This design comes from an exercise in tuning for small area, a short achievable clock period and few clock cycles on the open sky130 flow, not from production work. Only simulation tests tie the RTL to the original design; equivalence was not proved. Not every run is shown, and edits may drop behaviour that the tests do not exercise.

==> design.v <==
`timescale 1ns / 1ps
module Adder(InA, InB, Out);
    input [31:0] InA, InB;
    output [31:0] Out;
    assign Out = InA + InB;
endmodule
`timescale 1ns / 1ps
module Mux32Bit2To1(Out, In0, In1, Sel);
    input [31:0] In0, In1;
    input Sel;
    output [31:0] Out;
    assign Out = (Sel) ? (In1):(In0);
endmodule
`timescale 1ns / 1ps
module Mux32Bit4To1(Out, In0, In1, In2, In3, Sel);
    output reg [31:0] Out;
    input [31:0] In0, In1, In2, In3;
    input [1:0] Sel;
    always @(*) begin
        case(Sel)
            2'b00: Out = In0;
            2'b01: Out = In1; 
            2'b10: Out = In2; 
            2'b11: Out = In3;
        endcase
    end
endmodule
`timescale 1ns / 1ps
module ShiftLeft(In, Out, Shift);
    input [31:0] In;
    input [4:0] Shift;
    output [31:0] Out;
    assign Out = In <<< Shift;
endmodule
`timescale 1ns / 1ps
module SignExtension(In, Out, Control);
    input Control;
    input [15:0] In;
    output reg [31:0] Out;
    always @(*) begin
        if(Control) begin
            Out = {{16{In[15]}},In};
        end else begin
            Out = {16'b0, In};
        end
    end
endmodule
`timescale 1ns / 1ps
 module ProgramCounter(NewPC, PC, Reset, Clock, WriteEnable);
 	input [31:0] NewPC;
 	input Reset, Clock, WriteEnable;
 	output reg [31:0] PC;
    reg hold;
    always @(posedge Clock) begin
        if(Reset == 1)begin
            PC <= 0;
            hold <= 1;
        end else if(NewPC > 2048)begin
            PC <= 0;
        end else if(hold) begin
            hold <= 0;
            PC <= PC;
        end else if(WriteEnable) begin
            PC <= NewPC;
        end
    end
 endmodule
`timescale 1ns / 1ps
module IF_STAGE(Clock, Reset, Jump, Branch, BranchDest, JumpDest, Instruction, PC_Out, WriteEnable, IM_Data);
    input Clock, Reset, Jump, Branch, WriteEnable;
    input [31:0] JumpDest, BranchDest;
    input [31:0] IM_Data;     
    wire [31:0] NewPC, PC_Src_Out, JumpMux_Out;
    output wire [31:0] Instruction, PC_Out;            
    ProgramCounter PC(
        .WriteEnable(WriteEnable),
        .NewPC(PC_Src_Out),
        .PC(PC_Out),
        .Reset(Reset),
        .Clock(Clock)); 
    Adder PC_ADDER(
        .InA(PC_Out),
        .InB(32'd4),
        .Out(NewPC));
    assign Instruction = IM_Data;
    Mux32Bit4To1 PC_Src_Mux(
        .Out(PC_Src_Out),
        .In0(NewPC),
        .In1(BranchDest),
        .In2(JumpDest),
        .In3(32'b0),
        .Sel({Jump, Branch}));    
endmodule
`timescale 1ns / 1ps
module IFID_Reg(Clock, Reset, Flush , WriteEnable, Instruction_In, Instruction_Out, PC_In, PC_Out, IFID_JFlush_Out);
    input Clock, Reset, Flush, WriteEnable;
    input [31:0] Instruction_In, PC_In;
    output reg [31:0] Instruction_Out, PC_Out;
    output reg IFID_JFlush_Out;
    always @(posedge Clock) begin
        if(Reset || Flush) begin
            Instruction_Out <= 32'b0;
            PC_Out <= 32'b0;
            IFID_JFlush_Out <= 1;
        end else begin
            if(WriteEnable)begin
                PC_Out <= PC_In;
                Instruction_Out <= Instruction_In;
                IFID_JFlush_Out <= 0;
            end
        end
    end
endmodule
`timescale 1ns / 1ps
module HazardDetectionUnit(
    Reset, MemReadFromEXMEM, MemReadFromIDEX, MemReadFromID, BranchFromController, BranchFromBC, RegWriteFromIDEX, JumpFromController,
    IDInstruction, EXInstruction, MEMInstruction,
    IDEXFlush, PCWriteEnable, IFIDWriteEnable, Branch, Jump);
    input Reset, MemReadFromEXMEM, MemReadFromIDEX, MemReadFromID, BranchFromController, BranchFromBC, RegWriteFromIDEX, JumpFromController;
    input [31:0] IDInstruction, EXInstruction, MEMInstruction;
    output reg IDEXFlush, PCWriteEnable, IFIDWriteEnable, Branch, Jump;
    reg stall;
    wire IDIsJR = (IDInstruction[31:26] == 6'd0) && (IDInstruction[5:0] == 6'b001000);
    wire IDUsesRT = (IDInstruction[31:26] == 6'b000100 || IDInstruction[31:26] == 6'b000101 ||
                     IDInstruction[31:26] == 6'b000110 || IDInstruction[31:26] == 6'b000111 ||
                     IDInstruction[31:26] == 6'b111110);
    wire IDReadsInDecode = BranchFromController || IDIsJR;
    wire EXWritesRD  = (EXInstruction[31:26] == 6'd0)  || (EXInstruction[31:26] == 6'b011100)  || (EXInstruction[31:26] == 6'b011111);
    wire MEMWritesRD = (MEMInstruction[31:26] == 6'd0) || (MEMInstruction[31:26] == 6'b011100) || (MEMInstruction[31:26] == 6'b011111);
    wire [4:0] EXDest  = EXWritesRD  ? EXInstruction[15:11]  : EXInstruction[20:16];
    wire [4:0] MEMDest = MEMWritesRD ? MEMInstruction[15:11] : MEMInstruction[20:16];
    wire StallMEM = IDReadsInDecode && MemReadFromEXMEM &&
                    (MEMDest == IDInstruction[25:21] || (IDUsesRT && MEMDest == IDInstruction[20:16]));
    wire StallEX  = IDReadsInDecode && (RegWriteFromIDEX || MemReadFromIDEX) &&
                    (EXDest == IDInstruction[25:21] || (IDUsesRT && EXDest == IDInstruction[20:16]));
    wire StallJ   = JumpFromController && RegWriteFromIDEX && (EXDest == 5'd31);
    wire StallLW  = MemReadFromIDEX &&
                    ((EXInstruction[31:26] == 6'd0 && EXInstruction[15:11] == IDInstruction[25:21]) ||
                     (EXInstruction[31:26] == 6'd0 && EXInstruction[15:11] == IDInstruction[20:16]) ||
                     (EXInstruction[31:26] != 6'd0 && EXInstruction[20:16] == IDInstruction[20:16]) ||
                     (EXInstruction[31:26] != 6'd0 && EXInstruction[20:16] == IDInstruction[25:21]));
    always @(*) begin
        stall = StallMEM | StallEX | StallJ | StallLW;
        if(stall) begin
            PCWriteEnable = 0;
            IFIDWriteEnable = 0;
            IDEXFlush = 1;
            Branch = 0;
            Jump = 0;
        end else begin
            PCWriteEnable = 1;
            IFIDWriteEnable = 1;
            IDEXFlush = 0;
            Branch = BranchFromController & BranchFromBC;
            Jump = JumpFromController;
        end
    end
endmodule
`timescale 1ns / 1ps
module Comparator(Clock, InA, InB, Result, Control);
    input Clock;
    input [31:0] InA, InB;
    input [2:0] Control;
    output reg Result;
    localparam [2:0]    BEQ  = 'b000,  
                        BGEZ = 'b001,
                        BGTZ = 'b010,  
                        BLEZ = 'b011,  
                        BLTZ = 'b100,
                        BNE  = 'b101,  
                        BGT = 'b110;  
    always @(*)begin
        Result = 0;
        case (Control)
            BEQ: begin
                Result = (InA == InB) ? 1 : 0;
            end
            BGEZ, BLTZ: begin
                if(InB == 32'd0)begin
                    Result = ($signed(InA) < 0) ? 1 : 0;
                end else if(InB == 32'd1) begin
                    Result = ($signed(InA) >= 0) ? 1 : 0;
                end
            end
            BGTZ: begin
                Result = ($signed(InA) > $signed(InB)) ? 1 : 0;
            end
            BLEZ: begin
                Result = ($signed(InA) <= $signed(InB)) ? 1 : 0;
            end
            BNE: begin
                Result = (InA != InB) ? 1 : 0;
            end
            BGT: begin
          		Result = ($signed(InA) > $signed(InB)) ? 1 : 0;
          	end
        endcase
    end
endmodule
`timescale 1ns / 1ps
module DatapathController(
    Clock, 
    OpCode, Funct, IFID_JFlush,
    RegDest, RegWrite, AluSrc, AluOp, MemWrite, MemRead, Branch, MemToReg, SignExt, Jump, JumpMux, ByteSel, BCControl, BranchSourceMux, JAL, LB4
    );
    input Clock, IFID_JFlush;
    input[5:0] OpCode, Funct;
    output reg RegWrite, AluSrc, MemWrite, MemRead, Branch, SignExt, Jump, JumpMux, BranchSourceMux, JAL, LB4;
    output reg [1:0] RegDest, MemToReg, ByteSel;
    output reg [2:0] BCControl;
    output reg [4:0] AluOp;
    localparam [5:0]  INITIAL = 'b111111,     
                    OP_000000 = 'b000000,    
                    OP_000001 = 'b000001,    
                    OP_000010 = 'b000010,    
                    OP_000011 = 'b000011,    
                    OP_000100 = 'b000100,    
                    OP_000101 = 'b000101,    
                    OP_000110 = 'b000110,    
                    OP_000111 = 'b000111,    
                    OP_001000 = 'b001000,    
                    OP_001001 = 'b001001,    
                    OP_001010 = 'b001010,    
                    OP_001011 = 'b001011,    
                    OP_001100 = 'b001100,    
                    OP_001101 = 'b001101,    
                    OP_001110 = 'b001110,    
                    OP_001111 = 'b001111,    
                    OP_011100 = 'b011100,    
                    OP_011111 = 'b011111,    
                    OP_100000 = 'b100000,    
                    OP_100001 = 'b100001,	 
                    OP_100011 = 'b100011,	 
                    OP_101000 = 'b101000,	 
                    OP_101001 = 'b101001,	 
                    OP_101011 = 'b101011,    
                    OP_110011 = 'b110011,    
                    OP_111110 = 'b111110;    
    always @ (*) begin
        RegDest = 2'b00; RegWrite = 0; AluSrc = 0;
        MemWrite = 0; MemRead = 0; Branch = 0;
        MemToReg = 2'b00; SignExt = 0; AluOp = 'b00000;
        Jump = 0; JumpMux = 0; ByteSel = 2'b00;
        BCControl = 'b000; BranchSourceMux = 0; JAL = 0; LB4 = 0;
        case(OpCode)
            INITIAL: begin 
                RegDest = 2'b00; RegWrite = 0; AluSrc = 0; 
                MemWrite = 0; MemRead = 0; Branch = 0; 
                MemToReg = 2'b00; SignExt = 0; AluOp = 'b00001;
                Jump = 0; JumpMux = 0; ByteSel = 2'b00;
                BCControl = 'b000; BranchSourceMux = 0; JAL = 0; LB4 = 0;
            end
            OP_000000: begin  
                if(IFID_JFlush) RegWrite = 0;
                else  RegWrite = 1;
                RegDest = 2'b00; AluSrc = 0; 
                MemWrite = 0; MemRead = 0; Branch = 0; 
                MemToReg = 2'b00; SignExt = 1; AluOp = 'b00000;
                JumpMux = 1; ByteSel = 2'b00;
                BCControl = 'b000; BranchSourceMux = 0; JAL = 0; LB4 = 0;
                Jump = (Funct == 6'b001000) ? 1 : 0;
            end
            OP_000001: begin  
                RegDest = 2'b01; RegWrite = 0; AluSrc = 0;
                MemWrite = 0; MemRead = 0; Branch = 1;
                MemToReg = 2'b11; SignExt = 1; AluOp = 'b10000;
                Jump = 0; JumpMux = 0; ByteSel = 2'b00;
                BCControl = 'b001; BranchSourceMux = 1; JAL = 0; LB4 = 0;
            end
            OP_000010: begin  
                RegDest = 2'b00; RegWrite = 0; AluSrc = 0; 
                MemWrite = 0; MemRead = 0; Branch = 0; 
                MemToReg = 2'b00; SignExt = 1; AluOp = 'b00000;
                Jump = 1; JumpMux = 0; ByteSel = 2'b00;
                BCControl = 'b000; BranchSourceMux = 0; JAL = 0; LB4 = 0;
            end
            OP_000011: begin  
                RegDest = 2'b10; RegWrite = 0; AluSrc = 0; 
                MemWrite = 0; MemRead = 0; Branch = 0; 
                MemToReg = 2'b10; SignExt = 1; AluOp = 'b00000;
                Jump = 1; JumpMux = 0; ByteSel = 2'b00;
                BCControl = 'b000; BranchSourceMux = 0; JAL = 1; LB4 = 0;
            end
            OP_000100: begin  
                RegDest = 2'b01; RegWrite = 0; AluSrc = 0;
                MemWrite = 0; MemRead = 0; Branch = 1;
                MemToReg = 2'b11; SignExt = 1; AluOp = 'b01110;
                Jump = 0; JumpMux = 0; ByteSel = 2'b00; 
                BCControl = 'b000; BranchSourceMux = 0; JAL = 0; LB4 = 0;
            end
            OP_000101: begin  
                RegDest = 2'b01; RegWrite = 0; AluSrc = 0;
                MemWrite = 0; MemRead = 0; Branch = 1;
                MemToReg = 2'b11; SignExt = 1; AluOp = 'b01111;
                Jump = 0; JumpMux = 0; ByteSel = 2'b00;
                BCControl = 'b101; BranchSourceMux = 0; JAL = 0; LB4 = 0;
            end
            OP_000110: begin  
               RegDest = 2'b01; RegWrite = 0; AluSrc = 0;
                MemWrite = 0; MemRead = 0; Branch = 1;
                MemToReg = 2'b11; SignExt = 1; AluOp = 'b10010;
                Jump = 0; JumpMux = 0; ByteSel = 2'b00;
                BCControl = 'b011; BranchSourceMux = 0; JAL = 0; LB4 = 0;
            end
            OP_000111: begin  
                RegDest = 2'b01; RegWrite = 0; AluSrc = 0;
                MemWrite = 0; MemRead = 0; Branch = 1;
                MemToReg = 2'b11; SignExt = 1; AluOp = 'b10001;
                Jump = 0; JumpMux = 0; ByteSel = 2'b00;
                BCControl = 'b010; BranchSourceMux = 0; JAL = 0; LB4 = 0;
            end
            OP_001000: begin  
                RegDest = 2'b01; RegWrite = 1; AluSrc = 1; 
                MemWrite = 0; MemRead = 0; Branch = 0; 
                MemToReg = 2'b00; SignExt = 1; AluOp = 'b00001;
                Jump = 0; JumpMux = 0; ByteSel = 2'b00;
                BCControl = 'b000; BranchSourceMux = 0; JAL = 0; LB4 = 0;
            end
            OP_001001: begin  
                RegDest = 2'b01; RegWrite = 1; AluSrc = 1; 
                MemWrite = 0; MemRead = 0; Branch = 0; 
                MemToReg = 2'b00; SignExt = 1; AluOp = 'b00111;
                Jump = 0; JumpMux = 0; ByteSel = 2'b00;
                BCControl = 'b000; BranchSourceMux = 0; JAL = 0; LB4 = 0;
            end
            OP_001010: begin  
                RegDest = 2'b01; RegWrite = 1; AluSrc = 1; 
                MemWrite = 0; MemRead = 0; Branch = 0; 
                MemToReg = 2'b00; SignExt = 1; AluOp = 'b01010;
                Jump = 0; JumpMux = 0; ByteSel = 2'b00;
                BCControl = 'b000; BranchSourceMux = 0; JAL = 0; LB4 = 0;
            end
            OP_001011: begin  
                RegDest = 2'b01; RegWrite = 1; AluSrc = 1; 
                MemWrite = 0; MemRead = 0; Branch = 0; 
                MemToReg = 2'b00; SignExt = 1; AluOp = 'b01011;
                Jump = 0; JumpMux = 0; ByteSel = 2'b00;
                BCControl = 'b000; BranchSourceMux = 0; JAL = 0; LB4 = 0;
            end
            OP_001100: begin  
                RegDest = 2'b01; RegWrite = 1; AluSrc = 1; 
                MemWrite = 0; MemRead = 0; Branch = 0; 
                MemToReg = 2'b00; SignExt = 0; AluOp = 'b00100;
                Jump = 0; JumpMux = 0; ByteSel = 2'b00;
                BCControl = 'b000; BranchSourceMux = 0; JAL = 0; LB4 = 0;
            end
            OP_001101: begin  
                RegDest = 2'b01; RegWrite = 1; AluSrc = 1; 
                MemWrite = 0; MemRead = 0; Branch = 0; 
                MemToReg = 2'b000; SignExt = 0; AluOp = 'b00011;
                Jump = 0; JumpMux = 0; ByteSel = 2'b00;
                BCControl = 'b00; BranchSourceMux = 0; JAL = 0; LB4 = 0;
            end
            OP_001110: begin  
                RegDest = 2'b01; RegWrite = 1; AluSrc = 1; 
                MemWrite = 0; MemRead = 0; Branch = 0; 
                MemToReg = 2'b00; SignExt = 0; AluOp = 'b00101;
                Jump = 0; JumpMux = 0; ByteSel = 2'b00;
                BCControl = 'b000; BranchSourceMux = 0; JAL = 0; LB4 = 0;
            end
            OP_001111: begin  
                RegDest = 2'b01; RegWrite = 1; AluSrc = 1;
                MemWrite = 0; MemRead = 0; Branch = 0;
                MemToReg = 2'b00; SignExt = 1; AluOp = 'b10011;
                Jump = 0; JumpMux =0; ByteSel = 2'b00;
                BCControl = 'b000; BranchSourceMux = 0; JAL = 0; LB4 = 0;
            end
            OP_011100: begin  
                RegDest = 2'b00; RegWrite = 1; AluSrc = 0; 
                MemWrite = 0; MemRead = 0; Branch = 0; 
                MemToReg = 2'b00; SignExt = 1; AluOp = 'b01100;
                Jump = 0; JumpMux = 0; ByteSel = 2'b00;
                BCControl = 'b000; BranchSourceMux = 0; JAL = 0; LB4 = 0;
            end
            OP_011111: begin  
                RegDest = 2'b00; RegWrite = 1; AluSrc = 0; 
                MemWrite = 0; MemRead = 0; Branch = 0; 
                MemToReg = 2'b00; SignExt = 0; AluOp = 'b01101;
                Jump = 0; JumpMux = 0; ByteSel = 2'b00;
                BCControl = 'b000; BranchSourceMux = 0; JAL = 0; LB4 = 0;
            end
            OP_100000: begin  
                RegDest = 2'b01; RegWrite = 1; AluSrc = 1;
                MemWrite = 0; MemRead = 1; Branch = 0;
                MemToReg = 2'b01; SignExt = 1; AluOp = 'b00001;  
                Jump = 0; JumpMux = 0; ByteSel = 2'b01;
                BCControl = 'b000; BranchSourceMux = 0; JAL = 0; LB4 = 0;
            end
            OP_100001: begin  
                RegDest = 2'b01; RegWrite = 1; AluSrc = 1;
                MemWrite = 0; MemRead = 1; Branch = 0;
                MemToReg = 2'b01; SignExt = 1; AluOp = 'b00001;  
                Jump = 0; JumpMux = 0; ByteSel = 2'b11;
                BCControl = 'b000; BranchSourceMux = 0; JAL = 0; LB4 = 0;
            end
            OP_100011: begin  
                RegDest = 2'b01; RegWrite = 1; AluSrc = 1;
                MemWrite = 0; MemRead = 1; Branch = 0;
                MemToReg = 2'b01; SignExt = 1; AluOp = 'b00001;  
                Jump = 0; JumpMux = 0; ByteSel = 2'b00;
                BCControl = 'b000; BranchSourceMux = 0; JAL = 0; LB4 = 0;
            end
            OP_101000: begin  
                RegDest = 2'b01; RegWrite = 0; AluSrc = 1;
                MemWrite = 1; MemRead = 0; Branch = 0;
                MemToReg = 2'b11; SignExt = 1; AluOp = 'b00001;  
                Jump = 0; JumpMux = 0; ByteSel = 2'b01;
                BCControl = 'b000; BranchSourceMux = 0; JAL = 0; LB4 = 0;
            end
            OP_101001: begin  
                RegDest = 2'b01; RegWrite = 0; AluSrc = 1;
                MemWrite = 1; MemRead = 0; Branch = 0;
                MemToReg = 2'b11; SignExt = 1; AluOp = 'b00001;  
                Jump = 0; JumpMux = 0; ByteSel = 2'b11;
                BCControl = 'b000; BranchSourceMux = 0; JAL = 0; LB4 = 0;
            end
            OP_101011: begin  
            	RegDest = 2'b01; RegWrite = 0; AluSrc = 1;
            	MemWrite = 1; MemRead = 0; Branch = 0;
            	MemToReg = 2'b11; SignExt = 1; AluOp = 'b00001;  
            	Jump = 0; JumpMux = 0; ByteSel = 2'b00;
            	BCControl = 'b000; BranchSourceMux = 0; JAL = 0; LB4 = 0;
            end
            OP_110011: begin  
                RegDest = 2'b01; RegWrite = 1; AluSrc = 1;
                MemWrite = 0; MemRead = 1; Branch = 0;
                MemToReg = 2'b01; SignExt = 1; AluOp = 'b00001;  
                Jump = 0; JumpMux = 0; ByteSel = 2'b00;
                BCControl = 'b000; BranchSourceMux = 0; JAL = 0; LB4 = 1;
            end
            OP_111110: begin  
                RegDest = 2'b01; RegWrite = 0; AluSrc = 0;
                MemWrite = 0; MemRead = 0; Branch = 1;
                MemToReg = 2'b11; SignExt = 1; AluOp = 'b10000;
                Jump = 0; JumpMux = 0; ByteSel = 2'b00;
                BCControl = 'b110; BranchSourceMux = 0; JAL = 0; LB4 = 0;
            end
        endcase
     end
endmodule
`timescale 1ns / 1ps
module RegisterFile(
    Clk, Reset,
    RegWrite, JAL,
    ReadRegister1, ReadRegister2, WriteRegister1, WriteRegister2, 
    WriteData1, WriteData2,  ReadData1, ReadData2);
    input [4:0] ReadRegister1, ReadRegister2, WriteRegister1, WriteRegister2;
    input [31:0] WriteData1, WriteData2;
    input RegWrite, Reset, JAL;
    input Clk;
    output [31:0] ReadData1, ReadData2;
    reg [31:0] registers [0:31];
    integer i;
    always @(posedge Clk) begin
        if(Reset) begin
            for(i = 0; i < 32; i = i + 1)
                registers[i] <= 32'd0;
        end else begin
            if(RegWrite)
                registers[WriteRegister1] <= WriteData1;
            if(JAL)
                registers[WriteRegister2] <= WriteData2;
        end
    end
    assign ReadData1 = (RegWrite && WriteRegister1 == ReadRegister1) ? WriteData1 : registers[ReadRegister1];
    assign ReadData2 = (RegWrite && WriteRegister1 == ReadRegister2) ? WriteData1 : registers[ReadRegister2];
endmodule
`timescale 1ns / 1ps
module ID_STAGE(
    Clock, Reset,
    RegWrite_In, MemReadFromEXMEM, MemReadFromIDEX, FWMuxAControl, FWMuxBControl, RegWriteFromIDEX, IFID_JFlush,
    MEM_Instruction_In, EX_Instruction_In, Instruction, PC, WriteAddress, WriteData, FWFromMEM, FWFromWB,  
    IDEXFlush, ALUOp, RegWrite, ALUSrc, MemWrite, MemRead, Branch_Out, MemToReg, ByteSel, RegDestMuxControl, Jump, PC_WriteEnable, IFIDWriteEnable_Out, IFIDFlush, LB4,
    SE_Out, RF_RD1, RF_RD2, BranchDest, JumpDest);
    input Clock, Reset, RegWrite_In, MemReadFromIDEX, RegWriteFromIDEX, MemReadFromEXMEM, IFID_JFlush;
    input [1:0] FWMuxAControl, FWMuxBControl;
    input [4:0] WriteAddress;
    input [31:0] Instruction, MEM_Instruction_In, EX_Instruction_In, WriteData, PC, FWFromMEM, FWFromWB;
    output wire [31:0] SE_Out, RF_RD1, RF_RD2, BranchDest;
    output IDEXFlush, RegWrite, ALUSrc, MemWrite, MemRead, Branch_Out, Jump, PC_WriteEnable, IFIDWriteEnable_Out, IFIDFlush, LB4;
    output [1:0] ByteSel, RegDestMuxControl, MemToReg;      
    output [4:0] ALUOp;
    output [31:0] JumpDest;
    wire SignExt, LoadMuxControl, Control_WriteEnableMux, Controller_Branch_Out, Controller_Jump_Out, JumpMuxSel, BC_Out, BranchSourceMuxControl, JAL;
    wire [2:0] BCControl;
    wire [31:0] BranchShift_Out, JumpShift_Out, WriteEnable, BranchSourceMux_Out, FWMuxA_Out, FWMuxB_Out;
    HazardDetectionUnit HDU(
        .Reset(Reset),
        .MemReadFromIDEX(MemReadFromIDEX),
        .MemReadFromID(MemRead),
        .MemReadFromEXMEM(MemReadFromEXMEM),
        .BranchFromController(Controller_Branch_Out),
        .BranchFromBC(BC_Out),
        .RegWriteFromIDEX(RegWriteFromIDEX),
        .JumpFromController(Controller_Jump_Out),
        .IDInstruction(Instruction),
        .EXInstruction(EX_Instruction_In),
        .MEMInstruction(MEM_Instruction_In),
        .PCWriteEnable(PC_WriteEnable),
        .IFIDWriteEnable(IFIDWriteEnable_Out),
        .IDEXFlush(IDEXFlush),
        .Branch(Branch_Out),
        .Jump(Jump));
    ShiftLeft JumpShift(
        .In({6'b0,Instruction[25:0]}),
        .Out(JumpShift_Out),
        .Shift(5'd2));
    Mux32Bit2To1 JumpMux(
        .In0({PC[31:28],JumpShift_Out[27:0]}),
        .In1(FWMuxA_Out),
        .Out(JumpDest),
        .Sel(JumpMuxSel));
    Adder BranchAdder(
        .InA(PC+4),
        .InB(BranchShift_Out),
        .Out(BranchDest));
    ShiftLeft BranchShift(
        .In(SE_Out),
        .Out(BranchShift_Out),
        .Shift(5'd2));
    Mux32Bit4To1 FWMuxA(
        .In0(RF_RD1),
        .In1(FWFromMEM),
        .In2(FWFromWB),
        .In3(32'b0),
        .Out(FWMuxA_Out),
        .Sel(FWMuxAControl));
    Mux32Bit4To1 FWMuxB(
        .In0(RF_RD2),
        .In1(FWFromMEM),
        .In2(FWFromWB),
        .In3(32'b0),
        .Out(FWMuxB_Out),
        .Sel(FWMuxBControl));
    Mux32Bit2To1 BranchSourceMux(
        .In0(FWMuxB_Out),
        .In1({27'b0,Instruction[20:16]}),
        .Out(BranchSourceMux_Out),
        .Sel(BranchSourceMuxControl));
    Comparator BranchComparator(
        .Clock(Clock),
        .InA(FWMuxA_Out),
        .InB(BranchSourceMux_Out),
        .Result(BC_Out),
        .Control(BCControl));
    DatapathController Controller(
        .Clock(Clock),
        .OpCode(Instruction[31:26]),
        .IFID_JFlush(IFID_JFlush),
        .Funct(Instruction[5:0]),
        .AluOp(ALUOp),
        .RegDest(RegDestMuxControl),
        .RegWrite(RegWrite),
        .AluSrc(ALUSrc),
        .MemWrite(MemWrite),
        .MemRead(MemRead),
        .Branch(Controller_Branch_Out),
        .MemToReg(MemToReg),
        .SignExt(SignExt),
        .Jump(Controller_Jump_Out),
        .JumpMux(JumpMuxSel),
        .ByteSel(ByteSel),
        .BCControl(BCControl),
        .BranchSourceMux(BranchSourceMuxControl),
        .JAL(JAL),
        .LB4(LB4));
     RegisterFile RF(
        .ReadRegister1(Instruction[25:21]),
        .ReadRegister2(Instruction[20:16]),
        .WriteRegister1(WriteAddress),
        .WriteRegister2(5'd31),
        .WriteData1(WriteData),
        .WriteData2(PC+4),
        .RegWrite(RegWrite_In),
        .JAL(JAL),
        .Clk(Clock),
        .ReadData1(RF_RD1),
        .ReadData2(RF_RD2),
        .Reset(Reset));
     SignExtension SE(
        .Control(SignExt),
        .In(Instruction[15:0]),
        .Out(SE_Out));
     assign IFIDFlush = Branch_Out | Jump;
endmodule
`timescale 1ns / 1ps
module IDEX_Reg(
    Clock, Reset,  Flush,
    RegWrite_In, ALUSrc_In, MemWrite_In, MemRead_In, MemToReg_In, ByteSel_In, RegDestMuxControl_In, ALUOp_In, LB4_In,
    Instruction_In,  SE_In, RF_RD1_In, RF_RD2_In, PC_In, 
    RegWrite_Out, ALUSrc_Out, MemWrite_Out, MemRead_Out, MemToReg_Out, ByteSel_Out, RegDestMuxControl_Out, ALUOp_Out, LB4_Out,
    Instruction_Out, SE_Out, RF_RD1_Out, RF_RD2_Out, PC_Out);
    input Clock, Reset, Flush;
    input RegWrite_In, ALUSrc_In, MemWrite_In, MemRead_In, LB4_In;
    input [1:0] ByteSel_In, RegDestMuxControl_In, MemToReg_In;
    input [4:0] ALUOp_In;
    input [31:0] Instruction_In, SE_In, RF_RD1_In, RF_RD2_In, PC_In;
    output reg RegWrite_Out, ALUSrc_Out, MemWrite_Out, MemRead_Out, LB4_Out;
    output reg [1:0] ByteSel_Out, RegDestMuxControl_Out, MemToReg_Out;
    output reg [4:0] ALUOp_Out;
    output reg [31:0] Instruction_Out, SE_Out, PC_Out, RF_RD1_Out, RF_RD2_Out;
    reg WriteEnable;
    always @(posedge Clock) begin
        if(Reset || Flush) begin
            RegWrite_Out            <= 0; 
            ALUSrc_Out              <= 0;
            MemWrite_Out            <= 0; 
            MemRead_Out             <= 0; 
            MemToReg_Out            <= 0; 
            ByteSel_Out             <= 0; 
            RegDestMuxControl_Out   <= 0; 
            ALUOp_Out               <= 0;
            PC_Out                  <= 0;
            RF_RD1_Out              <= 0;
            RF_RD2_Out              <= 0;
            SE_Out                  <= 0;
            Instruction_Out         <= 0;
            LB4_Out                 <= 0;
        end else begin
                RegWrite_Out            <= RegWrite_In; 
                ALUSrc_Out              <= ALUSrc_In;
                MemWrite_Out            <= MemWrite_In; 
                MemRead_Out             <= MemRead_In; 
                MemToReg_Out            <= MemToReg_In; 
                ByteSel_Out             <= ByteSel_In; 
                RegDestMuxControl_Out   <= RegDestMuxControl_In; 
                ALUOp_Out               <= ALUOp_In;
                PC_Out                  <= PC_In;
                RF_RD1_Out              <= RF_RD1_In;
                RF_RD2_Out              <= RF_RD2_In;
                SE_Out                  <= SE_In;
                Instruction_Out         <= Instruction_In;
                LB4_Out                 <= LB4_In;
        end
    end       
endmodule
`timescale 1ns / 1ps
module ALU_Controller(AluOp, Funct, ALUControl);
    input [4:0] AluOp;            
    input [5:0] Funct;            
    output reg [5:0] ALUControl;  
    localparam [4:0] ALUOP_DC 		= 'b00000,  
                     ALUOP_ADDI 	= 'b00001,  
                     ALUOP_SUBI 	= 'b00010,  
                     ALUOP_ORI 		= 'b00011,  
                     ALUOP_ANDI 	= 'b00100,  
                     ALUOP_XORI 	= 'b00101,  
                     ALUOP_NORI 	= 'b00110,  
                     ALUOP_ADDUI 	= 'b00111,  
                     ALUOP_SUBUI 	= 'b01000,  
                     ALUOP_MULTUI 	= 'b01001,  
                     ALUOP_SLTI 	= 'b01010,  
                     ALUOP_SLTIU 	= 'b01011,  
                     ALUOP_MUL		= 'b01100,  
                     ALUOP_SE 		= 'b01101,  
                     ALUOP_BEQ      = 'b01110,  
                     ALUOP_BNE      = 'b01111,  
                     ALUOP_BLTZ_BGEZ= 'b10000,  
                     ALUOP_BGTZ     = 'b10001,  
                     ALUOP_BLEZ     = 'b10010,  
                     ALUOP_LUI      = 'b10011;  
    localparam [5:0] FC_add  	=  'b100000,	 
                     FC_addu 	=  'b100001,	 
                     FC_sub  	=  'b100010,	 
                     FC_mult 	=  'b011000,	 
                     FC_multu	=  'b011001,	 
                     FC_and  	=  'b100100,	 
                     FC_or   	=  'b100101,	 
                     FC_nor  	=  'b100111,	 
                     FC_xor  	=  'b100110,	 
                     FC_sll  	=  'b000000,	 
                     FC_srl  	=  'b000010,	 
                     FC_sllv 	=  'b000100,	 
                     FC_slt  	=  'b101010,	 
                     FC_movn 	=  'b001011,  	 
                     FC_movz 	=  'b001010,  	 
                     FC_srlv 	=  'b000110,  	 
                     FC_sra  	=  'b000011,  	 
                     FC_srav 	=  'b000111,  	 
                     FC_sltu 	=  'b101011,  	 
                     FC_mul  	=  'b000010,  	 
                     FC_madd 	=  'b000000,  	 
                     FC_msub 	=  'b000100,  	 
                     FC_mfhi 	=  'b010000, 	 
                     FC_mflo 	=  'b010010, 	 
                     FC_mthi 	=  'b010001, 	 
                     FC_mtlo 	=  'b010011, 	 
                     FC_jr      =  'b001000,     
                     FC_AD4B    =  'b111111;     
    localparam [5:0] ADD        = 'b000000,  
                     ADDU       = 'b000001,  
                     SUB        = 'b000010,  
                     MULT       = 'b000011,  
                     MULTU      = 'b000100,  
                     AND        = 'b000101,  
                     OR         = 'b000110,  
                     NOR        = 'b000111,  
                     XOR        = 'b001000,  
                     SLL        = 'b001001,  
                     SRL        = 'b001010,  
                     SLLV       = 'b001011,  
                     SLT        = 'b001100,  
                     MOVN       = 'b001101,  
                     MOVZ       = 'b001110,  
                     SRLV       = 'b001111,  
                     SRA        = 'b010000,  
                     SRAV       = 'b010001,  
                     SLTU       = 'b010010,  
                     MUL        = 'b010011,  
                     MADD       = 'b010100,  
                     MSUB       = 'b010101,  
                     SE         = 'b010110,  
                     MFHI       = 'b010111,  
                     MFLO       = 'b011000,  
                     MTHI       = 'b011001,  
                     MTLO       = 'b011010,  
                     EQ         = 'b011011,  
                     BLTZ_BGEZ  = 'b011100,  
                     BGTZ       = 'b011101,  
                     BLEZ       = 'b011110,  
                     JR         = 'b011111,  
                     LUI        = 'b100000,  
                     AD4B       = 'b100001;  
    always @(*) begin
        ALUControl = ADD;
        if(AluOp == ALUOP_DC) begin  
            case(Funct)
                FC_add: begin   
                    ALUControl = ADD;
                end
                FC_addu: begin   
                    ALUControl = ADDU;
                end
                FC_sub: begin   
                    ALUControl = SUB;
                end
                FC_mult: begin   
                    ALUControl = MULT;
                end
                FC_multu: begin   
                    ALUControl = MULTU;
                end
                FC_and: begin   
                    ALUControl = AND;
                end
                FC_or: begin   
                    ALUControl = OR;
                end
                FC_nor: begin   
                    ALUControl = NOR;
                end
                FC_xor: begin   
                    ALUControl = XOR;
                end
                FC_sll: begin   
                    ALUControl = SLL;
                end
                FC_srl: begin   
                    ALUControl = SRL;
                end
                FC_sllv: begin   
                    ALUControl = SLLV;
                end
                FC_slt: begin   
                    ALUControl = SLT;
                end
                FC_movn: begin   
                    ALUControl = MOVN;
                end
                FC_movz: begin   
                    ALUControl = MOVZ;
                end
                FC_srlv: begin   
                    ALUControl = SRLV;
                end
                FC_sra: begin   
                    ALUControl = SRA;
                end
                FC_srav: begin   
                    ALUControl = SRAV;
                end
                FC_sltu: begin   
                    ALUControl = SLTU;
                end
                FC_mfhi: begin   
                    ALUControl = MFHI;
                end
                FC_mflo: begin   
                    ALUControl = MFLO;
                end
                FC_mthi: begin   
                    ALUControl = MTHI;
                end
                FC_mtlo: begin   
                    ALUControl = MTLO;
                end
                FC_jr: begin  
                    ALUControl = JR;
                end
                FC_AD4B: begin  
                    ALUControl = AD4B;
                end  
                default: begin
                    ALUControl = ADD;
                end
            endcase
        end else begin  
            case(AluOp)  
                ALUOP_ADDI: begin
                    ALUControl = ADD;
                end
                ALUOP_SUBI: begin
                    ALUControl = SUB;
                end
                ALUOP_ORI: begin
                    ALUControl = OR;
                end
                ALUOP_ANDI: begin
                    ALUControl = AND;
                end
                ALUOP_XORI: begin
                    ALUControl = XOR;
                end
                ALUOP_NORI: begin
                    ALUControl = NOR;
                end
                ALUOP_ADDUI: begin
                    ALUControl = ADDU;
                end
                ALUOP_SUBUI: begin
                    ALUControl = SUB;
                end
                ALUOP_MULTUI: begin
                    ALUControl = MULT;
                end
                ALUOP_SLTI: begin
                    ALUControl = SLT;
                end
                ALUOP_SLTIU: begin
                    ALUControl = SLTU;
                end
                ALUOP_MUL: begin
                    if(Funct == FC_mul) begin
                    	ALUControl = MUL;
                    end
                    else if(Funct == FC_madd) begin
                    	ALUControl = MADD;
                    end
                    else if(Funct == FC_msub) begin
                        ALUControl = MSUB;
                    end
                    else begin
                        ALUControl = ADD;
                    end
                end
                ALUOP_SE: begin
                    ALUControl = SE;
                end
                ALUOP_BEQ: begin
                    ALUControl = SUB;
                end
                ALUOP_BNE: begin
                    ALUControl = EQ;
                end
                ALUOP_BLTZ_BGEZ: begin  
                    ALUControl = BLTZ_BGEZ;
                end
                ALUOP_BGTZ: begin  
                    ALUControl = BGTZ;
                end
                ALUOP_BLEZ: begin  
                    ALUControl = BLEZ;
                end
                ALUOP_LUI: begin  
                    ALUControl = LUI;
                end
            endcase
        end 
    end
endmodule
`timescale 1ns / 1ps
module ALU32Bit(ALUControl, A, B, Shamt, RS, ALUResult, HiLoEn, HiLoWrite, HiLoRead, RegWrite);
	input [5:0] ALUControl;  
	input [31:0] A, B;	     
	input [4:0] Shamt, RS;        
    input [63:0] HiLoRead;
    output reg HiLoEn;
    output reg [63:0] HiLoWrite;
    output reg RegWrite;
	output reg [31:0] ALUResult;	 
    localparam [5:0] ADD        = 'b000000,
                     ADDU       = 'b000001,
                     SUB        = 'b000010,
                     MULT       = 'b000011,
                     MULTU      = 'b000100,
                     AND        = 'b000101,
                     OR         = 'b000110,
                     NOR        = 'b000111,
                     XOR        = 'b001000,
                     SLL        = 'b001001,
                     SRL        = 'b001010,
                     SLLV       = 'b001011,
                     SLT        = 'b001100,
                     MOVN       = 'b001101,
                     MOVZ       = 'b001110,
                     SRLV       = 'b001111,
                     SRA        = 'b010000,
                     SRAV       = 'b010001,       
                     SLTU       = 'b010010,
                     MUL        = 'b010011,
                     MADD       = 'b010100,
                     MSUB       = 'b010101,
                     SEH_SEB    = 'b010110,
                     MFHI       = 'b010111,  
                     MFLO       = 'b011000,  
                     MTHI       = 'b011001,  
                     MTLO       = 'b011010,  
                     EQ         = 'b011011,  
                     BLTZ_BGEZ  = 'b011100,  
                     BGTZ       = 'b011101,  
                     BLEZ       = 'b011110,  
                     JR         = 'b011111,  
                     LUI        = 'b100000,
                     AD4B       = 'b100001;
    reg [31:0] temp_1, temp_2, temp_3, temp_4, temp_5;
    reg [63:0] temp64;
    always @(*) begin
        HiLoEn = 0;
        RegWrite = 0;
        ALUResult = 0;
        HiLoWrite = 0;
        temp_1 = 0; temp_2 = 0; temp_3 = 0; temp_4 = 0; temp64 = 0;
        case(ALUControl)
            ADD: begin
                RegWrite = 1;  
                ALUResult = $signed(A) + $signed(B);
            end
            ADDU: begin
                RegWrite = 1;  
                ALUResult = A + B;
            end
            SUB: begin
            	RegWrite = 1;  
                ALUResult = $signed(A) - $signed(B);
            end
            MULT: begin
            	RegWrite = 0;  
            	HiLoEn = 1;
                temp64 = $signed(A) * $signed(B);
                HiLoWrite = temp64;
                ALUResult = 0;  
            end
            MULTU: begin
                RegWrite = 0;  
                HiLoEn = 1;
                temp64 = A * B;
                HiLoWrite = temp64;
                ALUResult = 0;  
            end
            AND: begin
            	RegWrite = 1;  
                ALUResult = A & B;
            end
            OR: begin
            	RegWrite = 1;  
                ALUResult = A | B;
            end
            NOR: begin
            	RegWrite = 1;  
                ALUResult = ~(A | B);
            end
            XOR: begin
            	RegWrite = 1;  
                ALUResult = A ^ B;
            end
            SLL: begin
            	RegWrite = 1;  
                ALUResult = B << Shamt;
            end
            SLLV: begin
                RegWrite = 1;  
                ALUResult = B << A;
            end
            SRL: begin
            	RegWrite = 1;  
                if(RS == 5'd0) begin
                    ALUResult = B >> Shamt;
                end else if(RS == 5'd1) begin
                    temp_1 = B >> Shamt;
                    if(Shamt > 0) begin
                        temp_2 = B << (32 - Shamt);
                        temp_1 = temp_1 | temp_2;
                    end
                    ALUResult = temp_1;
                end
            end
            SRLV: begin
                RegWrite = 1;  
                if(Shamt == 0) begin
                    ALUResult = B >> A;
                end else begin
                    temp_1 = B >> A;
                    if(B > 0) begin
                        temp_2 = B << (32 - A);
                        temp_1 = temp_1 | temp_2;
                    end
                ALUResult = temp_1;
                end
            end
            SLT: begin
            	RegWrite = 1;  
                ALUResult = ($signed(A) < $signed(B)) ? 1 : 0; 
            end
            SLTU: begin
                RegWrite = 1;  
                ALUResult = ($unsigned(A) < $unsigned(B)) ? 1 : 0;
            end
            MOVN: begin
                if(B != 0) begin
                    RegWrite = 1;  
                    ALUResult = A;
                end else begin
                	RegWrite = 0;  
            	end
            end
            MOVZ: begin
                if(B == 0) begin
                    RegWrite = 1;  
                    ALUResult = A;
                end else begin
                    RegWrite = 0;  
                end
            end
            SRA: begin  
                RegWrite = 1;  
                ALUResult = (B[30:0] >> Shamt) | (B[31] << 31);
            end
            SRAV: begin
            	RegWrite = 1;  
                ALUResult = (B[30:0] >> A) | (B[31] << 31);
            end
            MUL: begin
            	RegWrite = 1;  
                ALUResult = ($signed(A) * $signed(B));
            end
            MADD: begin
            	RegWrite = 0;  
            	HiLoEn = 1;
                temp64 = $signed(A) * $signed(B);
                HiLoWrite = temp64 + HiLoRead[63:0];
                ALUResult = 0;  
            end
            MSUB: begin
            	RegWrite = 0;  
            	HiLoEn = 1;
                temp64 = ($signed(A) * $signed(B));
                HiLoWrite =  HiLoRead[63:0] - temp64;
                ALUResult = 0;  
            end
            SEH_SEB: begin
            	RegWrite = 1;  
                if(Shamt == 'b11000) begin
                    ALUResult = {{16{B[15]}},B[15:0]};
                end else if(Shamt == 'b10000) begin
                    ALUResult = {{24{B[7]}},B[7:0]};
                end
            end
            MFHI: begin
                RegWrite = 1;  
                ALUResult = HiLoRead[63:32];
            end
            MFLO: begin
                RegWrite = 1;  
                ALUResult = HiLoRead[31:0];
            end
            MTHI: begin
                RegWrite = 0;  
                HiLoEn = 1;
                HiLoWrite = {A,HiLoRead[31:0]};
                ALUResult = 0;
            end
            MTLO: begin
                RegWrite = 0;
                HiLoEn = 1;
                HiLoWrite = {HiLoRead[63:32],A}; 
                ALUResult = 0;
            end 
            EQ: begin  
                RegWrite = 0;
                if(A != B)
                    ALUResult = 0;
                else
                    ALUResult = 1;
            end
            BLTZ_BGEZ: begin
                RegWrite = 0;
                if(B == 0) begin  
                    if($signed(A) < 0)
                        ALUResult = 1;   
                    else
                        ALUResult = 0;
                end
                else begin  
                      if($signed(A) >= 0)
                          ALUResult = 1;  
                      else
                          ALUResult = 0;
                end
            end
            BGTZ: begin
                RegWrite = 0;
                if($signed(A) > 0)  
                    ALUResult = 0;   
                else
                    ALUResult = 1;   
            end
            BLEZ: begin
                RegWrite = 0;
                if($signed(A) <= 0)  
                    ALUResult = 0;   
                else
                    ALUResult = 1;   
            end
            JR: begin
                RegWrite = 0;
                ALUResult = 0;
            end
            LUI: begin
                RegWrite = 1;
                ALUResult = B << 16;
            end
            AD4B: begin
                RegWrite = 1;
                temp_1 = (A[7:0] > B[7:0])     ? (A[7:0]   - B[7:0])  : (B[7:0]   - A[7:0]);
                temp_2 = (A[15:8] > B[15:8])   ? (A[15:8]  - B[15:8]) : (B[15:8]  - A[15:8]);
                temp_3 = (A[23:16] > B[23:16]) ? (A[23:16] - B[23:16]): (B[23:16] - A[23:16]);
                temp_4 = (A[31:24] > B[31:24]) ? (A[31:24] - B[31:24]): (B[31:24] - A[31:24]);
                ALUResult = $unsigned(temp_1[7:0] + temp_2[7:0] + temp_3[7:0] + temp_4[7:0]);
            end
            default: begin
            	RegWrite = 0;  
                ALUResult = 0;
                HiLoEn = 0;
            end
        endcase
    end
endmodule
`timescale 1ns / 1ps
module HiLoRegister(WriteEnable , WriteData, HiLoReg, Clock, Reset);
    input Reset, Clock, WriteEnable;
    input [63:0] WriteData;
    output reg [63:0] HiLoReg; 
    always @(posedge Clock) begin
        if(Reset) begin
            HiLoReg <= 64'd0;
        end else if(WriteEnable) begin
            HiLoReg <= WriteData;
        end
    end
endmodule
`timescale 1ns / 1ps
module EX_STAGE(
    Clock, Reset, 
    ALUSrc, RegDestMuxControl, ALUOp, RegWrite_In, FWMuxAControl, FWMuxBControl,
    PC, Instruction, RF_RD1, RF_RD2, SE_In, FWFromMEM, FWFromWB, MEM_ReadData,
    RegDest, RegWrite_Out,
    ALUResult, FWMuxB_Out);
    input Clock, Reset, ALUSrc, RegWrite_In;
    input [1:0] RegDestMuxControl, FWMuxAControl, FWMuxBControl;
    input [4:0] ALUOp;
    input [31:0] PC, Instruction, RF_RD1, RF_RD2, SE_In, FWFromMEM, FWFromWB, MEM_ReadData;
    output RegWrite_Out;
    output [4:0] RegDest;
    output [31:0] ALUResult;
    output wire [31:0] FWMuxB_Out;
    wire [63:0] HiLoWrite, HiLoRead;
    wire HiLoEn;
    wire [31:0]  ALUSrc_Out, FWMuxA_Out;
    wire [5:0] ALUControl;
    wire ALURegWrite;
    Mux32Bit4To1 FWMuxA(
        .In0(RF_RD1),
        .In1(FWFromMEM),
        .In2(FWFromWB),
        .In3(MEM_ReadData),
        .Out(FWMuxA_Out),
        .Sel(FWMuxAControl));
    Mux32Bit4To1 FWMuxB(
        .In0(RF_RD2),
        .In1(FWFromMEM),
        .In2(FWFromWB),
        .In3(MEM_ReadData),
        .Out(FWMuxB_Out),
        .Sel(FWMuxBControl));
    ALU_Controller ALUController(
        .AluOp(ALUOp),
        .Funct(Instruction[5:0]),
        .ALUControl(ALUControl));
    Mux32Bit2To1 ALUSrcMux(
        .Out(ALUSrc_Out),
        .In0(FWMuxB_Out),
        .In1(SE_In),
        .Sel(ALUSrc));
    ALU32Bit ALU(
        .ALUControl(ALUControl),
        .A(FWMuxA_Out),
        .B(ALUSrc_Out),
        .Shamt(Instruction[10:6]),
        .RS(Instruction[25:21]),
        .ALUResult(ALUResult),
        .HiLoEn(HiLoEn),
        .HiLoWrite(HiLoWrite), 
        .HiLoRead(HiLoRead),
        .RegWrite(ALURegWrite));
    HiLoRegister HiLo(
        .WriteEnable(HiLoEn & RegWrite_In) , 
        .WriteData(HiLoWrite), 
        .HiLoReg(HiLoRead), 
        .Clock(Clock), 
        .Reset(Reset));
    Mux32Bit4To1 RegDestMux(
        .In0({27'b0,Instruction[15:11]}),
        .In1({27'b0,Instruction[20:16]}),
        .In2(32'b11111),
        .In3(32'b0),
        .Out(RegDest),
        .Sel(RegDestMuxControl));
    assign RegWrite_Out = RegWrite_In & ALURegWrite;
endmodule
`timescale 1ns / 1ps
module EXMEM_Reg(
    Clock, Reset,
    MemRead_In, MemWrite_In,  ByteSel_In,
    ALUResult_In, Instruction_In, MemToReg_In, PC_In, RegDest_In, RegWrite_In, WriteData_In, LB4_In,
    MemRead_Out, MemWrite_Out, ByteSel_Out, LB4_Out,
    ALUResult_Out, Instruction_Out, MemToReg_Out, PC_Out, RegDest_Out, RegWrite_Out, WriteData_Out);
    input Clock, Reset, MemRead_In, MemWrite_In, RegWrite_In, LB4_In;
    input [1:0] ByteSel_In, MemToReg_In;
    input [4:0] RegDest_In;
    input [31:0] ALUResult_In, Instruction_In, PC_In, WriteData_In;
    output reg MemRead_Out, MemWrite_Out, RegWrite_Out, LB4_Out;
    output reg [1:0] ByteSel_Out, MemToReg_Out;
    output reg [4:0] RegDest_Out;
    output reg [31:0] ALUResult_Out, Instruction_Out, PC_Out, WriteData_Out;
    always @(posedge Clock) begin
        if(Reset) begin
            ALUResult_Out       <= 32'b0;
            ByteSel_Out         <= 2'b0;
            Instruction_Out     <= 32'b0;
            MemToReg_Out        <= 2'b0;
            MemRead_Out         <= 0;
            MemWrite_Out        <= 0;
            PC_Out              <= 32'b0;
            RegDest_Out         <= 5'b0;
            RegWrite_Out        <= 0;
            WriteData_Out       <= 32'b0;
            LB4_Out             <= 0;
        end else begin
            ALUResult_Out       <= ALUResult_In;
            ByteSel_Out         <= ByteSel_In;
            Instruction_Out     <= Instruction_In;
            MemToReg_Out        <= MemToReg_In;
            MemRead_Out         <= MemRead_In;
            MemWrite_Out        <= MemWrite_In;
            PC_Out              <= PC_In;
            RegDest_Out         <= RegDest_In;
            RegWrite_Out        <= RegWrite_In;
            WriteData_Out       <= WriteData_In;
            LB4_Out             <= LB4_In;
        end
    end 
endmodule
`timescale 1ns / 1ps
module MEMWB_Reg(
    Clock, Reset,
    MemToReg_In, RegDest_In, RegWrite_In,
    ALUResult_In, PC_In, ReadData_In,  
    MemToReg_Out, RegDest_Out, RegWrite_Out,
    ALUResult_Out, PC_Out, ReadData_Out);
    input Clock, Reset, RegWrite_In;
    input [1:0] MemToReg_In;
    input [4:0] RegDest_In;
    input [31:0] ALUResult_In, PC_In, ReadData_In;
    output reg RegWrite_Out;
    output reg [1:0] MemToReg_Out;
    output reg [4:0] RegDest_Out;
    output reg [31:0] ALUResult_Out, ReadData_Out;
    (* mark_debus = "true"*) output reg [31:0] PC_Out;
    always @(posedge Clock) begin
        if(Reset) begin
            ALUResult_Out       <= 0;
            MemToReg_Out        <= 0;
            PC_Out             <= 0;
            ReadData_Out        <= 0;
            RegDest_Out         <= 0;
            RegWrite_Out        <= 0;
        end else begin
            ALUResult_Out       <= ALUResult_In;
            MemToReg_Out        <= MemToReg_In;
            PC_Out              <= PC_In;
            ReadData_Out        <= ReadData_In;
            RegDest_Out         <= RegDest_In;
            RegWrite_Out        <= RegWrite_In;
        end
    end
endmodule
`timescale 1ns / 1ps
module WB_STAGE(MemToReg, ALUResult, ReadData, PC, MemToReg_Out);
    input [1:0] MemToReg;
    input [31:0] ALUResult, ReadData, PC;
    output [31:0] MemToReg_Out;
    Mux32Bit4To1 MemToRegMux(
        .Out(MemToReg_Out),
        .In0(ALUResult),
        .In1(ReadData),
        .In2(PC),
        .In3(32'b0),
        .Sel(MemToReg));
endmodule
`timescale 1ns / 1ps
module Forwarder(
    Clock,
    Reset,
    RegWriteFromEXMEM, RegWriteFromMEMWB,
    EX_Instruction, ID_Instruction, RegDestFromEXMEM, RegDestFromMEMWB,
    EXFWMuxAControl, EXFWMuxBControl, IDFWMuxAControl, IDFWMuxBControl);
    input Clock, Reset, RegWriteFromEXMEM, RegWriteFromMEMWB;
    input [4:0] RegDestFromEXMEM, RegDestFromMEMWB;
    input [31:0] ID_Instruction, EX_Instruction;
    output reg [1:0] EXFWMuxAControl, EXFWMuxBControl, IDFWMuxAControl, IDFWMuxBControl;
    reg [4:0] EX_RegRS, EX_RegRT, ID_RegRS, ID_RegRT;
    always @(*) begin
        EX_RegRS = EX_Instruction[25:21];
        EX_RegRT = EX_Instruction[20:16];
        ID_RegRS = ID_Instruction[25:21];
        ID_RegRT = ID_Instruction[20:16];
        EXFWMuxAControl = 2'b00;
        EXFWMuxBControl = 2'b00;
        IDFWMuxAControl = 2'b00;
        IDFWMuxBControl = 2'b00;
        if(RegWriteFromMEMWB) begin
            if(EX_RegRS == RegDestFromMEMWB && EX_RegRS != 5'b00000) EXFWMuxAControl = 2'b10;
            if(EX_RegRT == RegDestFromMEMWB) EXFWMuxBControl = 2'b10;
            if(ID_RegRS == RegDestFromMEMWB && ID_RegRS != 5'b00000) IDFWMuxAControl = 2'b10;
            if(ID_RegRT == RegDestFromMEMWB) IDFWMuxBControl = 2'b10;
        end
        if(RegWriteFromEXMEM) begin
            if(EX_RegRS == RegDestFromEXMEM && EX_RegRS != 5'b00000) EXFWMuxAControl = 2'b01;
            if(EX_RegRT == RegDestFromEXMEM && EX_RegRT != 5'b00000) EXFWMuxBControl = 2'b01;
            if(ID_RegRS == RegDestFromEXMEM && ID_RegRS != 5'b00000) IDFWMuxAControl = 2'b01;
            if(ID_RegRT == RegDestFromEXMEM && ID_RegRT != 5'b00000) IDFWMuxBControl = 2'b01;
        end
    end
endmodule
`timescale 1ns / 1ps
module artemis_cpu(clk, rst, imem_addr, imem_data,
                   dmem_addr, dmem_wdata, dmem_we, dmem_re, dmem_bytesel, dmem_lb4, dmem_rdata);
    input clk, rst;
    output [31:0] imem_addr;
    input  [31:0] imem_data;
    output [31:0] dmem_addr, dmem_wdata;
    output dmem_we, dmem_re, dmem_lb4;
    output [1:0] dmem_bytesel;
    input  [31:0] dmem_rdata;
    wire ClkOut = clk;
    wire Rst = rst;
    wire [1:0] FU_EXFWMuxAControl_Out, FU_EXFWMuxBControl_Out, FU_IDFWMuxAControl_Out, FU_IDFWMuxBControl_Out;
    wire [31:0] IF_Instruction_Out, IF_PC_Out;
    wire IFID_JFlush_Out;
    wire [31:0] IFID_Instruction_Out, IFID_PC_Out;
    wire ID_IFIDFlush_Out, ID_Flush_Out, ID_RegWrite_Out, ID_ALUSrc_Out, ID_MemWrite_Out, ID_MemRead_Out, ID_Branch_Out, ID_SignExt_Out, ID_PCWriteEnable_Out, ID_IFIDWriteEnable_Out, ID_Jump_Out, ID_LB4_Out;
    wire [1:0] ID_ByteSel_Out, ID_RegDestMuxControl_Out, ID_MemToReg_Out;
    wire [4:0] ID_ALUOp_Out;
    wire [31:0] ID_RF_RD1_Out, ID_RF_RD2_Out, ID_SE_Out, ID_BranchDest_Out, ID_JumpDest_Out;
    wire IDEX_RegWrite_Out, IDEX_ALUSrc_Out, IDEX_MemWrite_Out, IDEX_MemRead_Out, IDEX_Branch_Out, IDEX_SignExt_Out, IDEX_LB4_Out;      
    wire [1:0] IDEX_ByteSel_Out, IDEX_RegDestMuxControl_Out, IDEX_MemToReg_Out;
    wire [4:0] IDEX_ALUOp_Out;
    wire [31:0] IDEX_Instruction_Out, IDEX_SE_Out, IDEX_RF_RD1_Out, IDEX_RF_RD2_Out, IDEX_PC_Out;
    wire EX_RegWrite_Out, EX_Zero_Out, EX_Jump_Out;
    wire [4:0] EX_RegDest_Out;
    wire [31:0] EX_ALUResult_Out, EX_WriteData_Out;
    wire EXMEM_RegWrite_Out, EXMEM_MemRead_Out, EXMEM_MemWrite_Out, EXMEM_LB4_Out;
    wire [1:0] EXMEM_ByteSel_Out, EXMEM_MemToReg_Out;
    wire [4:0] EXMEM_RegDest_Out;
    wire [31:0] EXMEM_WriteData_Out, EXMEM_Instruction_Out;
    wire [31:0] EXMEM_ALUResult_Out, EXMEM_PC_Out;
    wire [31:0] MEM_ReadData_Out;
    wire MEMWB_RegWrite_Out;
    wire [1:0] MEMWB_MemToReg_Out;
    wire [4:0] MEMWB_RegDest_Out;
    wire [31:0] MEMWB_ALUResult_Out, MEMWB_ReadData_Out, MEMWB_WriteAddress_Out, MEMWB_PC_Out;
    wire [31:0] WB_MemToReg_Out;
    Forwarder FU(
        .Clock(ClkOut),
        .Reset(Rst),
        .RegWriteFromEXMEM(EXMEM_RegWrite_Out),
        .RegWriteFromMEMWB(MEMWB_RegWrite_Out),
        .RegDestFromMEMWB(MEMWB_RegDest_Out),
        .RegDestFromEXMEM(EXMEM_RegDest_Out),
        .ID_Instruction(IFID_Instruction_Out),
        .EX_Instruction(IDEX_Instruction_Out),
        .IDFWMuxAControl(FU_IDFWMuxAControl_Out),
        .IDFWMuxBControl(FU_IDFWMuxBControl_Out),
        .EXFWMuxAControl(FU_EXFWMuxAControl_Out),
        .EXFWMuxBControl(FU_EXFWMuxBControl_Out));
    IF_STAGE    IF(
        .Clock(ClkOut), 
        .Reset(Rst), 
        .Jump(ID_Jump_Out),
        .Branch(ID_Branch_Out), 
        .BranchDest(ID_BranchDest_Out), 
        .JumpDest(ID_JumpDest_Out),
        .WriteEnable(ID_PCWriteEnable_Out),
        .IM_Data(imem_data),
        .Instruction(IF_Instruction_Out),
        .PC_Out(IF_PC_Out));
    IFID_Reg     IFID_SR(
        .Clock(ClkOut), 
        .Reset(Rst),
        .Flush(ID_IFIDFlush_Out),
        .WriteEnable(ID_IFIDWriteEnable_Out),
        .Instruction_In(IF_Instruction_Out),
        .PC_In(IF_PC_Out),
        .Instruction_Out(IFID_Instruction_Out), 
        .PC_Out(IFID_PC_Out),
        .IFID_JFlush_Out(IFID_JFlush_Out));
    ID_STAGE    ID(
        .Clock(ClkOut),
        .Reset(Rst),
        .FWMuxAControl(FU_IDFWMuxAControl_Out),
        .FWMuxBControl(FU_IDFWMuxBControl_Out),
        .RegWrite_In(MEMWB_RegWrite_Out),
        .RegWriteFromIDEX(IDEX_RegWrite_Out),
        .MemReadFromIDEX(IDEX_MemRead_Out),
        .MemReadFromEXMEM(EXMEM_MemRead_Out),
        .Instruction(IFID_Instruction_Out),
        .EX_Instruction_In(IDEX_Instruction_Out),
        .MEM_Instruction_In(EXMEM_Instruction_Out),
        .WriteAddress(MEMWB_RegDest_Out),
        .WriteData(WB_MemToReg_Out),
        .PC(IFID_PC_Out),
        .FWFromMEM(EXMEM_ALUResult_Out),
        .FWFromWB(WB_MemToReg_Out),
        .IFID_JFlush(IFID_JFlush_Out),
        .Jump(ID_Jump_Out),
        .ALUOp(ID_ALUOp_Out),
        .RegWrite(ID_RegWrite_Out),
        .ALUSrc(ID_ALUSrc_Out),
        .MemWrite(ID_MemWrite_Out),
        .MemRead(ID_MemRead_Out), 
        .Branch_Out(ID_Branch_Out),
        .MemToReg(ID_MemToReg_Out),
        .ByteSel(ID_ByteSel_Out), 
        .RegDestMuxControl(ID_RegDestMuxControl_Out),
        .PC_WriteEnable(ID_PCWriteEnable_Out),
        .IFIDWriteEnable_Out(ID_IFIDWriteEnable_Out),
        .IDEXFlush(ID_Flush_Out),
        .LB4(ID_LB4_Out),
        .SE_Out(ID_SE_Out),
        .RF_RD1(ID_RF_RD1_Out),
        .RF_RD2(ID_RF_RD2_Out),
        .IFIDFlush(ID_IFIDFlush_Out),
        .JumpDest(ID_JumpDest_Out),
        .BranchDest(ID_BranchDest_Out));
     IDEX_Reg    IDEX_SR(
        .Clock(ClkOut),
        .Reset(Rst),
        .Flush(ID_Flush_Out),
        .RegWrite_In(ID_RegWrite_Out),
        .ALUSrc_In(ID_ALUSrc_Out),
        .MemWrite_In(ID_MemWrite_Out),
        .MemRead_In(ID_MemRead_Out),
        .MemToReg_In(ID_MemToReg_Out),
        .ByteSel_In(ID_ByteSel_Out),
        .RegDestMuxControl_In(ID_RegDestMuxControl_Out),
        .ALUOp_In(ID_ALUOp_Out), 
        .LB4_In(ID_LB4_Out),
        .Instruction_In(IFID_Instruction_Out),
        .SE_In(ID_SE_Out),
        .PC_In(IFID_PC_Out),
        .RF_RD1_In(ID_RF_RD1_Out),
        .RF_RD2_In(ID_RF_RD2_Out),
        .RegWrite_Out(IDEX_RegWrite_Out),
        .ALUSrc_Out(IDEX_ALUSrc_Out),
        .MemWrite_Out(IDEX_MemWrite_Out),
        .MemRead_Out(IDEX_MemRead_Out),
        .MemToReg_Out(IDEX_MemToReg_Out),
        .ByteSel_Out(IDEX_ByteSel_Out),
        .RegDestMuxControl_Out(IDEX_RegDestMuxControl_Out),
        .ALUOp_Out(IDEX_ALUOp_Out),
        .LB4_Out(IDEX_LB4_Out),
        .Instruction_Out(IDEX_Instruction_Out),
        .PC_Out(IDEX_PC_Out),
        .RF_RD1_Out(IDEX_RF_RD1_Out),
        .RF_RD2_Out(IDEX_RF_RD2_Out),
        .SE_Out(IDEX_SE_Out));
    EX_STAGE    EX(
        .Clock(ClkOut),
        .Reset(Rst),
        .ALUSrc(IDEX_ALUSrc_Out),
        .Instruction(IDEX_Instruction_Out),
        .ALUOp(IDEX_ALUOp_Out),
        .RegDestMuxControl(IDEX_RegDestMuxControl_Out),
        .RegWrite_In(IDEX_RegWrite_Out),
        .FWMuxAControl(FU_EXFWMuxAControl_Out),
        .FWMuxBControl(FU_EXFWMuxBControl_Out),
        .PC(IDEX_PC_Out),
        .FWFromMEM(EXMEM_ALUResult_Out),
        .FWFromWB(WB_MemToReg_Out),
        .RF_RD1(IDEX_RF_RD1_Out),
        .RF_RD2(IDEX_RF_RD2_Out),
        .SE_In(IDEX_SE_Out),
        .MEM_ReadData(MEM_ReadData_Out),
        .RegWrite_Out(EX_RegWrite_Out),
        .ALUResult(EX_ALUResult_Out),
        .RegDest(EX_RegDest_Out),
        .FWMuxB_Out(EX_WriteData_Out));
    EXMEM_Reg EXMEM_SR(
        .Clock(ClkOut),
        .Reset(Rst),
        .Instruction_In(IDEX_Instruction_Out),
        .MemToReg_In(IDEX_MemToReg_Out),
        .RegWrite_In(EX_RegWrite_Out),
        .MemRead_In(IDEX_MemRead_Out),
        .MemWrite_In(IDEX_MemWrite_Out),
        .ByteSel_In(IDEX_ByteSel_Out),
        .LB4_In(IDEX_LB4_Out),
        .ALUResult_In(EX_ALUResult_Out),
        .PC_In(IDEX_PC_Out),
        .WriteData_In(EX_WriteData_Out),
        .RegDest_In(EX_RegDest_Out),
        .MemToReg_Out(EXMEM_MemToReg_Out),
        .RegWrite_Out(EXMEM_RegWrite_Out),
        .MemRead_Out(EXMEM_MemRead_Out),
        .MemWrite_Out(EXMEM_MemWrite_Out),
        .ByteSel_Out(EXMEM_ByteSel_Out),
        .LB4_Out(EXMEM_LB4_Out),
        .ALUResult_Out(EXMEM_ALUResult_Out),
        .Instruction_Out(EXMEM_Instruction_Out),
        .PC_Out(EXMEM_PC_Out),
        .WriteData_Out(EXMEM_WriteData_Out),
        .RegDest_Out(EXMEM_RegDest_Out));
    assign dmem_addr    = EXMEM_ALUResult_Out;
    assign dmem_wdata   = EXMEM_WriteData_Out;
    assign dmem_we      = EXMEM_MemWrite_Out;
    assign dmem_re      = EXMEM_MemRead_Out;
    assign dmem_bytesel = EXMEM_ByteSel_Out;
    assign dmem_lb4     = EXMEM_LB4_Out;
    assign MEM_ReadData_Out = dmem_rdata;
    MEMWB_Reg   MEMWB_SR(
        .Clock(ClkOut),
        .Reset(Rst),
        .MemToReg_In(EXMEM_MemToReg_Out),
        .RegWrite_In(EXMEM_RegWrite_Out),
        .ALUResult_In(EXMEM_ALUResult_Out),
        .ReadData_In(MEM_ReadData_Out),
        .PC_In(EXMEM_PC_Out),
        .RegDest_In(EXMEM_RegDest_Out),
        .MemToReg_Out(MEMWB_MemToReg_Out),
        .RegWrite_Out(MEMWB_RegWrite_Out),
        .ALUResult_Out(MEMWB_ALUResult_Out),
        .ReadData_Out(MEMWB_ReadData_Out),
        .RegDest_Out(MEMWB_RegDest_Out),
        .PC_Out(MEMWB_PC_Out));
    WB_STAGE    WB(
        .MemToReg(MEMWB_MemToReg_Out),
        .ALUResult(MEMWB_ALUResult_Out),
        .ReadData(MEMWB_ReadData_Out),
        .PC(MEMWB_PC_Out),
        .MemToReg_Out(WB_MemToReg_Out));
    assign imem_addr = IF_PC_Out;
endmodule
==> run.sh <==
#!/bin/bash
# synth_recipe.tcl (not shown) runs the flow's synth.tcl, then flattens the netlist and writes it again
# the make line also repeats each setting of config.mk as NAME=value (left out here)
make -C /OpenROAD-flow-scripts/flow DESIGN_CONFIG=/design/flow/config.mk WORK_HOME=/design/flow/orfs CLKGATE_MAP_FILE= SYNTH_SCRIPT=/design/flow/synth_recipe.tcl finish
==> config.mk <==
export PLATFORM = sky130hd
export DESIGN_NAME = artemis_cpu
export DESIGN_NICKNAME = artemis_cpu
export VERILOG_FILES = /design/flow/design.v
export SDC_FILE = /design/flow/constraint.sdc
export NUM_CORES = 4
export LEC_CHECK = 0
export CAP_MARGIN = 20
export CORE_MARGIN = 2
export CORE_UTILIZATION = 30
export SLEW_MARGIN = 20
==> constraint.sdc <==
create_clock -name core_clock -period 20.0 [get_ports {clk}]
set_input_delay 4.0000 -clock core_clock [delete_from_list [all_inputs] [get_ports {clk}]]
set_output_delay 4.0000 -clock core_clock [all_outputs]
set_load 0.01 [all_outputs]
Fig. 1: run 1, where the registers sit
Scale bar: 200 um. Other sequential cells in the stronger grey, the rest of the logic in the fainter grey.
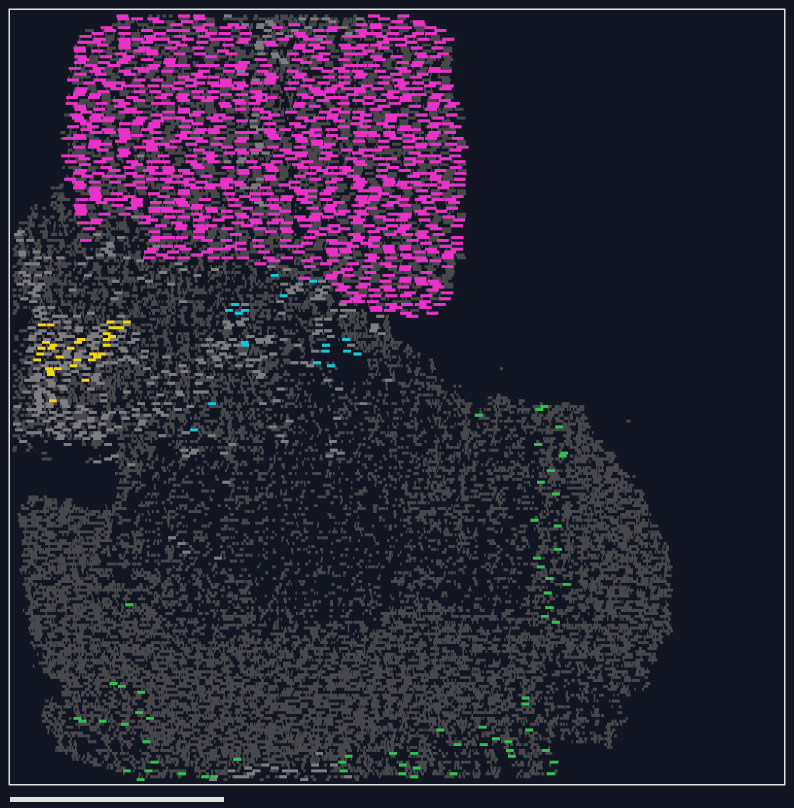
legend:
  ID.RF.registers:
    colour: magenta
    flops: 1024
  IDEX_SR.SE_Out:
    colour: cyan
    flops: 18
  EX.HiLo.HiLoReg:
    colour: green
    flops: 64
  EXMEM_SR.PC_Out:
    colour: yellow
    flops: 32
    where: west
not coloured: 439

Fig. 2: run 1, signal routing as the flow saved it
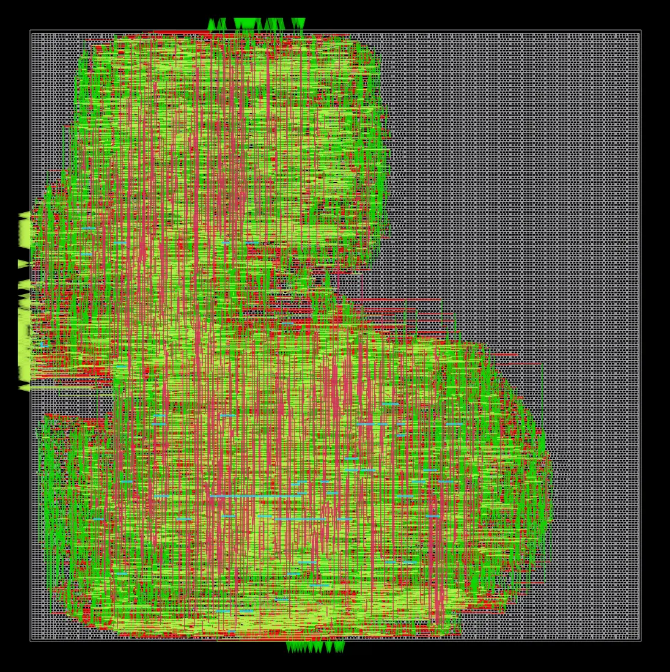
wire length on met3: 117000 um
highest routed layer: met5
GRT Util Overall: 0.299
met2 routed WL: 318000 um

Fig. 3: run 1, signal metal coverage by tile
Scale bar: 200 um. The die is cut into 36 by 36 equal tiles; white is low, dark blue is high, scaled to the fullest tile. Values are wire area over tile area, all layers added.
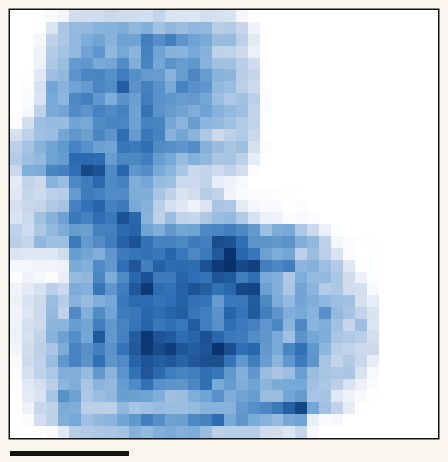
tiles over half the peak: 32%
densest ninth of the die: south
nearly empty tiles: 31%
total number of vias: 137k
Post-Route WL: 804000 um
DR WL/cell: 35.3 um

==> flow_metrics.tcl, run 1 <==
set metrics [dict create \
    drv_slew 0 \
    yosysTopAreaCell "edfxtp_1" \
    cp_slowest_cell "o311ai_0" \
    vias_per_cell 5.99 \
    drive_above_1_share 0.122 \
    grt_first_pass_wirelength_um 1090000 \
    crit_required_ns 20.76 \
    seq_area_frac_synth 0.270 \
    clkSlewWorstSetupHoldPaths_ns 0.07 \
    fp-row-count 263 \
    period_share 0.934 \
    critPathKind "register to register" \
    hold_class "register to register" \
    postCtsSetupRepairBufs 0 \
    status "timing/DRC/antenna clean" \
    slew_headroom 0.0825 \
    worstMarginPinSlew_ns 1.36 \
    grt_max_degree 128 \
    cp_top_family "compound AO/OA/AOI/OAI gates" \
    cts_max_level 4 \
    drc_errors 0 \
    initial_core_util 0.301 \
    max_cap_violations 0 \
    tns_ns 0 \
    clock_latency_ns 0.96 \
    clock_skew_ns 0.128 \
    die_w_um 722 \
    pre_cts_slack_ns 2.02 \
    synth.avg_cell_area_um2 9.68 \
    synth_edf_count 1024 \
    cp.arrival_ns 19.44 \
    root_buffer "clkbuf_16" \
    die_area_um2 522000 \
]
Testbench counts for the RTL of run 1, summed over its fixed seeds: cycles 255,764.
[run 1: layout by cell type (no fill, tap or decap), types with 117 or more instances in the layout]
cell	n
nor2_1	2319
inv_1	1735
clkbuf_16	173
xor2_1	160
mux2i_1	383
nor3_1	230
ha_1	657
dfxtp_1	540
buf_4	585
nand4_1	117
diode_2	123
fa_1	1497
clkdlybuf4s50_1	165
nand3_1	184
a21o_1	155
a21oi_1	699
edfxtp_1	1024
mux4_2	663
nand2_1	1367
nor2b_1	235
xnor2_1	274
o21ai_0	535
[run 1: metal layers]
metal,track usage,routed length (um),vias up,part of all wire
met1,0.385,302000,69100,0.38
met5,0.00139,766,-,0.00095
met2,0.410,318000,10200,0.40
met3,0.121,117000,2395,0.15
li1,-,-,54700,-
met4,0.199,66600,98,0.083
[run 1: cell type report]
class	count	area, um^2	area share
clock buffers	214	4660	0.0270
clock inverters	98	1190	0.00693
well taps	6757	8450	0.0490
repair buffers	767	6340	0.0367
inverters	1769	6650	0.0385
multi-input cells	11500	103000	0.597
diodes	123	308	0.00178
flip-flops and latches	1577	41900	0.243
[run 1: final timing paths]
check	slack, ns	cells after the start	to	from
setup / recovery	1.32	50	EX.HiLo.HiLoReg[61]	IDEX_SR.Instruction_Out[17]
setup reg to reg	1.32	50	EX.HiLo.HiLoReg[61]	IDEX_SR.Instruction_Out[17]
hold / removal	0.40	1	MEMWB_SR.PC_Out[4]	EXMEM_SR.PC_Out[4]
hold reg to reg	0.40	1	MEMWB_SR.PC_Out[4]	EXMEM_SR.PC_Out[4]
[run 1: stage by stage]
| step | util | instances | hold slack, ns |
|---|---|---|---|
| 2_1_floorplan | - | 16000 | 0.414 |
| 3_3_place_gp | 0.323 | 22400 | 0.420 |
| 3_5_place_dp | 0.324 | 22400 | 0.420 |
| 4_1_cts | 0.335 | 22700 | 0.422 |
| 5_1_grt | 0.336 | 22700 | 0.439 |
| 6_report | 0.336 | 22800 | 0.396 |
[run 1: kinds of logic after synthesis]
kind of cell | count (synthesis) | synth area share
AND/OR/NAND/NOR | 5095 | 0.144
buffers and inverters | 2916 | 0.0721
XOR/XNOR | 446 | 0.0254
adder cells (fa/ha/maj) | 2156 | 0.247
AO/OA/AOI/OAI | 2657 | 0.113
flip-flops | 1577 | 0.270
multiplexers | 1144 | 0.128
==> run 2: a larger rewrite; changed files in full <==
removed: run.sh
==> design.v <==
`timescale 1ns / 1ps
module artemis_cpu(clk, rst, imem_addr, imem_data,
                   dmem_addr, dmem_wdata, dmem_we, dmem_re, dmem_bytesel, dmem_lb4, dmem_rdata);
    input clk, rst;
    output [31:0] imem_addr;
    input  [31:0] imem_data;
    output [31:0] dmem_addr, dmem_wdata;
    output dmem_we, dmem_re, dmem_lb4;
    output [1:0] dmem_bytesel;
    input  [31:0] dmem_rdata;
    reg  [8:0]  pc;              
    reg  [31:0] d_ir;            
    reg  [8:0]  d_pc;
    reg         d_v;
    reg         d_hit;
    reg  [1:0]  d_hidx;
    reg  [31:0] ir;              
    reg  [8:0]  ir_pc;
    reg         ir_v;
    reg         ir_hit;
    reg  [1:0]  ir_hidx;
    reg  [31:0] e_a, e_b;        
    reg  [31:0] m_res;           
    reg  [31:0] m_wdata;
    reg  [4:0]  m_dst;
    reg         m_we, m_ld, m_st, m_lb4;
    reg  [1:0]  m_bs;
    reg  [31:0] rf [1:31];
    reg  [31:0] hi, lo;
    reg  [3:0]  bv;
    reg  [8:0]  btag [0:3];
    reg  [8:0]  btgt [0:3];
    reg  [1:0]  bctr [0:3];
    reg  [1:0]  bptr;
    wire [3:0] bhit;
    genvar gi;
    generate for (gi = 0; gi < 4; gi = gi + 1) begin : g_btb
        assign bhit[gi] = bv[gi] && (btag[gi] == pc);
    end endgenerate
    wire       f_hit  = |bhit;
    wire [1:0] f_hidx = {bhit[3] | bhit[2], bhit[3] | bhit[1]};
    wire       f_take = (bhit[0] & bctr[0][1]) | (bhit[1] & bctr[1][1]) |
                        (bhit[2] & bctr[2][1]) | (bhit[3] & bctr[3][1]);
    wire [8:0] f_tgt  = ({9{bhit[0]}} & btgt[0]) | ({9{bhit[1]}} & btgt[1]) |
                        ({9{bhit[2]}} & btgt[2]) | ({9{bhit[3]}} & btgt[3]);
    wire [5:0] op = ir[31:26];
    wire [4:0] rs = ir[25:21];
    wire [4:0] rt = ir[20:16];
    wire [4:0] rd = ir[15:11];
    wire [4:0] sh = ir[10:6];
    wire [5:0] fn = ir[5:0];
    wire o_r    = (op == 6'd0);
    wire o_sp2  = (op == 6'd28);
    wire o_31   = (op == 6'd31);
    wire o_rim  = (op == 6'd1);
    wire o_j    = (op == 6'd2);
    wire o_jal  = (op == 6'd3);
    wire o_beq  = (op == 6'd4);
    wire o_bne  = (op == 6'd5);
    wire o_blez = (op == 6'd6);
    wire o_bgt  = (op == 6'd7) || (op == 6'd62);
    wire o_alui = (op[5:3] == 3'b001);           
    wire o_ld   = (op == 6'd32) || (op == 6'd33) || (op == 6'd35) || (op == 6'd51);
    wire o_st   = (op == 6'd40) || (op == 6'd41) || (op == 6'd43);
    wire f_sll  = o_r && fn == 6'd0;
    wire f_srl  = o_r && fn == 6'd2;
    wire f_sra  = o_r && fn == 6'd3;
    wire f_sllv = o_r && fn == 6'd4;
    wire f_srlv = o_r && fn == 6'd6;
    wire f_srav = o_r && fn == 6'd7;
    wire f_jr   = o_r && fn == 6'd8;
    wire f_movz = o_r && fn == 6'd10;
    wire f_movn = o_r && fn == 6'd11;
    wire f_mfhi = o_r && fn == 6'd16;
    wire f_mthi = o_r && fn == 6'd17;
    wire f_mflo = o_r && fn == 6'd18;
    wire f_mtlo = o_r && fn == 6'd19;
    wire f_mult = o_r && fn == 6'd24;
    wire f_multu= o_r && fn == 6'd25;
    wire f_sub  = o_r && fn == 6'd34;
    wire f_and  = o_r && fn == 6'd36;
    wire f_or   = o_r && fn == 6'd37;
    wire f_xor  = o_r && fn == 6'd38;
    wire f_nor  = o_r && fn == 6'd39;
    wire f_slt  = o_r && fn == 6'd42;
    wire f_sltu = o_r && fn == 6'd43;
    wire f_ad4b = o_r && fn == 6'd63;
    wire s_mul  = o_sp2 && fn == 6'd2;
    wire s_madd = o_sp2 && fn == 6'd0;
    wire s_msub = o_sp2 && fn == 6'd4;
    wire i_slti  = (op == 6'd10);
    wire i_sltiu = (op == 6'd11);
    wire i_andi  = (op == 6'd12);
    wire i_ori   = (op == 6'd13);
    wire i_xori  = (op == 6'd14);
    wire i_lui   = (op == 6'd15);
    wire is_shift = f_sll | f_srl | f_sra | f_sllv | f_srlv | f_srav;
    wire is_mulop = f_mult | f_multu | s_mul | s_madd | s_msub;
    wire [4:0] dst = o_jal ? 5'd31 : (o_r | o_sp2 | o_31) ? rd : rt;
    wire wr_static = (o_r & ~(f_jr | f_mthi | f_mtlo | f_mult | f_multu | f_movz | f_movn)) |
                     (o_sp2 & ~(s_madd | s_msub)) | o_31 | o_alui | o_ld | o_jal;
    wire wr_maybe  = wr_static | f_movz | f_movn;
    wire [31:0] va = e_a;
    wire [31:0] vb = e_b;
    wire imm_s = ~(i_andi | i_ori | i_xori);
    wire [31:0] imm = {{16{imm_s & ir[15]}}, ir[15:0]};
    wire use_imm = o_alui | o_ld | o_st;
    wire [31:0] opb = use_imm ? imm : vb;
    wire do_sub = f_sub | f_slt | f_sltu | i_slti | i_sltiu;
    wire [32:0] sum = {1'b0, va} + {1'b0, opb ^ {32{do_sub}}} + {32'd0, do_sub};
    wire lt_s = (va[31] != opb[31]) ? va[31] : sum[31];
    wire lt_u = ~sum[32];
    wire slt_r = (f_sltu | i_sltiu) ? lt_u : lt_s;
    reg [31:0] lres;
    always @(*) begin
        if (f_and | i_andi)      lres = va & opb;
        else if (f_or | i_ori)   lres = va | opb;
        else if (f_xor | i_xori) lres = va ^ opb;
        else if (f_nor)          lres = ~(va | opb);
        else if (i_lui)          lres = {ir[15:0], 16'd0};
        else                     lres = va;              
    end
    wire var_sh = f_sllv | f_srlv | f_srav;
    wire [4:0]  samt = var_sh ? va[4:0] : sh;
    wire big = var_sh && (va[31:5] != 27'd0);           
    wire left = f_sll | f_sllv;
    wire [4:0] ramt = left ? (5'd0 - samt) : samt;
    wire [31:0] sin = (f_sra | f_srav) ? {1'b0, vb[30:0]} : vb;
    wire [63:0] sdbl = {sin, sin} >> ramt;
    wire [31:0] rot = sdbl[31:0];
    wire [31:0] rmask = 32'hFFFFFFFF >> samt;
    wire [31:0] lmask = 32'hFFFFFFFF << samt;
    wire rot_srl  = f_srl && rs == 5'd1;
    wire rot_srlv = f_srlv && sh != 5'd0;
    wire zero_srl = f_srl && rs[4:1] != 4'd0;
    wire srlv_ok  = (va[31:6] == 26'd0) && (!va[5] || va[4:0] == 5'd0);   
    reg [31:0] shres;
    always @(*) begin
        if (rot_srlv)       shres = srlv_ok ? rot : 32'd0;
        else if (rot_srl)   shres = rot;
        else if (zero_srl)  shres = 32'd0;
        else if (big)       shres = (f_srav) ? {vb[31], 31'd0} : 32'd0;
        else if (left)      shres = rot & lmask;
        else if (f_sra | f_srav) shres = {vb[31], rot[30:0] & rmask[30:0]};
        else                shres = rot & rmask;
    end
    wire [8:0] d0 = {1'b0, va[7:0]}   - {1'b0, vb[7:0]};
    wire [8:0] d1 = {1'b0, va[15:8]}  - {1'b0, vb[15:8]};
    wire [8:0] d2 = {1'b0, va[23:16]} - {1'b0, vb[23:16]};
    wire [8:0] d3 = {1'b0, va[31:24]} - {1'b0, vb[31:24]};
    wire [7:0] n0 = vb[7:0]   - va[7:0];
    wire [7:0] n1 = vb[15:8]  - va[15:8];
    wire [7:0] n2 = vb[23:16] - va[23:16];
    wire [7:0] n3 = vb[31:24] - va[31:24];
    wire [7:0] x0 = d0[8] ? n0 : d0[7:0];
    wire [7:0] x1 = d1[8] ? n1 : d1[7:0];
    wire [7:0] x2 = d2[8] ? n2 : d2[7:0];
    wire [7:0] x3 = d3[8] ? n3 : d3[7:0];
    wire [7:0] cs_s1 = x0 ^ x1 ^ x2;
    wire [7:0] cs_c1 = {(x0[6:0] & x1[6:0]) | (x0[6:0] & x2[6:0]) | (x1[6:0] & x2[6:0]), 1'b0};
    wire [7:0] cs_s2 = cs_s1 ^ cs_c1 ^ x3;
    wire [7:0] cs_c2 = {(cs_s1[6:0] & cs_c1[6:0]) | (cs_s1[6:0] & x3[6:0]) | (cs_c1[6:0] & x3[6:0]), 1'b0};
    wire [7:0] ad_sum = cs_s2 + cs_c2;
    wire [31:0] seres = (sh == 5'd24) ? {{16{vb[15]}}, vb[15:0]} :
                        (sh == 5'd16) ? {{24{vb[7]}}, vb[7:0]} : 32'd0;
    localparam M_IDLE = 3'd0, M_STEP = 3'd1, M_FIN = 3'd2, M_ACCH = 3'd3;
    reg  [2:0]  mst;
    reg  [4:0]  mcnt;
    reg  [32:0] ph;
    reg  [31:0] pl;
    reg         mcy;
    wire m_signed = ~f_multu;
    wire m_acc    = s_madd | s_msub;
    wire [32:0] aext = {m_signed & va[31], va};
    wire m_last   = (mcnt == 5'd31);
    wire m_neg    = m_signed & m_last;                  
    reg  [33:0] mx, my;
    reg         mci;
    always @(*) begin
        mx = {ph[32], ph};
        my = {aext[32], aext} & {34{pl[0]}};
        mci = 1'b0;
        if (mst == M_STEP) begin
            if (m_neg) begin my = ~my; mci = 1'b1; end
        end else if (mst == M_FIN) begin
            mx = {2'b0, lo};
            my = {2'b0, pl ^ {32{s_msub}}};
            mci = s_msub;
        end else begin
            mx = {2'b0, hi};
            my = {2'b0, ph[31:0] ^ {32{s_msub}}};
            mci = mcy;
        end
    end
    wire [33:0] msum = mx + my + {33'd0, mci};
    wire m_busy = ir_v && is_mulop && !((mst == M_FIN && !m_acc) || mst == M_ACCH);
    always @(posedge clk) begin
        if (rst) begin
            mst <= M_IDLE;
        end else if (ir_v && is_mulop) begin
            case (mst)
                M_IDLE: begin
                    mst <= M_STEP;
                    mcnt <= 5'd0;
                    ph <= 33'd0;
                    pl <= vb;
                end
                M_STEP: begin
                    ph <= msum[33:1];
                    pl <= {msum[0], pl[31:1]};
                    mcnt <= mcnt + 5'd1;
                    if (m_last) mst <= M_FIN;
                end
                M_FIN: begin
                    mcy <= msum[32];
                    mst <= m_acc ? M_ACCH : M_IDLE;
                end
                default: mst <= M_IDLE;
            endcase
        end
    end
    always @(posedge clk) begin
        if (rst) begin
            hi <= 32'd0;
            lo <= 32'd0;
        end else if (ir_v) begin
            if (f_mthi) hi <= va;
            if (f_mtlo) lo <= va;
            if (mst == M_FIN && (f_mult | f_multu)) begin
                hi <= ph[31:0];
                lo <= pl;
            end
            if (mst == M_FIN && m_acc) lo <= msum[31:0];
            if (mst == M_ACCH) hi <= msum[31:0];
        end
    end
    wire eq  = (va == vb);
    wire gt  = ($signed(va) > $signed(vb));
    wire taken = (o_beq & eq) | (o_bne & ~eq) | (o_blez & ~gt) | (o_bgt & gt) |
                 (o_rim & rt == 5'd0 & va[31]) | (o_rim & rt == 5'd1 & ~va[31]) |
                 o_j | o_jal | f_jr;
    wire [8:0] pc1  = ir_pc + 9'd1;
    wire [8:0] btar = pc1 + ir[8:0];
    wire [8:0] tgt  = f_jr ? va[10:2] : (o_j | o_jal) ? ir[8:0] : btar;
    wire is_cti = o_beq | o_bne | o_blez | o_bgt | o_rim | o_j | o_jal | f_jr;
    wire [8:0] nxt  = taken ? tgt : pc1;
    wire ex_go = ir_v && !m_busy;                       
    wire redirect = ex_go && (!d_v || (taken ? (tgt != d_pc) : (pc1 != d_pc)));
    wire [31:0] link = {21'd0, pc1, 2'b00} + {21'd0, (pc1 == 9'd0), 11'd0};    
    reg [31:0] res;
    always @(*) begin
        if (is_shift)                         res = shres;
        else if (f_slt | f_sltu | i_slti | i_sltiu) res = {31'd0, slt_r};
        else if (f_and | f_or | f_xor | f_nor | i_andi | i_ori | i_xori | i_lui | f_movz | f_movn)
                                              res = lres;
        else if (f_ad4b)                      res = {24'd0, ad_sum};
        else if (o_31)                        res = seres;
        else if (f_mfhi)                      res = hi;
        else if (f_mflo)                      res = lo;
        else if (s_mul)                       res = pl;
        else if (o_jal)                       res = link;
        else                                  res = sum[31:0];
    end
    wire bz = (vb == 32'd0);
    wire ex_wr = wr_static | (f_movn & ~bz) | (f_movz & bz);
    wire [5:0] d_op = d_ir[31:26];
    wire [4:0] d_rs = d_ir[25:21];
    wire [4:0] d_rt = d_ir[20:16];
    wire d_o_r = (d_op == 6'd0);
    wire d_use_rs = d_o_r | (d_op == 6'd28) | (d_op == 6'd1) | (d_op[5:2] == 4'b0001) |
                    (d_op == 6'd62) | (d_op[5:3] == 3'b001) | (d_op[5:3] == 3'b100) |
                    (d_op[5:3] == 3'b101) | (d_op == 6'd51);
    wire d_use_rt = d_o_r | (d_op == 6'd28) | (d_op == 6'd31) | (d_op[5:2] == 4'b0001) |
                    (d_op == 6'd62) | (d_op[5:3] == 3'b101);
    wire [31:0] wb = m_ld ? dmem_rdata : m_res;
    wire [31:0] rf_a = (d_rs == 5'd0) ? 32'd0 : rf[d_rs];
    wire [31:0] rf_b = (d_rt == 5'd0) ? 32'd0 : rf[d_rt];
    wire [31:0] rd_a = (m_we && m_dst == d_rs) ? wb : rf_a;
    wire [31:0] rd_b = (m_we && m_dst == d_rt) ? wb : rf_b;
    wire ex_w = ex_go && ex_wr && (dst != 5'd0);
    wire fwd_a = ex_w && (dst == d_rs);
    wire fwd_b = ex_w && (dst == d_rt);
    wire ld_stall = d_v && ir_v && o_ld && (dst != 5'd0) &&
                    ((d_use_rs && dst == d_rs) || (d_use_rt && dst == d_rt));
    wire f_stall = ld_stall | m_busy;
    wire [8:0] pc_next = redirect ? nxt :
                         f_stall ? pc :
                         f_take ? f_tgt : pc + 9'd1;
    always @(posedge clk) begin
        if (rst) begin
            pc <= 9'd0;
            d_v <= 1'b0;
        end else begin
            pc <= pc_next;
            if (redirect) d_v <= 1'b0;
            else if (!f_stall) d_v <= 1'b1;
        end
        if (!f_stall) begin
            d_ir <= imem_data;
            d_pc <= pc;
            d_hit <= f_hit;
            d_hidx <= f_hidx;
        end
    end
    always @(posedge clk) begin
        if (rst) begin
            ir_v <= 1'b0;
        end else if (!m_busy) begin
            ir_v <= d_v && !ld_stall && !redirect;
        end
        if (!m_busy) begin
            ir <= d_ir;
            ir_pc <= d_pc;
            ir_hit <= d_hit;
            ir_hidx <= d_hidx;
            e_a <= fwd_a ? res : rd_a;
            e_b <= fwd_b ? res : rd_b;
        end
    end
    always @(posedge clk) begin
        if (rst) begin
            m_we <= 1'b0;
            m_ld <= 1'b0;
            m_st <= 1'b0;
            m_lb4 <= 1'b0;
        end else begin
            m_we <= ex_w;
            m_ld <= ex_go && o_ld;
            m_st <= ex_go && o_st;
            m_lb4 <= ex_go && (op == 6'd51);
        end
        m_res <= res;
        m_wdata <= vb;
        m_dst <= dst;
        m_bs <= (op == 6'd32 || op == 6'd40) ? 2'b01 : (op == 6'd33 || op == 6'd41) ? 2'b11 : 2'b00;
    end
    always @(posedge clk) begin
        if (rst) begin
            bv <= 4'd0;
            bptr <= 2'd0;
        end else if (ex_go && is_cti) begin
            if (ir_hit) begin
                if (taken) begin
                    if (bctr[ir_hidx] != 2'd3) bctr[ir_hidx] <= bctr[ir_hidx] + 2'd1;
                    btgt[ir_hidx] <= tgt;
                end else if (bctr[ir_hidx] != 2'd0) begin
                    bctr[ir_hidx] <= bctr[ir_hidx] - 2'd1;
                end
            end else if (taken) begin
                bv[bptr] <= 1'b1;
                btag[bptr] <= ir_pc;
                btgt[bptr] <= tgt;
                bctr[bptr] <= 2'd2;
                bptr <= bptr + 2'd1;
            end
        end
    end
    integer i;
    always @(posedge clk) begin
        for (i = 1; i < 32; i = i + 1)
            if (rst || (m_we && m_dst == i)) rf[i] <= rst ? 32'd0 : wb;
    end
    assign imem_addr    = {21'd0, pc, 2'b00};
    assign dmem_addr    = m_res;
    assign dmem_wdata   = m_wdata;
    assign dmem_we      = m_st;
    assign dmem_re      = m_ld;
    assign dmem_lb4     = m_lb4;
    assign dmem_bytesel = m_bs;
endmodule
==> flow/run.sh <==
#!/bin/bash
# The standard ORFS layout (standard.sh, unchanged synthesis), with
# repair_timing asked to reach a setup slack margin so that the design is
# sped up below the 20 ns clock constraint. The clock, the IO constraints
# and every other setting stay the standard flow's. make's output goes to standard.log;
# ORFS keeps each tool's own log under orfs/logs/.
set -euo pipefail
export SETUP_SLACK_MARGIN=14.5
bash standard.sh > standard.log 2>&1
==> standard.sh <==
#!/bin/bash
# synth_recipe.tcl (not shown) runs the flow's synth.tcl, then flattens the netlist and writes it again
# the make line also repeats each setting of config.mk as NAME=value (left out here)
make -C /OpenROAD-flow-scripts/flow DESIGN_CONFIG=/design/flow/config.mk WORK_HOME=/design/flow/orfs CLKGATE_MAP_FILE= SYNTH_SCRIPT=/design/flow/synth_recipe.tcl "${@:-finish}"
Fig. 4: run 2, the clock tree on the layout
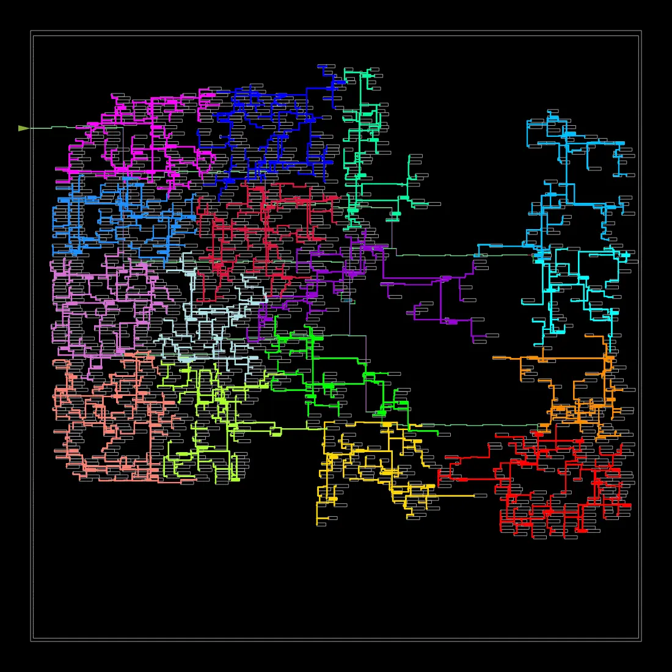
cts bufs inserted: 154
CTS Root Buffer Type: clkbuf_16
H-tree depth: 4

Fig. 5: run 2, signal metal coverage by tile
Scale bar: 200 um. The die is cut into 26 by 26 equal tiles; white is low, dark blue is high, scaled to the fullest tile. Values are wire area over tile area, all layers added.
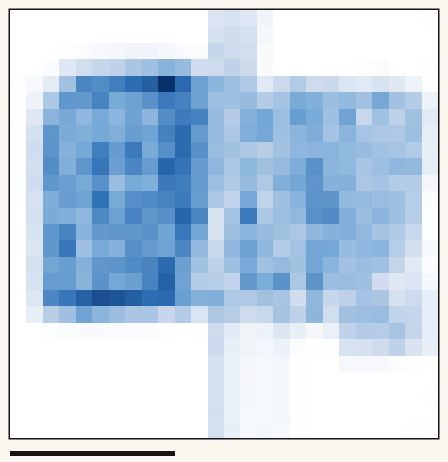
nearly empty tiles: 32%
fullest tile: 1.1
mean over tiles: 0.27
emptiest ninth of the die: south-west
tiles over half the peak: 20%
GRT Util Overall: 0.283
total number of vias: 73.3k
DR WL/cell: 36.4 um
Post-Route WL: 401000 um

Fig. 6: run 2, cell area per tile
The die is cut into 26 by 26 equal tiles; white is low, dark blue is high, 0 to 100% covered.
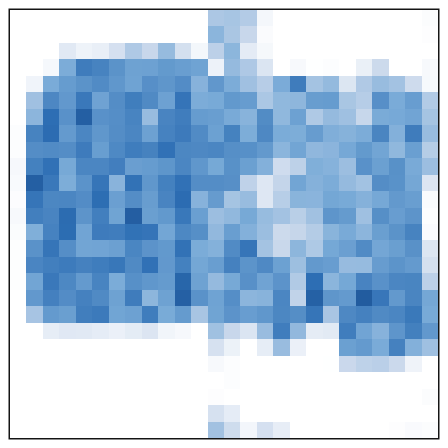
tiles over 75% full: 2.1%
emptiest ninth of the die: south-west
densest ninth of the die: west

==> flow_metrics.tcl, run 2 <==
set metrics [dict create \
    status "timing/DRC/antenna clean" \
    pre_cts_slack_ns 12.59 \
    cp.arrival_ns 6.59 \
    crit_buf_inv 3 \
    initial_core_util 0.302 \
    die_area_um2 269000 \
    reg2reg_depth 24 \
    grt_max_degree 80 \
    fp-row-count 188 \
    cp_slowest_cell "fa_1" \
    hold_class "register to register" \
    synth-compound-area-share 0.221 \
    path_depth 24 \
    drive_above_1_share 0.165 \
    clock_skew_ns 0.0698 \
    synth_top_family_by_area "compound AO/OA/AOI/OAI gates" \
    crit_required_ns 20.55 \
    whs_path_depth 0 \
    clock_latency_ns 0.86 \
    grt_first_pass_wirelength_um 541000 \
    mostFrequentLayoutCell "edfxtp_1" \
    period_share 0.302 \
    seq_area_frac_synth 0.530 \
    drv_slew 0 \
    synth_edf_count 1295 \
    synth.avg_cell_area_um2 11.1 \
    final_cell_mix "1295 x edfxtp_1, 477 x a21oi_1, 384 x nand2_1, 379 x buf_4, 355 x a22oi_1" \
    drc_errors 0 \
    tns_ns 0 \
    hold_slack_ns 0.395 \
    muxShareOfSynthArea 0.0375 \
    slew_headroom 0.0802 \
    die_w_um 519 \
    clkSlewWorstSetupHoldPaths_ns 0.07 \
    max_cap_violations 0 \
    final_util 0.362 \
    cp_top_family "adder cells" \
    yosys.area_share.xor_xnor 0.0321 \
]
Testbench counts for the RTL of run 2, summed over its fixed seeds: cycles 223,534.
## run 2: logic make-up (layout without fill, tap and decap cells)
logic type,count (synthesis),in the layout
AOI/OAI and AO/OA,2494,2494
xor gates and xnor gates,285,285
adders and majority gates,253,253
buffers and inverters,747,1072
DFF,1455,1455
muxes,259,259
other,1,44
and+or+nand+nor,1647,1649
## run 2: cell type report
| type | instances | area share |
|---|---|---|
| antenna | 21 | 0.000553 |
| clock buffer | 185 | 0.0422 |
| clock inverter | 103 | 0.0158 |
| inverter | 207 | 0.00850 |
| multi-input combinational | 4963 | 0.388 |
| sequential | 1455 | 0.444 |
| tap | 3515 | 0.0463 |
| timing repair buffer | 577 | 0.0542 |
## run 2: worst paths after layout
path              startpoint      to  slack, ns
hold / removal       d_ir[7]   ir[7]       0.39
setup reg to reg     e_a[16]  e_b[7]      13.96
setup / recovery     e_a[16]  e_b[7]      13.96
hold reg to reg      d_ir[7]   ir[7]       0.39
## run 2: metal layers
layer / vias up / global-route usage / part of all wire
li1: 28600 / - / -
met1: 35700 / 0.339 / 0.34
met2: 7060 / 0.425 / 0.42
met3: 1894 / 0.107 / 0.15
met4: 26 / 0.177 / 0.082
met5: - / 0.00551 / 0.0010
## run 2: what timing repair did
action                      CTS  global route
hold buffers                  0             0
setup endpoints to repair  1214          1123
pin swaps                    52            61
cloned                        6             3
setup buffers               116            66
resized for setup           436           132
## run 2: stage by stage
step           cells
2_1_floorplan   7163
3_5_place_dp   10500
6_report       11000
5_1_grt        11000
3_3_place_gp   10500
4_1_cts        10900
## run 2: worst reg2reg max path: cells and delay by family (launching register included)
family                     cells  cell delay [ns]
muxes                          1             0.23
and+or+nand+nor                1             0.10
xor gates and xnor gates       4             0.71
DFF                            1             0.51
AOI/OAI and AO/OA             10             1.92
adders and majority gates      5             1.97
buffers and inverters          3             0.32
--- run 3: outline of the changes from run 2 ---
design.v: 370 -> 449 lines; modules unchanged: 0
  artemis_cpu: edited, 369 -> 384 lines
  alu_decode: new, 64 lines
==> module alu_decode as of run 3 <==
module alu_decode(i, c_sub, c_imm, c_zx, c_sltu, c_var, c_left, c_sra, c_and, c_or, c_xor, c_nor,
                  c_lui, r_sum, r_shift, r_slt, r_logic, r_ad4b, r_se, r_hi, r_lo, r_mul, r_link);
    input  [31:0] i;
    output c_sub, c_imm, c_zx, c_sltu, c_var, c_left, c_sra, c_and, c_or, c_xor, c_nor, c_lui;
    output r_sum, r_shift, r_slt, r_logic, r_ad4b, r_se, r_hi, r_lo, r_mul, r_link;
    wire [5:0] op = i[31:26];
    wire [5:0] fn = i[5:0];
    wire o_r   = (op == 6'd0);
    wire o_sp2 = (op == 6'd28);
    wire f_sll  = o_r && fn == 6'd0;
    wire f_srl  = o_r && fn == 6'd2;
    wire f_sra  = o_r && fn == 6'd3;
    wire f_sllv = o_r && fn == 6'd4;
    wire f_srlv = o_r && fn == 6'd6;
    wire f_srav = o_r && fn == 6'd7;
    wire f_movz = o_r && fn == 6'd10;
    wire f_movn = o_r && fn == 6'd11;
    wire f_mfhi = o_r && fn == 6'd16;
    wire f_mflo = o_r && fn == 6'd18;
    wire f_mult = o_r && fn == 6'd24;
    wire f_multu= o_r && fn == 6'd25;
    wire f_sub  = o_r && fn == 6'd34;
    wire f_and  = o_r && fn == 6'd36;
    wire f_or   = o_r && fn == 6'd37;
    wire f_xor  = o_r && fn == 6'd38;
    wire f_nor  = o_r && fn == 6'd39;
    wire f_slt  = o_r && fn == 6'd42;
    wire f_sltu = o_r && fn == 6'd43;
    wire f_ad4b = o_r && fn == 6'd63;
    wire s_mul  = o_sp2 && fn == 6'd2;
    wire s_madd = o_sp2 && fn == 6'd0;
    wire s_msub = o_sp2 && fn == 6'd4;
    wire i_slti  = (op == 6'd10);
    wire i_sltiu = (op == 6'd11);
    wire i_andi  = (op == 6'd12);
    wire i_ori   = (op == 6'd13);
    wire i_xori  = (op == 6'd14);
    wire i_lui   = (op == 6'd15);
    wire o_alui  = (op[5:3] == 3'b001);
    wire o_ld    = (op == 6'd32) || (op == 6'd33) || (op == 6'd35) || (op == 6'd51);
    wire o_st    = (op == 6'd40) || (op == 6'd41) || (op == 6'd43);
    assign c_sub  = f_sub | f_slt | f_sltu | i_slti | i_sltiu;
    assign c_imm  = o_alui | o_ld | o_st;
    assign c_zx   = i_andi | i_ori | i_xori;
    assign c_sltu = f_sltu | i_sltiu;
    assign c_var  = f_sllv | f_srlv | f_srav;
    assign c_left = f_sll | f_sllv;
    assign c_sra  = f_sra | f_srav;
    assign c_and  = f_and | i_andi;
    assign c_or   = f_or | i_ori;
    assign c_xor  = f_xor | i_xori;
    assign c_nor  = f_nor;
    assign c_lui  = i_lui;
    assign r_shift = f_sll | f_srl | f_sra | f_sllv | f_srlv | f_srav;
    assign r_slt   = f_slt | f_sltu | i_slti | i_sltiu;
    assign r_logic = f_and | f_or | f_xor | f_nor | i_andi | i_ori | i_xori | i_lui | f_movz | f_movn;
    assign r_ad4b  = f_ad4b;
    assign r_se    = (op == 6'd31);
    assign r_hi    = f_mfhi;
    assign r_lo    = f_mflo;
    assign r_mul   = f_mult | f_multu | s_mul | s_madd | s_msub;
    assign r_link  = (op == 6'd3);
    assign r_sum   = ~(r_shift | r_slt | r_logic | r_ad4b | r_se | r_hi | r_lo | r_mul | r_link);
endmodule
--- a/config.mk
+++ b/config.mk
@@ -9,3 +9,5 @@
 export CORE_MARGIN = 2
 export CORE_UTILIZATION = 30
+export CTS_CLUSTER_DIAMETER = 60
+export CTS_CLUSTER_SIZE = 30
 export SLEW_MARGIN = 20
Fig. 7: run 3, signal routing as the flow saved it
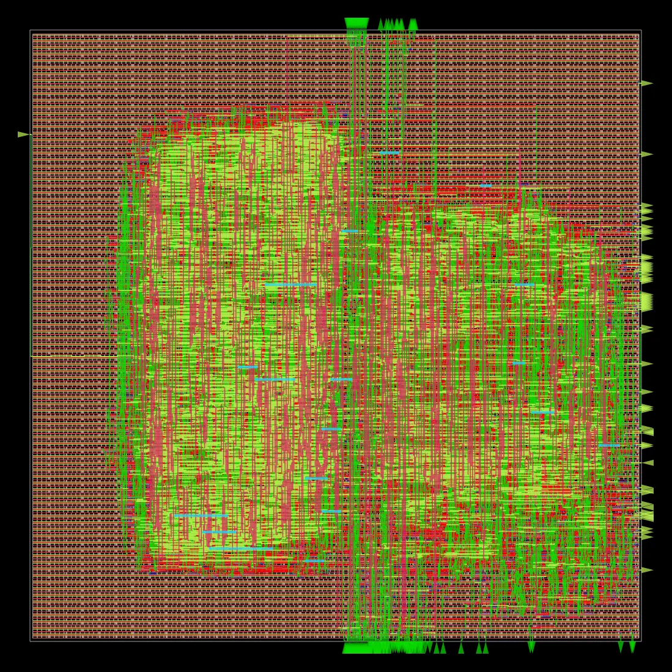
GRT Util Overall: 0.306
Post-Route WL: 408000 um
DR WL/cell: 39.8 um
wire length on met3: 66600 um

Fig. 8: run 3, routed clock nets over the placement
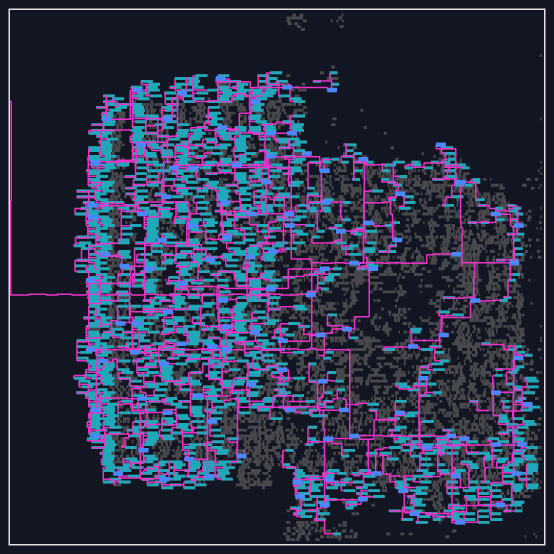
legend:
  flip-flops:
    colour: cyan
    count: 1397
  clock wires:
    colour: magenta
    length: 17500 um
  clock drivers:
    colour: blue
    count: 116
flops lie: all over the die
routed clock nets: 117

Fig. 9: run 3, where the registers sit
Scale bar: 200 um. Other sequential cells in the stronger grey, the rest of the logic in the fainter grey.
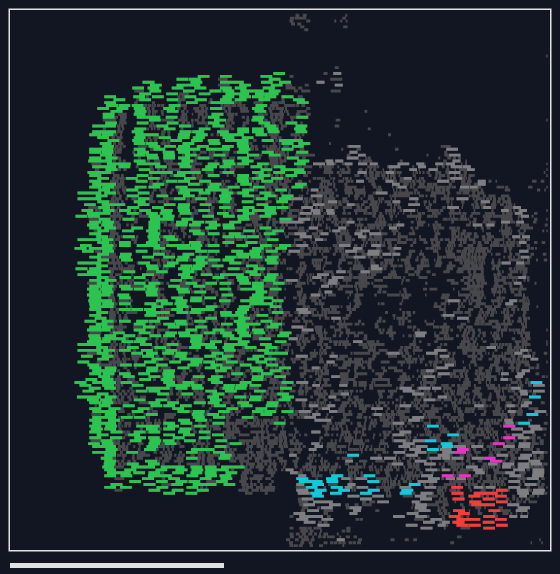
legend:
  ir:
    colour: cyan
    flops: 32
  rf:
    colour: green
    flops: 992
  d_pc:
    colour: magenta
    flops: 9
    where: south-east
  btgt:
    colour: red
    flops: 27
    where: south-east
not coloured: 337
FF+latch area: 40500 um^2
Seq/total area: 0.461
Final Core Density: 0.353

==> flow_metrics.tcl, run 3 <==
set metrics [dict create \
    grt_max_degree 80 \
    place_inst 9865 \
    pre_cts_slack_ns 13.53 \
    seq_cells 1397 \
    crit_required_ns 20.57 \
    fp-row-count 183 \
    wl_met2_um 166000 \
    die_w_um 504 \
    n_clock_buffer 122 \
    buf_share 0.0526 \
    reg2reg_depth 21 \
    multi_input_area_share 0.379 \
    status "timing/DRC/antenna clean" \
    synth_edf_count 1230 \
    period_share 0.277 \
    tapCellCount 3330 \
    num-multi-input-gates 4503 \
    final_cell_mix "1230 x edfxtp_1, 423 x a22oi_1, 412 x nand2_1, 388 x buf_4, 364 x a21oi_1" \
    clock_skew_ns 0.136 \
    slew_headroom 0.118 \
    fin_cells 10200 \
    rr_startpoint "e_b[8]" \
    mostFrequentLayoutCell "edfxtp_1" \
]
Testbench counts for the RTL of run 3, summed over its fixed seeds: cycles 223,282.
run 3: how the worst max path moves through the flow:
stage / start / endpoint / slack (ns) / cells past startpoint
2_1_floorplan: e_a[16] / e_b[7] / 14.52 / 24
3_3_place_gp: e_b[16] / e_b[3] / 13.31 / 20
3_5_place_dp: dmem_rdata[28] / e_a[28] / 13.53 / 6
4_1_cts: c_imm / e_a[0] / 14.47 / 17
5_1_grt: e_b[0] / e_b[7] / 14.29 / 23
6_report: e_b[8] / e_a[0] / 14.46 / 21
run 3: cells by family (layout without fill, tap and decap cells):
kind of cell | after synthesis | after routing | share of synthesized area
AND/OR/NAND/NOR | 1543 | 1545 | 0.0977
adder cells (fa/ha/maj) | 218 | 218 | 0.0388
flip-flops | 1397 | 1397 | 0.537
other | 1 | 45 | 0.0000500
XOR/XNOR | 269 | 269 | 0.0316
AO/OA/AOI/OAI | 2214 | 2214 | 0.216
multiplexers | 234 | 234 | 0.0390
buffers and inverters | 755 | 990 | 0.0395
run 3: worst max-delay path: stages (launching register included):
cell      delay [ns]
edfxtp_1        0.39
buf_12          0.16
ha_4            0.14
inv_2           0.04
fa_2            0.39
a21o_1          0.17
a21oi_2         0.16
o21bai_1        0.09
buf_6           0.15
xnor2_2         0.14
fa_2            0.54
inv_1           0.05
fa_2            0.53
inv_2           0.04
fa_2            0.51
inv_1           0.04
a222oi_1        0.62
o21ai_1         0.15
a221o_1         0.37
a31oi_1         0.21
o21ai_2         0.11
mux2_2          0.29
run 3: per-layer routing:
layer | GRT usage | up-vias
li1 | - | 26600
met1 | 0.354 | 33600
met2 | 0.441 | 7449
met3 | 0.135 | 2327
met4 | 0.234 | 36
met5 | 0.00526 | -
run 3: what timing repair did:
action,in CTS,in global routing
cloned,3,1
pin swaps,31,17
gates resized for setup,380,42
endpoints found under the setup margin,174,56
buffers inserted,116,14
hold endpoints to repair,0,0
==> run 3 -> run 4 <==
--- a/design.v
+++ b/design.v
@@ -159,45 +159,28 @@
     wire [7:0] ad_sum = ad9[8:1];
     wire [31:0] seres = (sh == 5'd24) ? {{16{vb[15]}}, vb[15:0]} :
                         (sh == 5'd16) ? {{24{vb[7]}}, vb[7:0]} : 32'd0;
-    localparam M_IDLE = 2'd0, M_STEP = 2'd1, M_FIN = 2'd2, M_ACCH = 2'd3;
+    localparam M_IDLE = 2'd0, M_STEP = 2'd1, M_FIN = 2'd2;
     reg  [1:0]  mst;
     reg  [4:0]  mcnt;
     reg         ph32;
-    reg         mcy;
     wire m_signed = c_msgn;
     wire m_acc    = s_madd | s_msub;
     wire [32:0] aext = {m_signed & va[31], va};
     wire m_last   = (mcnt == 5'd31);
-    wire m_neg    = m_signed & m_last;                  
-    reg  [33:0] mx, my;
-    reg         mci;
-    always @(*) begin
-        mx = {ph32, ph32, m_res};
-        my = {aext[32], aext} & {34{vb[0]}};
-        mci = 1'b0;
-        if (mst == M_STEP) begin
-            if (m_neg) begin my = ~my; mci = 1'b1; end
-        end else if (mst == M_FIN) begin
-            mx = {2'b0, lo};
-            my = {2'b0, vb ^ {32{c_msub}}};
-            mci = c_msub;
-        end else begin
-            mx = {2'b0, hi};
-            my = {2'b0, vb ^ {32{c_msub}}};
-            mci = mcy;
-        end
-    end
-    wire [33:0] msum = mx + my + {33'd0, mci};
-    wire [31:0] mres = (mst == M_IDLE) ? 32'd0 :
-                       (mst == M_STEP) ? msum[32:1] : vb;
-    wire m_busy = ir_v && is_mulop && !((mst == M_FIN && !m_acc) || mst == M_ACCH);
+    wire m_subst  = c_msub ^ (m_signed & m_last);
+    wire [33:0] mpart = {aext[32], aext} & {34{m_wdata[0]}};
+    wire [33:0] my  = (mst == M_STEP) ? (mpart ^ {34{m_subst}}) : {2'b0, hi};
+    wire        mci = (mst == M_STEP) & m_subst;
+    wire [33:0] msum = {ph32, ph32, m_res} + my + {33'd0, mci};
+    wire [31:0] mres = (mst == M_IDLE) ? (lo & {32{m_acc}}) :
+                       (mst == M_STEP) ? msum[32:1] : m_wdata;
+    wire m_busy = ir_v && is_mulop && (mst != M_FIN);
     always @(posedge clk) begin
         if (rst) mst <= M_IDLE;
         else if (ir_v && is_mulop) begin
             case (mst)
                 M_IDLE: mst <= M_STEP;
                 M_STEP: if (m_last) mst <= M_FIN;
-                M_FIN:  mst <= m_acc ? M_ACCH : M_IDLE;
                 default: mst <= M_IDLE;
             endcase
         end
@@ -206,7 +189,6 @@
         mcnt <= (mst == M_STEP) ? mcnt + 5'd1 : 5'd0;
         if (mst == M_STEP) ph32 <= msum[33];
         else ph32 <= 1'b0;
-        mcy <= msum[32];
     end
     always @(posedge clk) begin
         if (rst_q) begin
@@ -215,12 +197,10 @@
         end else if (ir_v) begin
             if (f_mthi) hi <= va;
             if (f_mtlo) lo <= va;
-            if (mst == M_FIN && (f_mult | f_multu)) begin
-                hi <= m_res;
-                lo <= vb;
+            if (mst == M_FIN && (f_mult | f_multu | m_acc)) begin
+                hi <= m_acc ? msum[31:0] : m_res;
+                lo <= m_wdata;
             end
-            if (mst == M_FIN && m_acc) lo <= msum[31:0];
-            if (mst == M_ACCH) hi <= msum[31:0];
         end
     end
     wire eq  = (va == vb);
@@ -243,7 +223,7 @@
                       ({32{r_se}}    & seres) |
                       ({32{r_hi}}    & hi) |
                       ({32{r_lo}}    & lo) |
-                      ({32{r_mul}}   & vb) |
+                      ({32{r_mul}}   & m_wdata) |
                       ({32{r_link}}  & link) |
                       ({32{r_sum}}   & sum[31:0]);
     wire [31:0] res = r_mul ? mres : res_f;
@@ -252,6 +232,7 @@
     wire [5:0] d_op = d_ir[31:26];
     wire [4:0] d_rs = d_ir[25:21];
     wire [4:0] d_rt = d_ir[20:16];
+    wire [4:0] ra_a = m_busy ? rs : d_rs;
     wire d_o_r = (d_op == 6'd0);
     wire d_use_rs = d_o_r | (d_op == 6'd28) | (d_op == 6'd1) | (d_op[5:2] == 4'b0001) |
                     (d_op == 6'd62) | (d_op[5:3] == 3'b001) | (d_op[5:3] == 3'b100) |
@@ -265,11 +246,11 @@
         rf_a = 32'd0;
         rf_b = 32'd0;
         for (j = 1; j < 32; j = j + 1) begin
-            rf_a = rf_a | (rf[j] & {32{d_rs == j}});
+            rf_a = rf_a | (rf[j] & {32{ra_a == j}});
             rf_b = rf_b | (rf[j] & {32{d_rt == j}});
         end
     end
-    wire [31:0] rd_a = (m_we && m_dst == d_rs) ? wb : rf_a;
+    wire [31:0] rd_a = (m_we && m_dst == ra_a) ? wb : rf_a;
     wire [31:0] rd_b = (m_we && m_dst == d_rt) ? wb : rf_b;
     wire k_sub, k_imm, k_zx, k_sltu, k_var, k_left, k_sra, k_and, k_or, k_xor, k_nor, k_lui;
     wire k_sum, k_shift, k_slt, k_logic, k_ad4b, k_se, k_hi, k_lo, k_mul, k_link;
@@ -309,16 +290,13 @@
         end else if (!m_busy) begin
             ir_v <= d_v && !ld_stall && !redirect;
         end
-        if (m_busy) begin
-            if (mst == M_STEP) e_b <= {msum[0], e_b[31:1]};
-            else if (mst == M_FIN) e_b <= m_res;        
-        end else begin
+        e_a <= fwd_a ? res_f : rd_a;
+        e_b <= fwd_b ? res_f : rd_b;
+        if (!m_busy) begin
             ir <= d_ir;
             ir_pc <= d_pc;
             ir_hit <= d_hit;
             ir_hidx <= d_hidx;
-            e_a <= fwd_a ? res_f : rd_a;
-            e_b <= fwd_b ? res_f : rd_b;
             {c_sub, c_imm, c_zx, c_sltu, c_var, c_left, c_sra} <=
                 {k_sub, k_imm, k_zx, k_sltu, k_var, k_left, k_sra};
             {c_and, c_or, c_xor, c_nor, c_lui} <= {k_and, k_or, k_xor, k_nor, k_lui};
@@ -341,33 +319,37 @@
             m_lb4 <= ex_go && (op == 6'd51);
         end
         m_res <= res;
-        m_wdata <= vb;
+        m_wdata <= (mst == M_STEP) ? {msum[0], m_wdata[31:1]} : vb;
         m_dst <= dst;
         m_bs <= (op == 6'd32 || op == 6'd40) ? 2'b01 : (op == 6'd33 || op == 6'd41) ? 2'b11 : 2'b00;
     end
     wire b_upd   = ex_go && is_cti;
     wire b_alloc = b_upd && !ir_hit && taken;
+    integer e;
     always @(posedge clk) begin
         if (rst) begin
             bv <= 3'd0;
             bptr <= 2'd0;
         end else if (b_alloc) begin
-            bv[bptr] <= 1'b1;
+            for (e = 0; e < 3; e = e + 1)
+                if (bptr == e) bv[e] <= 1'b1;
             bptr <= (bptr == 2'd2) ? 2'd0 : bptr + 2'd1;
         end
     end
     always @(posedge clk) begin
-        if (b_upd && ir_hit) begin
-            if (taken) begin
-                if (bctr[ir_hidx] != 2'd3) bctr[ir_hidx] <= bctr[ir_hidx] + 2'd1;
-                btgt[ir_hidx] <= tgt;
-            end else if (bctr[ir_hidx] != 2'd0) begin
-                bctr[ir_hidx] <= bctr[ir_hidx] - 2'd1;
+        for (e = 0; e < 3; e = e + 1) begin
+            if (b_upd && ir_hit && ir_hidx == e) begin
+                if (taken) begin
+                    if (bctr[e] != 2'd3) bctr[e] <= bctr[e] + 2'd1;
+                    btgt[e] <= tgt;
+                end else if (bctr[e] != 2'd0) begin
+                    bctr[e] <= bctr[e] - 2'd1;
+                end
+            end else if (b_alloc && bptr == e) begin
+                btag[e] <= ir_pc;
+                btgt[e] <= tgt;
+                bctr[e] <= 2'd2;
             end
-        end else if (b_alloc) begin
-            btag[bptr] <= ir_pc;
-            btgt[bptr] <= tgt;
-            bctr[bptr] <= 2'd2;
         end
     end
     integer i;
==> flow/run.sh (replaced) <==
#!/bin/bash
# The standard ORFS layout (standard.sh, standard synthesis) with two
# changes to how the layout is made; the clock, the IO constraints and every
# other setting stay the standard flow's:
#  - every port is still buffered, with buf_4 cells instead of the delay cells
#    buffer_ports picks by default;
#  - repair_timing is asked to reach a setup slack margin, so that the design
#    is sped up below the 20 ns clock constraint.
# make's output goes to standard.log; ORFS keeps each tool's own log under
# orfs/logs/.
set -euo pipefail
export BUFFER_PORTS_ARGS="-buffer_cell sky130_fd_sc_hd__buf_4"
export SETUP_SLACK_MARGIN=14.5
bash standard.sh > standard.log 2>&1
Fig. 10: run 4, where the registers sit
Scale bar: 100 um. Other sequential cells in the stronger grey, the rest of the logic in the fainter grey.
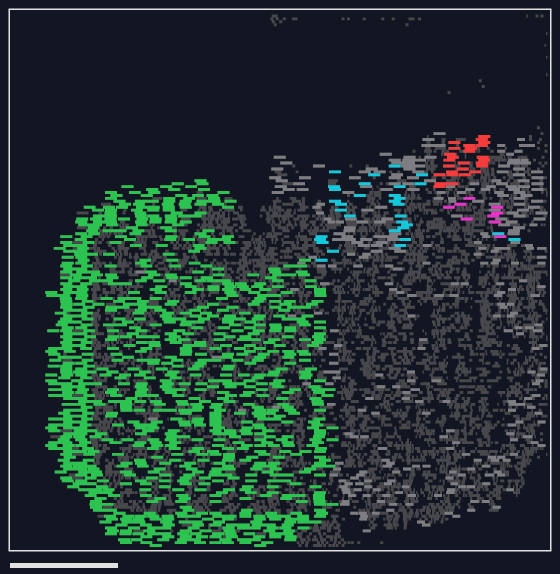
legend:
  ir:
    colour: cyan
    flops: 32
  d_pc:
    colour: magenta
    flops: 9
  btgt:
    colour: red
    flops: 27
    where: north-east
  rf:
    colour: green
    flops: 992

Fig. 11: run 4, signal routing as the flow saved it
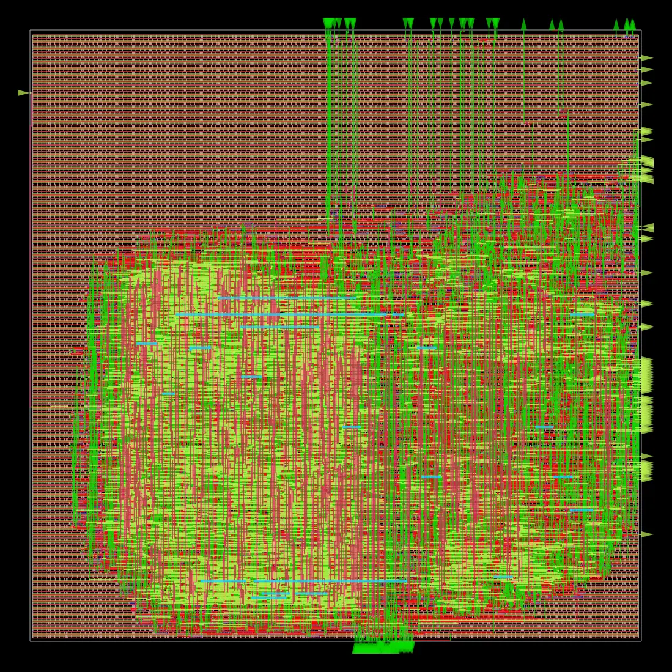
DR WL/cell: 39.4 um
total number of vias: 68.0k
Post-Route WL: 390000 um
DRT met1 WL: 133000 um
GRT Util Overall: 0.298

Fig. 12: run 4, cell area per tile
The die is cut into 25 by 25 equal tiles; white is low, dark blue is high, 0 to 100% covered.
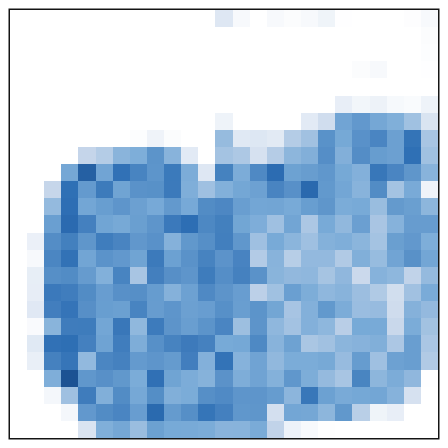
fullest tile: 86%
emptiest ninth of the die: north-west
mean over tiles: 32%
nearly empty tiles: 33%
tiles over 75% full: 1.1%

==> flow_metrics.tcl, run 4 <==
set metrics [dict create \
    status "timing/DRC/antenna clean" \
    met2_usage 0.420 \
    period_share 0.276 \
    final_cell_mix "1164 x edfxtp_1, 564 x nand2_1, 433 x a22oi_1, 412 x buf_4, 280 x nor2_1" \
    fin_cells 9907 \
    use_met3 0.140 \
    met1_usage 0.356 \
    slowest_delay_ns 0.79 \
    crit_required_ns 20.78 \
    rr_startpoint "ir[29]" \
    reg2reg_depth 14 \
    die_w_um 499 \
    place_inst 9643 \
    wl_met3_um 65000 \
    seq_area_um2 39700 \
    mostFrequentLayoutCell "edfxtp_1" \
    grt_max_degree 83 \
    wl_met2_um 156000 \
]
Testbench counts for the RTL of run 4, summed over its fixed seeds: cycles 223,282.
## run 4: cell count changes after synthesis, moves of 32 or more
cell      delta
nand2_1    +159
a21oi_1    -111
mux2i_1    +124
buf_2       +33
dfxtp_1     +61
xor2_1      -32
o211ai_1    -43
o21ai_0     +65
clkbuf_1    -74
edfxtp_1    -66
a31oi_1     -33
nor2_1      -71
mux4_2      -39
## run 4: stage by stage
step | setup slack, ns | utilization
2_1_floorplan | 14.61 | -
3_3_place_gp | 13.52 | 0.327
3_5_place_dp | 13.47 | 0.327
4_1_cts | 14.50 | 0.346
5_1_grt | 14.41 | 0.349
6_report | 14.49 | 0.349
## run 4: cell families after synthesis
| group | synth area share |
|---|---|
| AND/OR/NAND/NOR | 0.0989 |
| XOR/XNOR | 0.0301 |
| adder cells (fa/ha/maj) | 0.0394 |
| flip-flops | 0.537 |
| buffers and inverters | 0.0371 |
| other | 0.0000510 |
| multiplexers | 0.0471 |
| AO/OA/AOI/OAI | 0.210 |
## run 4: timing repair
| action | CTS | global route |
|---|---|---|
| setup endpoints to repair | 132 | 62 |
| gates cloned | 1 | 1 |
| pin swaps | 9 | 17 |
| setup buffers | 14 | 18 |
| resized for setup | 134 | 82 |
## run 4: layout make-up
class                      count  area share
timing repair buffer         424      0.0390
inverter                     191     0.00856
tap                         3202      0.0472
sequential                  1392       0.468
multi-input combinational   4469       0.386
clock inverter                94      0.0173
antenna                       22    0.000648
clock buffer                 113      0.0332
## run 4: worst register-to-register path, stage by stage (launching register included)
cell,delay (ns)
edfxtp_1,0.55
or4_1,0.74
nor4_4,0.24
o21ai_2,0.15
nor2_4,0.26
inv_6,0.19
mux2_2,0.83
and2_2,0.51
buf_4,0.60
a22oi_1,0.21
o2111ai_1,0.15
nor4_1,0.11
a21oi_1,0.68
nor2_1,0.14
a21oi_1,0.15
## run 4: worst max path at each step
stage | startpoint | end | slack, ns | cells past startpoint
6_report | ir[29] | e_a[20] | 14.49 | 14
5_1_grt | e_a[24] | e_b[7] | 14.41 | 25
4_1_cts | e_b[22] | e_b[7] | 14.50 | 23
3_5_place_dp | e_a[6] | e_b[5] | 13.47 | 21
3_3_place_gp | e_a[6] | e_b[5] | 13.52 | 21
2_1_floorplan | e_a[0] | e_b[7] | 14.61 | 25
==> run 4 -> run 5 <==
--- a/design.v
+++ b/design.v
@@ -101,7 +101,8 @@
     wire i_lui   = (op == 6'd15);
     wire is_shift = f_sll | f_srl | f_sra | f_sllv | f_srlv | f_srav;
     wire is_mulop = f_mult | f_multu | s_mul | s_madd | s_msub;
-    wire [4:0] dst = o_jal ? 5'd31 : (o_r | o_sp2 | o_31) ? rd : rt;
+    reg  [4:0] dst;
+    reg        e_wrs, e_movn, e_movz;
     wire wr_static = (o_r & ~(f_jr | f_mthi | f_mtlo | f_mult | f_multu | f_movz | f_movn)) |
                      (o_sp2 & ~(s_madd | s_msub)) | o_31 | o_alui | o_ld | o_jal;
     wire wr_maybe  = wr_static | f_movz | f_movn;
@@ -228,7 +229,7 @@
                       ({32{r_sum}}   & sum[31:0]);
     wire [31:0] res = r_mul ? mres : res_f;
     wire bz = (vb == 32'd0);
-    wire ex_wr = wr_static | (f_movn & ~bz) | (f_movz & bz);
+    wire ex_wr = e_wrs | (e_movn & ~bz) | (e_movz & bz);
     wire [5:0] d_op = d_ir[31:26];
     wire [4:0] d_rs = d_ir[25:21];
     wire [4:0] d_rt = d_ir[20:16];
@@ -259,10 +260,21 @@
         .c_sra(k_sra), .c_and(k_and), .c_or(k_or), .c_xor(k_xor), .c_nor(k_nor), .c_lui(k_lui),
         .r_sum(k_sum), .r_shift(k_shift), .r_slt(k_slt), .r_logic(k_logic), .r_ad4b(k_ad4b),
         .r_se(k_se), .r_hi(k_hi), .r_lo(k_lo), .r_mul(k_mul), .r_link(k_link));
-    wire ex_w = ex_go && ex_wr && (dst != 5'd0);
+    wire [5:0] d_fn = d_ir[5:0];
+    wire d_o_sp2 = (d_op == 6'd28);
+    wire d_o_31  = (d_op == 6'd31);
+    wire d_o_jal = (d_op == 6'd3);
+    wire [4:0] k_dst = d_o_jal ? 5'd31 : (d_o_r | d_o_sp2 | d_o_31) ? d_ir[15:11] : d_rt;
+    wire k_movz = d_o_r && d_fn == 6'd10;
+    wire k_movn = d_o_r && d_fn == 6'd11;
+    wire k_wrs  = (d_o_r & ~(d_fn == 6'd8 || d_fn == 6'd17 || d_fn == 6'd19 || d_fn == 6'd24 ||
+                             d_fn == 6'd25 || d_fn == 6'd10 || d_fn == 6'd11)) |
+                  (d_o_sp2 & ~(d_fn == 6'd0 || d_fn == 6'd4)) | d_o_31 | (d_op[5:3] == 3'b001) |
+                  (d_op == 6'd32) | (d_op == 6'd33) | (d_op == 6'd35) | (d_op == 6'd51) | d_o_jal;
+    wire ex_w = ex_go && ex_wr;
     wire fwd_a = ex_w && (dst == d_rs);
     wire fwd_b = ex_w && (dst == d_rt);
-    wire ld_stall = d_v && ir_v && o_ld && (dst != 5'd0) &&
+    wire ld_stall = d_v && ir_v && o_ld && e_wrs &&
                     ((d_use_rs && dst == d_rs) || (d_use_rt && dst == d_rt));
     wire f_stall = ld_stall | m_busy;
     wire [8:0] pc_next = redirect ? nxt :
@@ -297,6 +309,10 @@
             ir_pc <= d_pc;
             ir_hit <= d_hit;
             ir_hidx <= d_hidx;
+            dst <= k_dst;
+            e_wrs <= k_wrs & (k_dst != 5'd0);
+            e_movn <= k_movn & (k_dst != 5'd0);
+            e_movz <= k_movz & (k_dst != 5'd0);
             {c_sub, c_imm, c_zx, c_sltu, c_var, c_left, c_sra} <=
                 {k_sub, k_imm, k_zx, k_sltu, k_var, k_left, k_sra};
             {c_and, c_or, c_xor, c_nor, c_lui} <= {k_and, k_or, k_xor, k_nor, k_lui};
Fig. 13: run 5, signal routing as the flow saved it
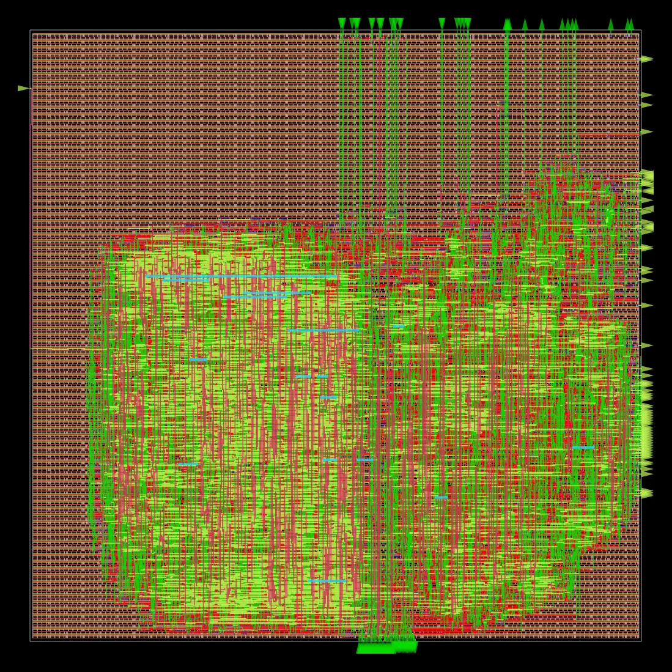
GRT Util Overall: 0.290
wire length on met3: 59600 um
met2 routed WL: 157000 um

Fig. 14: run 5, where the registers sit
Scale bar: 100 um. Other sequential cells in the stronger grey, the rest of the logic in the fainter grey.
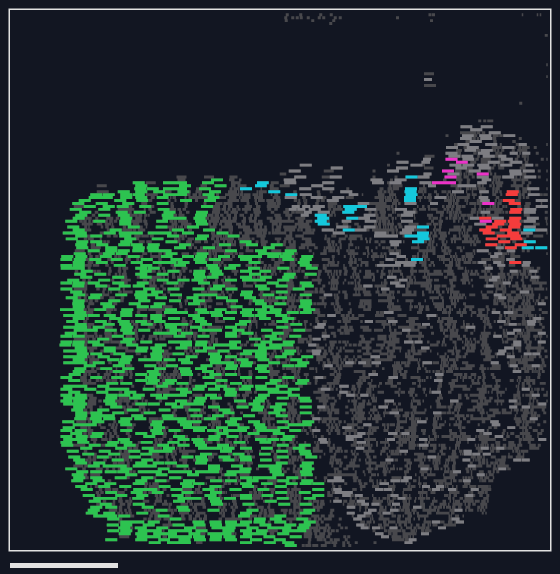
legend:
  btgt:
    colour: red
    flops: 27
    where: east
  d_pc:
    colour: magenta
    flops: 9
  ir:
    colour: cyan
    flops: 32
  rf:
    colour: green
    flops: 992
not coloured: 340

Fig. 15: run 5, cell area per tile
The die is cut into 25 by 25 equal tiles; white is low, dark blue is high, 0 to 100% covered.
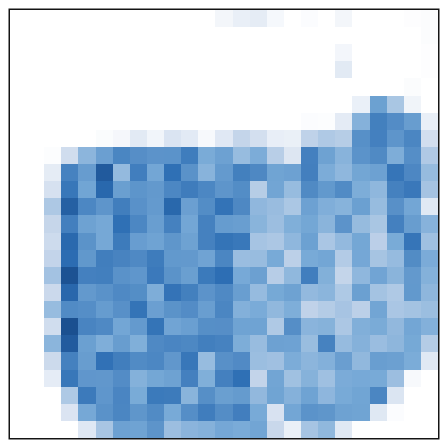
emptiest ninth of the die: north-west
nearly empty tiles: 34%
mean over tiles: 33%
fullest tile: 87%
tiles over 75% full: 1.6%
Final Core Density: 0.349
Starting Density: 0.301
core area: 243000 um^2

==> flow_metrics.tcl, run 5 <==
set metrics [dict create \
    status "timing/DRC/antenna clean" \
    cp_common_cell "buf_4" \
    gp_congestion 1.02 \
    worst-path-max-fanout 104 \
    grt-ovfl-total 0 \
    drt_iter0_drc 14700 \
    mostFrequentLayoutCell "edfxtp_1" \
    dp_hpwl_um 235000 \
    cp-startpoint "ir[26]" \
    grt_max_degree 105 \
    dr.pass1.iters 11 \
    final_area_um2 84900 \
    min_period_ns 5.73 \
    rr_startpoint "ir[26]" \
    slowest_delay_ns 0.91 \
    clk_path_buf_depth 3 \
    final_cell_mix "1172 x edfxtp_1, 557 x nand2_1, 487 x a22oi_1, 449 x buf_4, 297 x a21oi_1" \
    routedWlPerCell_um 38.2 \
    async_flop_share 0 \
    largest-register "rf" \
    clkSlewWorstSetupHoldPaths_ns 0.08 \
    die_w_um 498 \
    tns_ns 0 \
    crit_required_ns 20.63 \
    worstMarginPinSlew_ns 1.27 \
    reg2reg_depth 15 \
    num_vias 67200 \
    wirelength_um 378000 \
    placed_cell_area_um2 79200 \
    clock-sinks 1400 \
    yosysTopAreaCell "edfxtp_1" \
    setup_viol 0 \
    synth.area.top_cells "edfxtp_1 48%, dfxtp_1 6.2%, a22oi_1 5.0%, ha_1 3.3%, a221oi_1 3.2%" \
    path_depth 15 \
    die_h_um 498 \
    period_share 0.286 \
    fin_nets 6859 \
]
Testbench counts for the RTL of run 5, summed over its fixed seeds: cycles 223,282.
-- run 5: changes by cell type after synthesis, moves of 32 or more --
cell / before / now
buf_2: 42 / 74
a21oi_1: 261 / 308
o21ai_0: 279 / 247
nor3_1: 84 / 120
a22oi_1: 433 / 487
mux2i_1: 273 / 173
-- run 5: cell families (layout without fill, tap and decap cells) --
family	Yosys count	in the layout	share of synthesized area
buffers and inverters	674	883	0.0378
XOR/XNOR	245	245	0.0297
AND/OR/NAND/NOR	1626	1626	0.105
AO/OA/AOI/OAI	2053	2053	0.207
multiplexers	231	231	0.0386
flip-flops	1400	1400	0.543
other	1	44	0.0000512
adder cells (fa/ha/maj)	217	217	0.0395
-- run 5: how the worst max path moves through the flow --
stage	end	slack, ns
2_1_floorplan	m_res[31]	14.57
3_3_place_gp	m_res[31]	13.16
3_5_place_dp	m_res[31]	13.43
4_1_cts	m_res[31]	14.29
5_1_grt	m_res[31]	14.32
6_report	e_a[16]	14.27
-- run 5: through the flow --
stage          worst slack [ns]  instances  utilization
2_1_floorplan             14.57       6469            -
3_3_place_gp              13.16       9592        0.326
3_5_place_dp              13.43       9597        0.326
4_1_cts                   14.29       9840        0.346
5_1_grt                   14.32       9881        0.349
6_report                  14.27       9901        0.349
-- run 5: routing by layer --
metal / part of all wire / track usage / routed length [um]
met5: 0.0013 / 0.00598 / 482
met4: 0.088 / 0.197 / 33400
met3: 0.16 / 0.121 / 59600
met2: 0.41 / 0.421 / 157000
met1: 0.34 / 0.347 / 128000
-- run 5: what timing repair did --
| action | 4_1_cts | 5_1_grt |
|---|---|---|
| setup endpoints to repair | 107 | 94 |
| gates resized for setup | 154 | 99 |
| pin swaps | 7 | 38 |
| gates cloned | 3 | 1 |
| buffers inserted | 22 | 36 |
-- run 5: cell type report --
cell class	instances	area (um^2)
inverter	192	727
sequential	1400	40000
timing repair buffer	472	3730
antenna	21	52.6
fill	23800	158000
clock buffer	117	2860
tap	3202	4010
timing repair inverter	1	5.00
clock inverter	101	1380
multi-input combinational	4395	32100

==> static timing again, ports no longer ideal <==
No port has a modelled driver above. Below, the same layouts with a new extraction and two added sets of constraints.
Step 1: set_driving_cell puts a clkbuf_16 on clk and a buf_2 on each other input, an assumption about the parent block.
Step 2 moves the port delays by t, midway between the first and last clock arrival at a register: inputs arrive t later, outputs are due t later. That takes back most of the time a late clock gives input paths.
a / b / c = ideal / step 1 / step 2; a / b = the first two.
| run | t (ns) | setup WS [ns] | worst setup path at the end | clock arrival spread, ns | pins driven straight from the clock port |
|---|---|---|---|---|---|
| run 1 | 0.986 | 1.318 / 1.318 / 1.318 | register to register | 0.128 / 0.129 | 1 |
| run 2 | 0.922 | 13.957 / 13.957 / 13.614 | input to register | 0.079 / 0.079 | 1 |
| run 3 | 0.923 | 14.463 / 14.409 / 13.610 | input to register | 0.145 / 0.144 | 1 |
| run 4 | 0.910 | 14.488 / 14.414 / 14.043 | input to register | 0.087 / 0.086 | 1 |
| run 5 | 0.919 | 14.273 / 14.273 / 14.150 | input to register | 0.127 / 0.126 | 1 |
After both steps setup and hold are still met in every run listed. The setup slack of run 3, which loses most, moves by -0.054 ns with the drivers and by -0.853 ns with both steps.
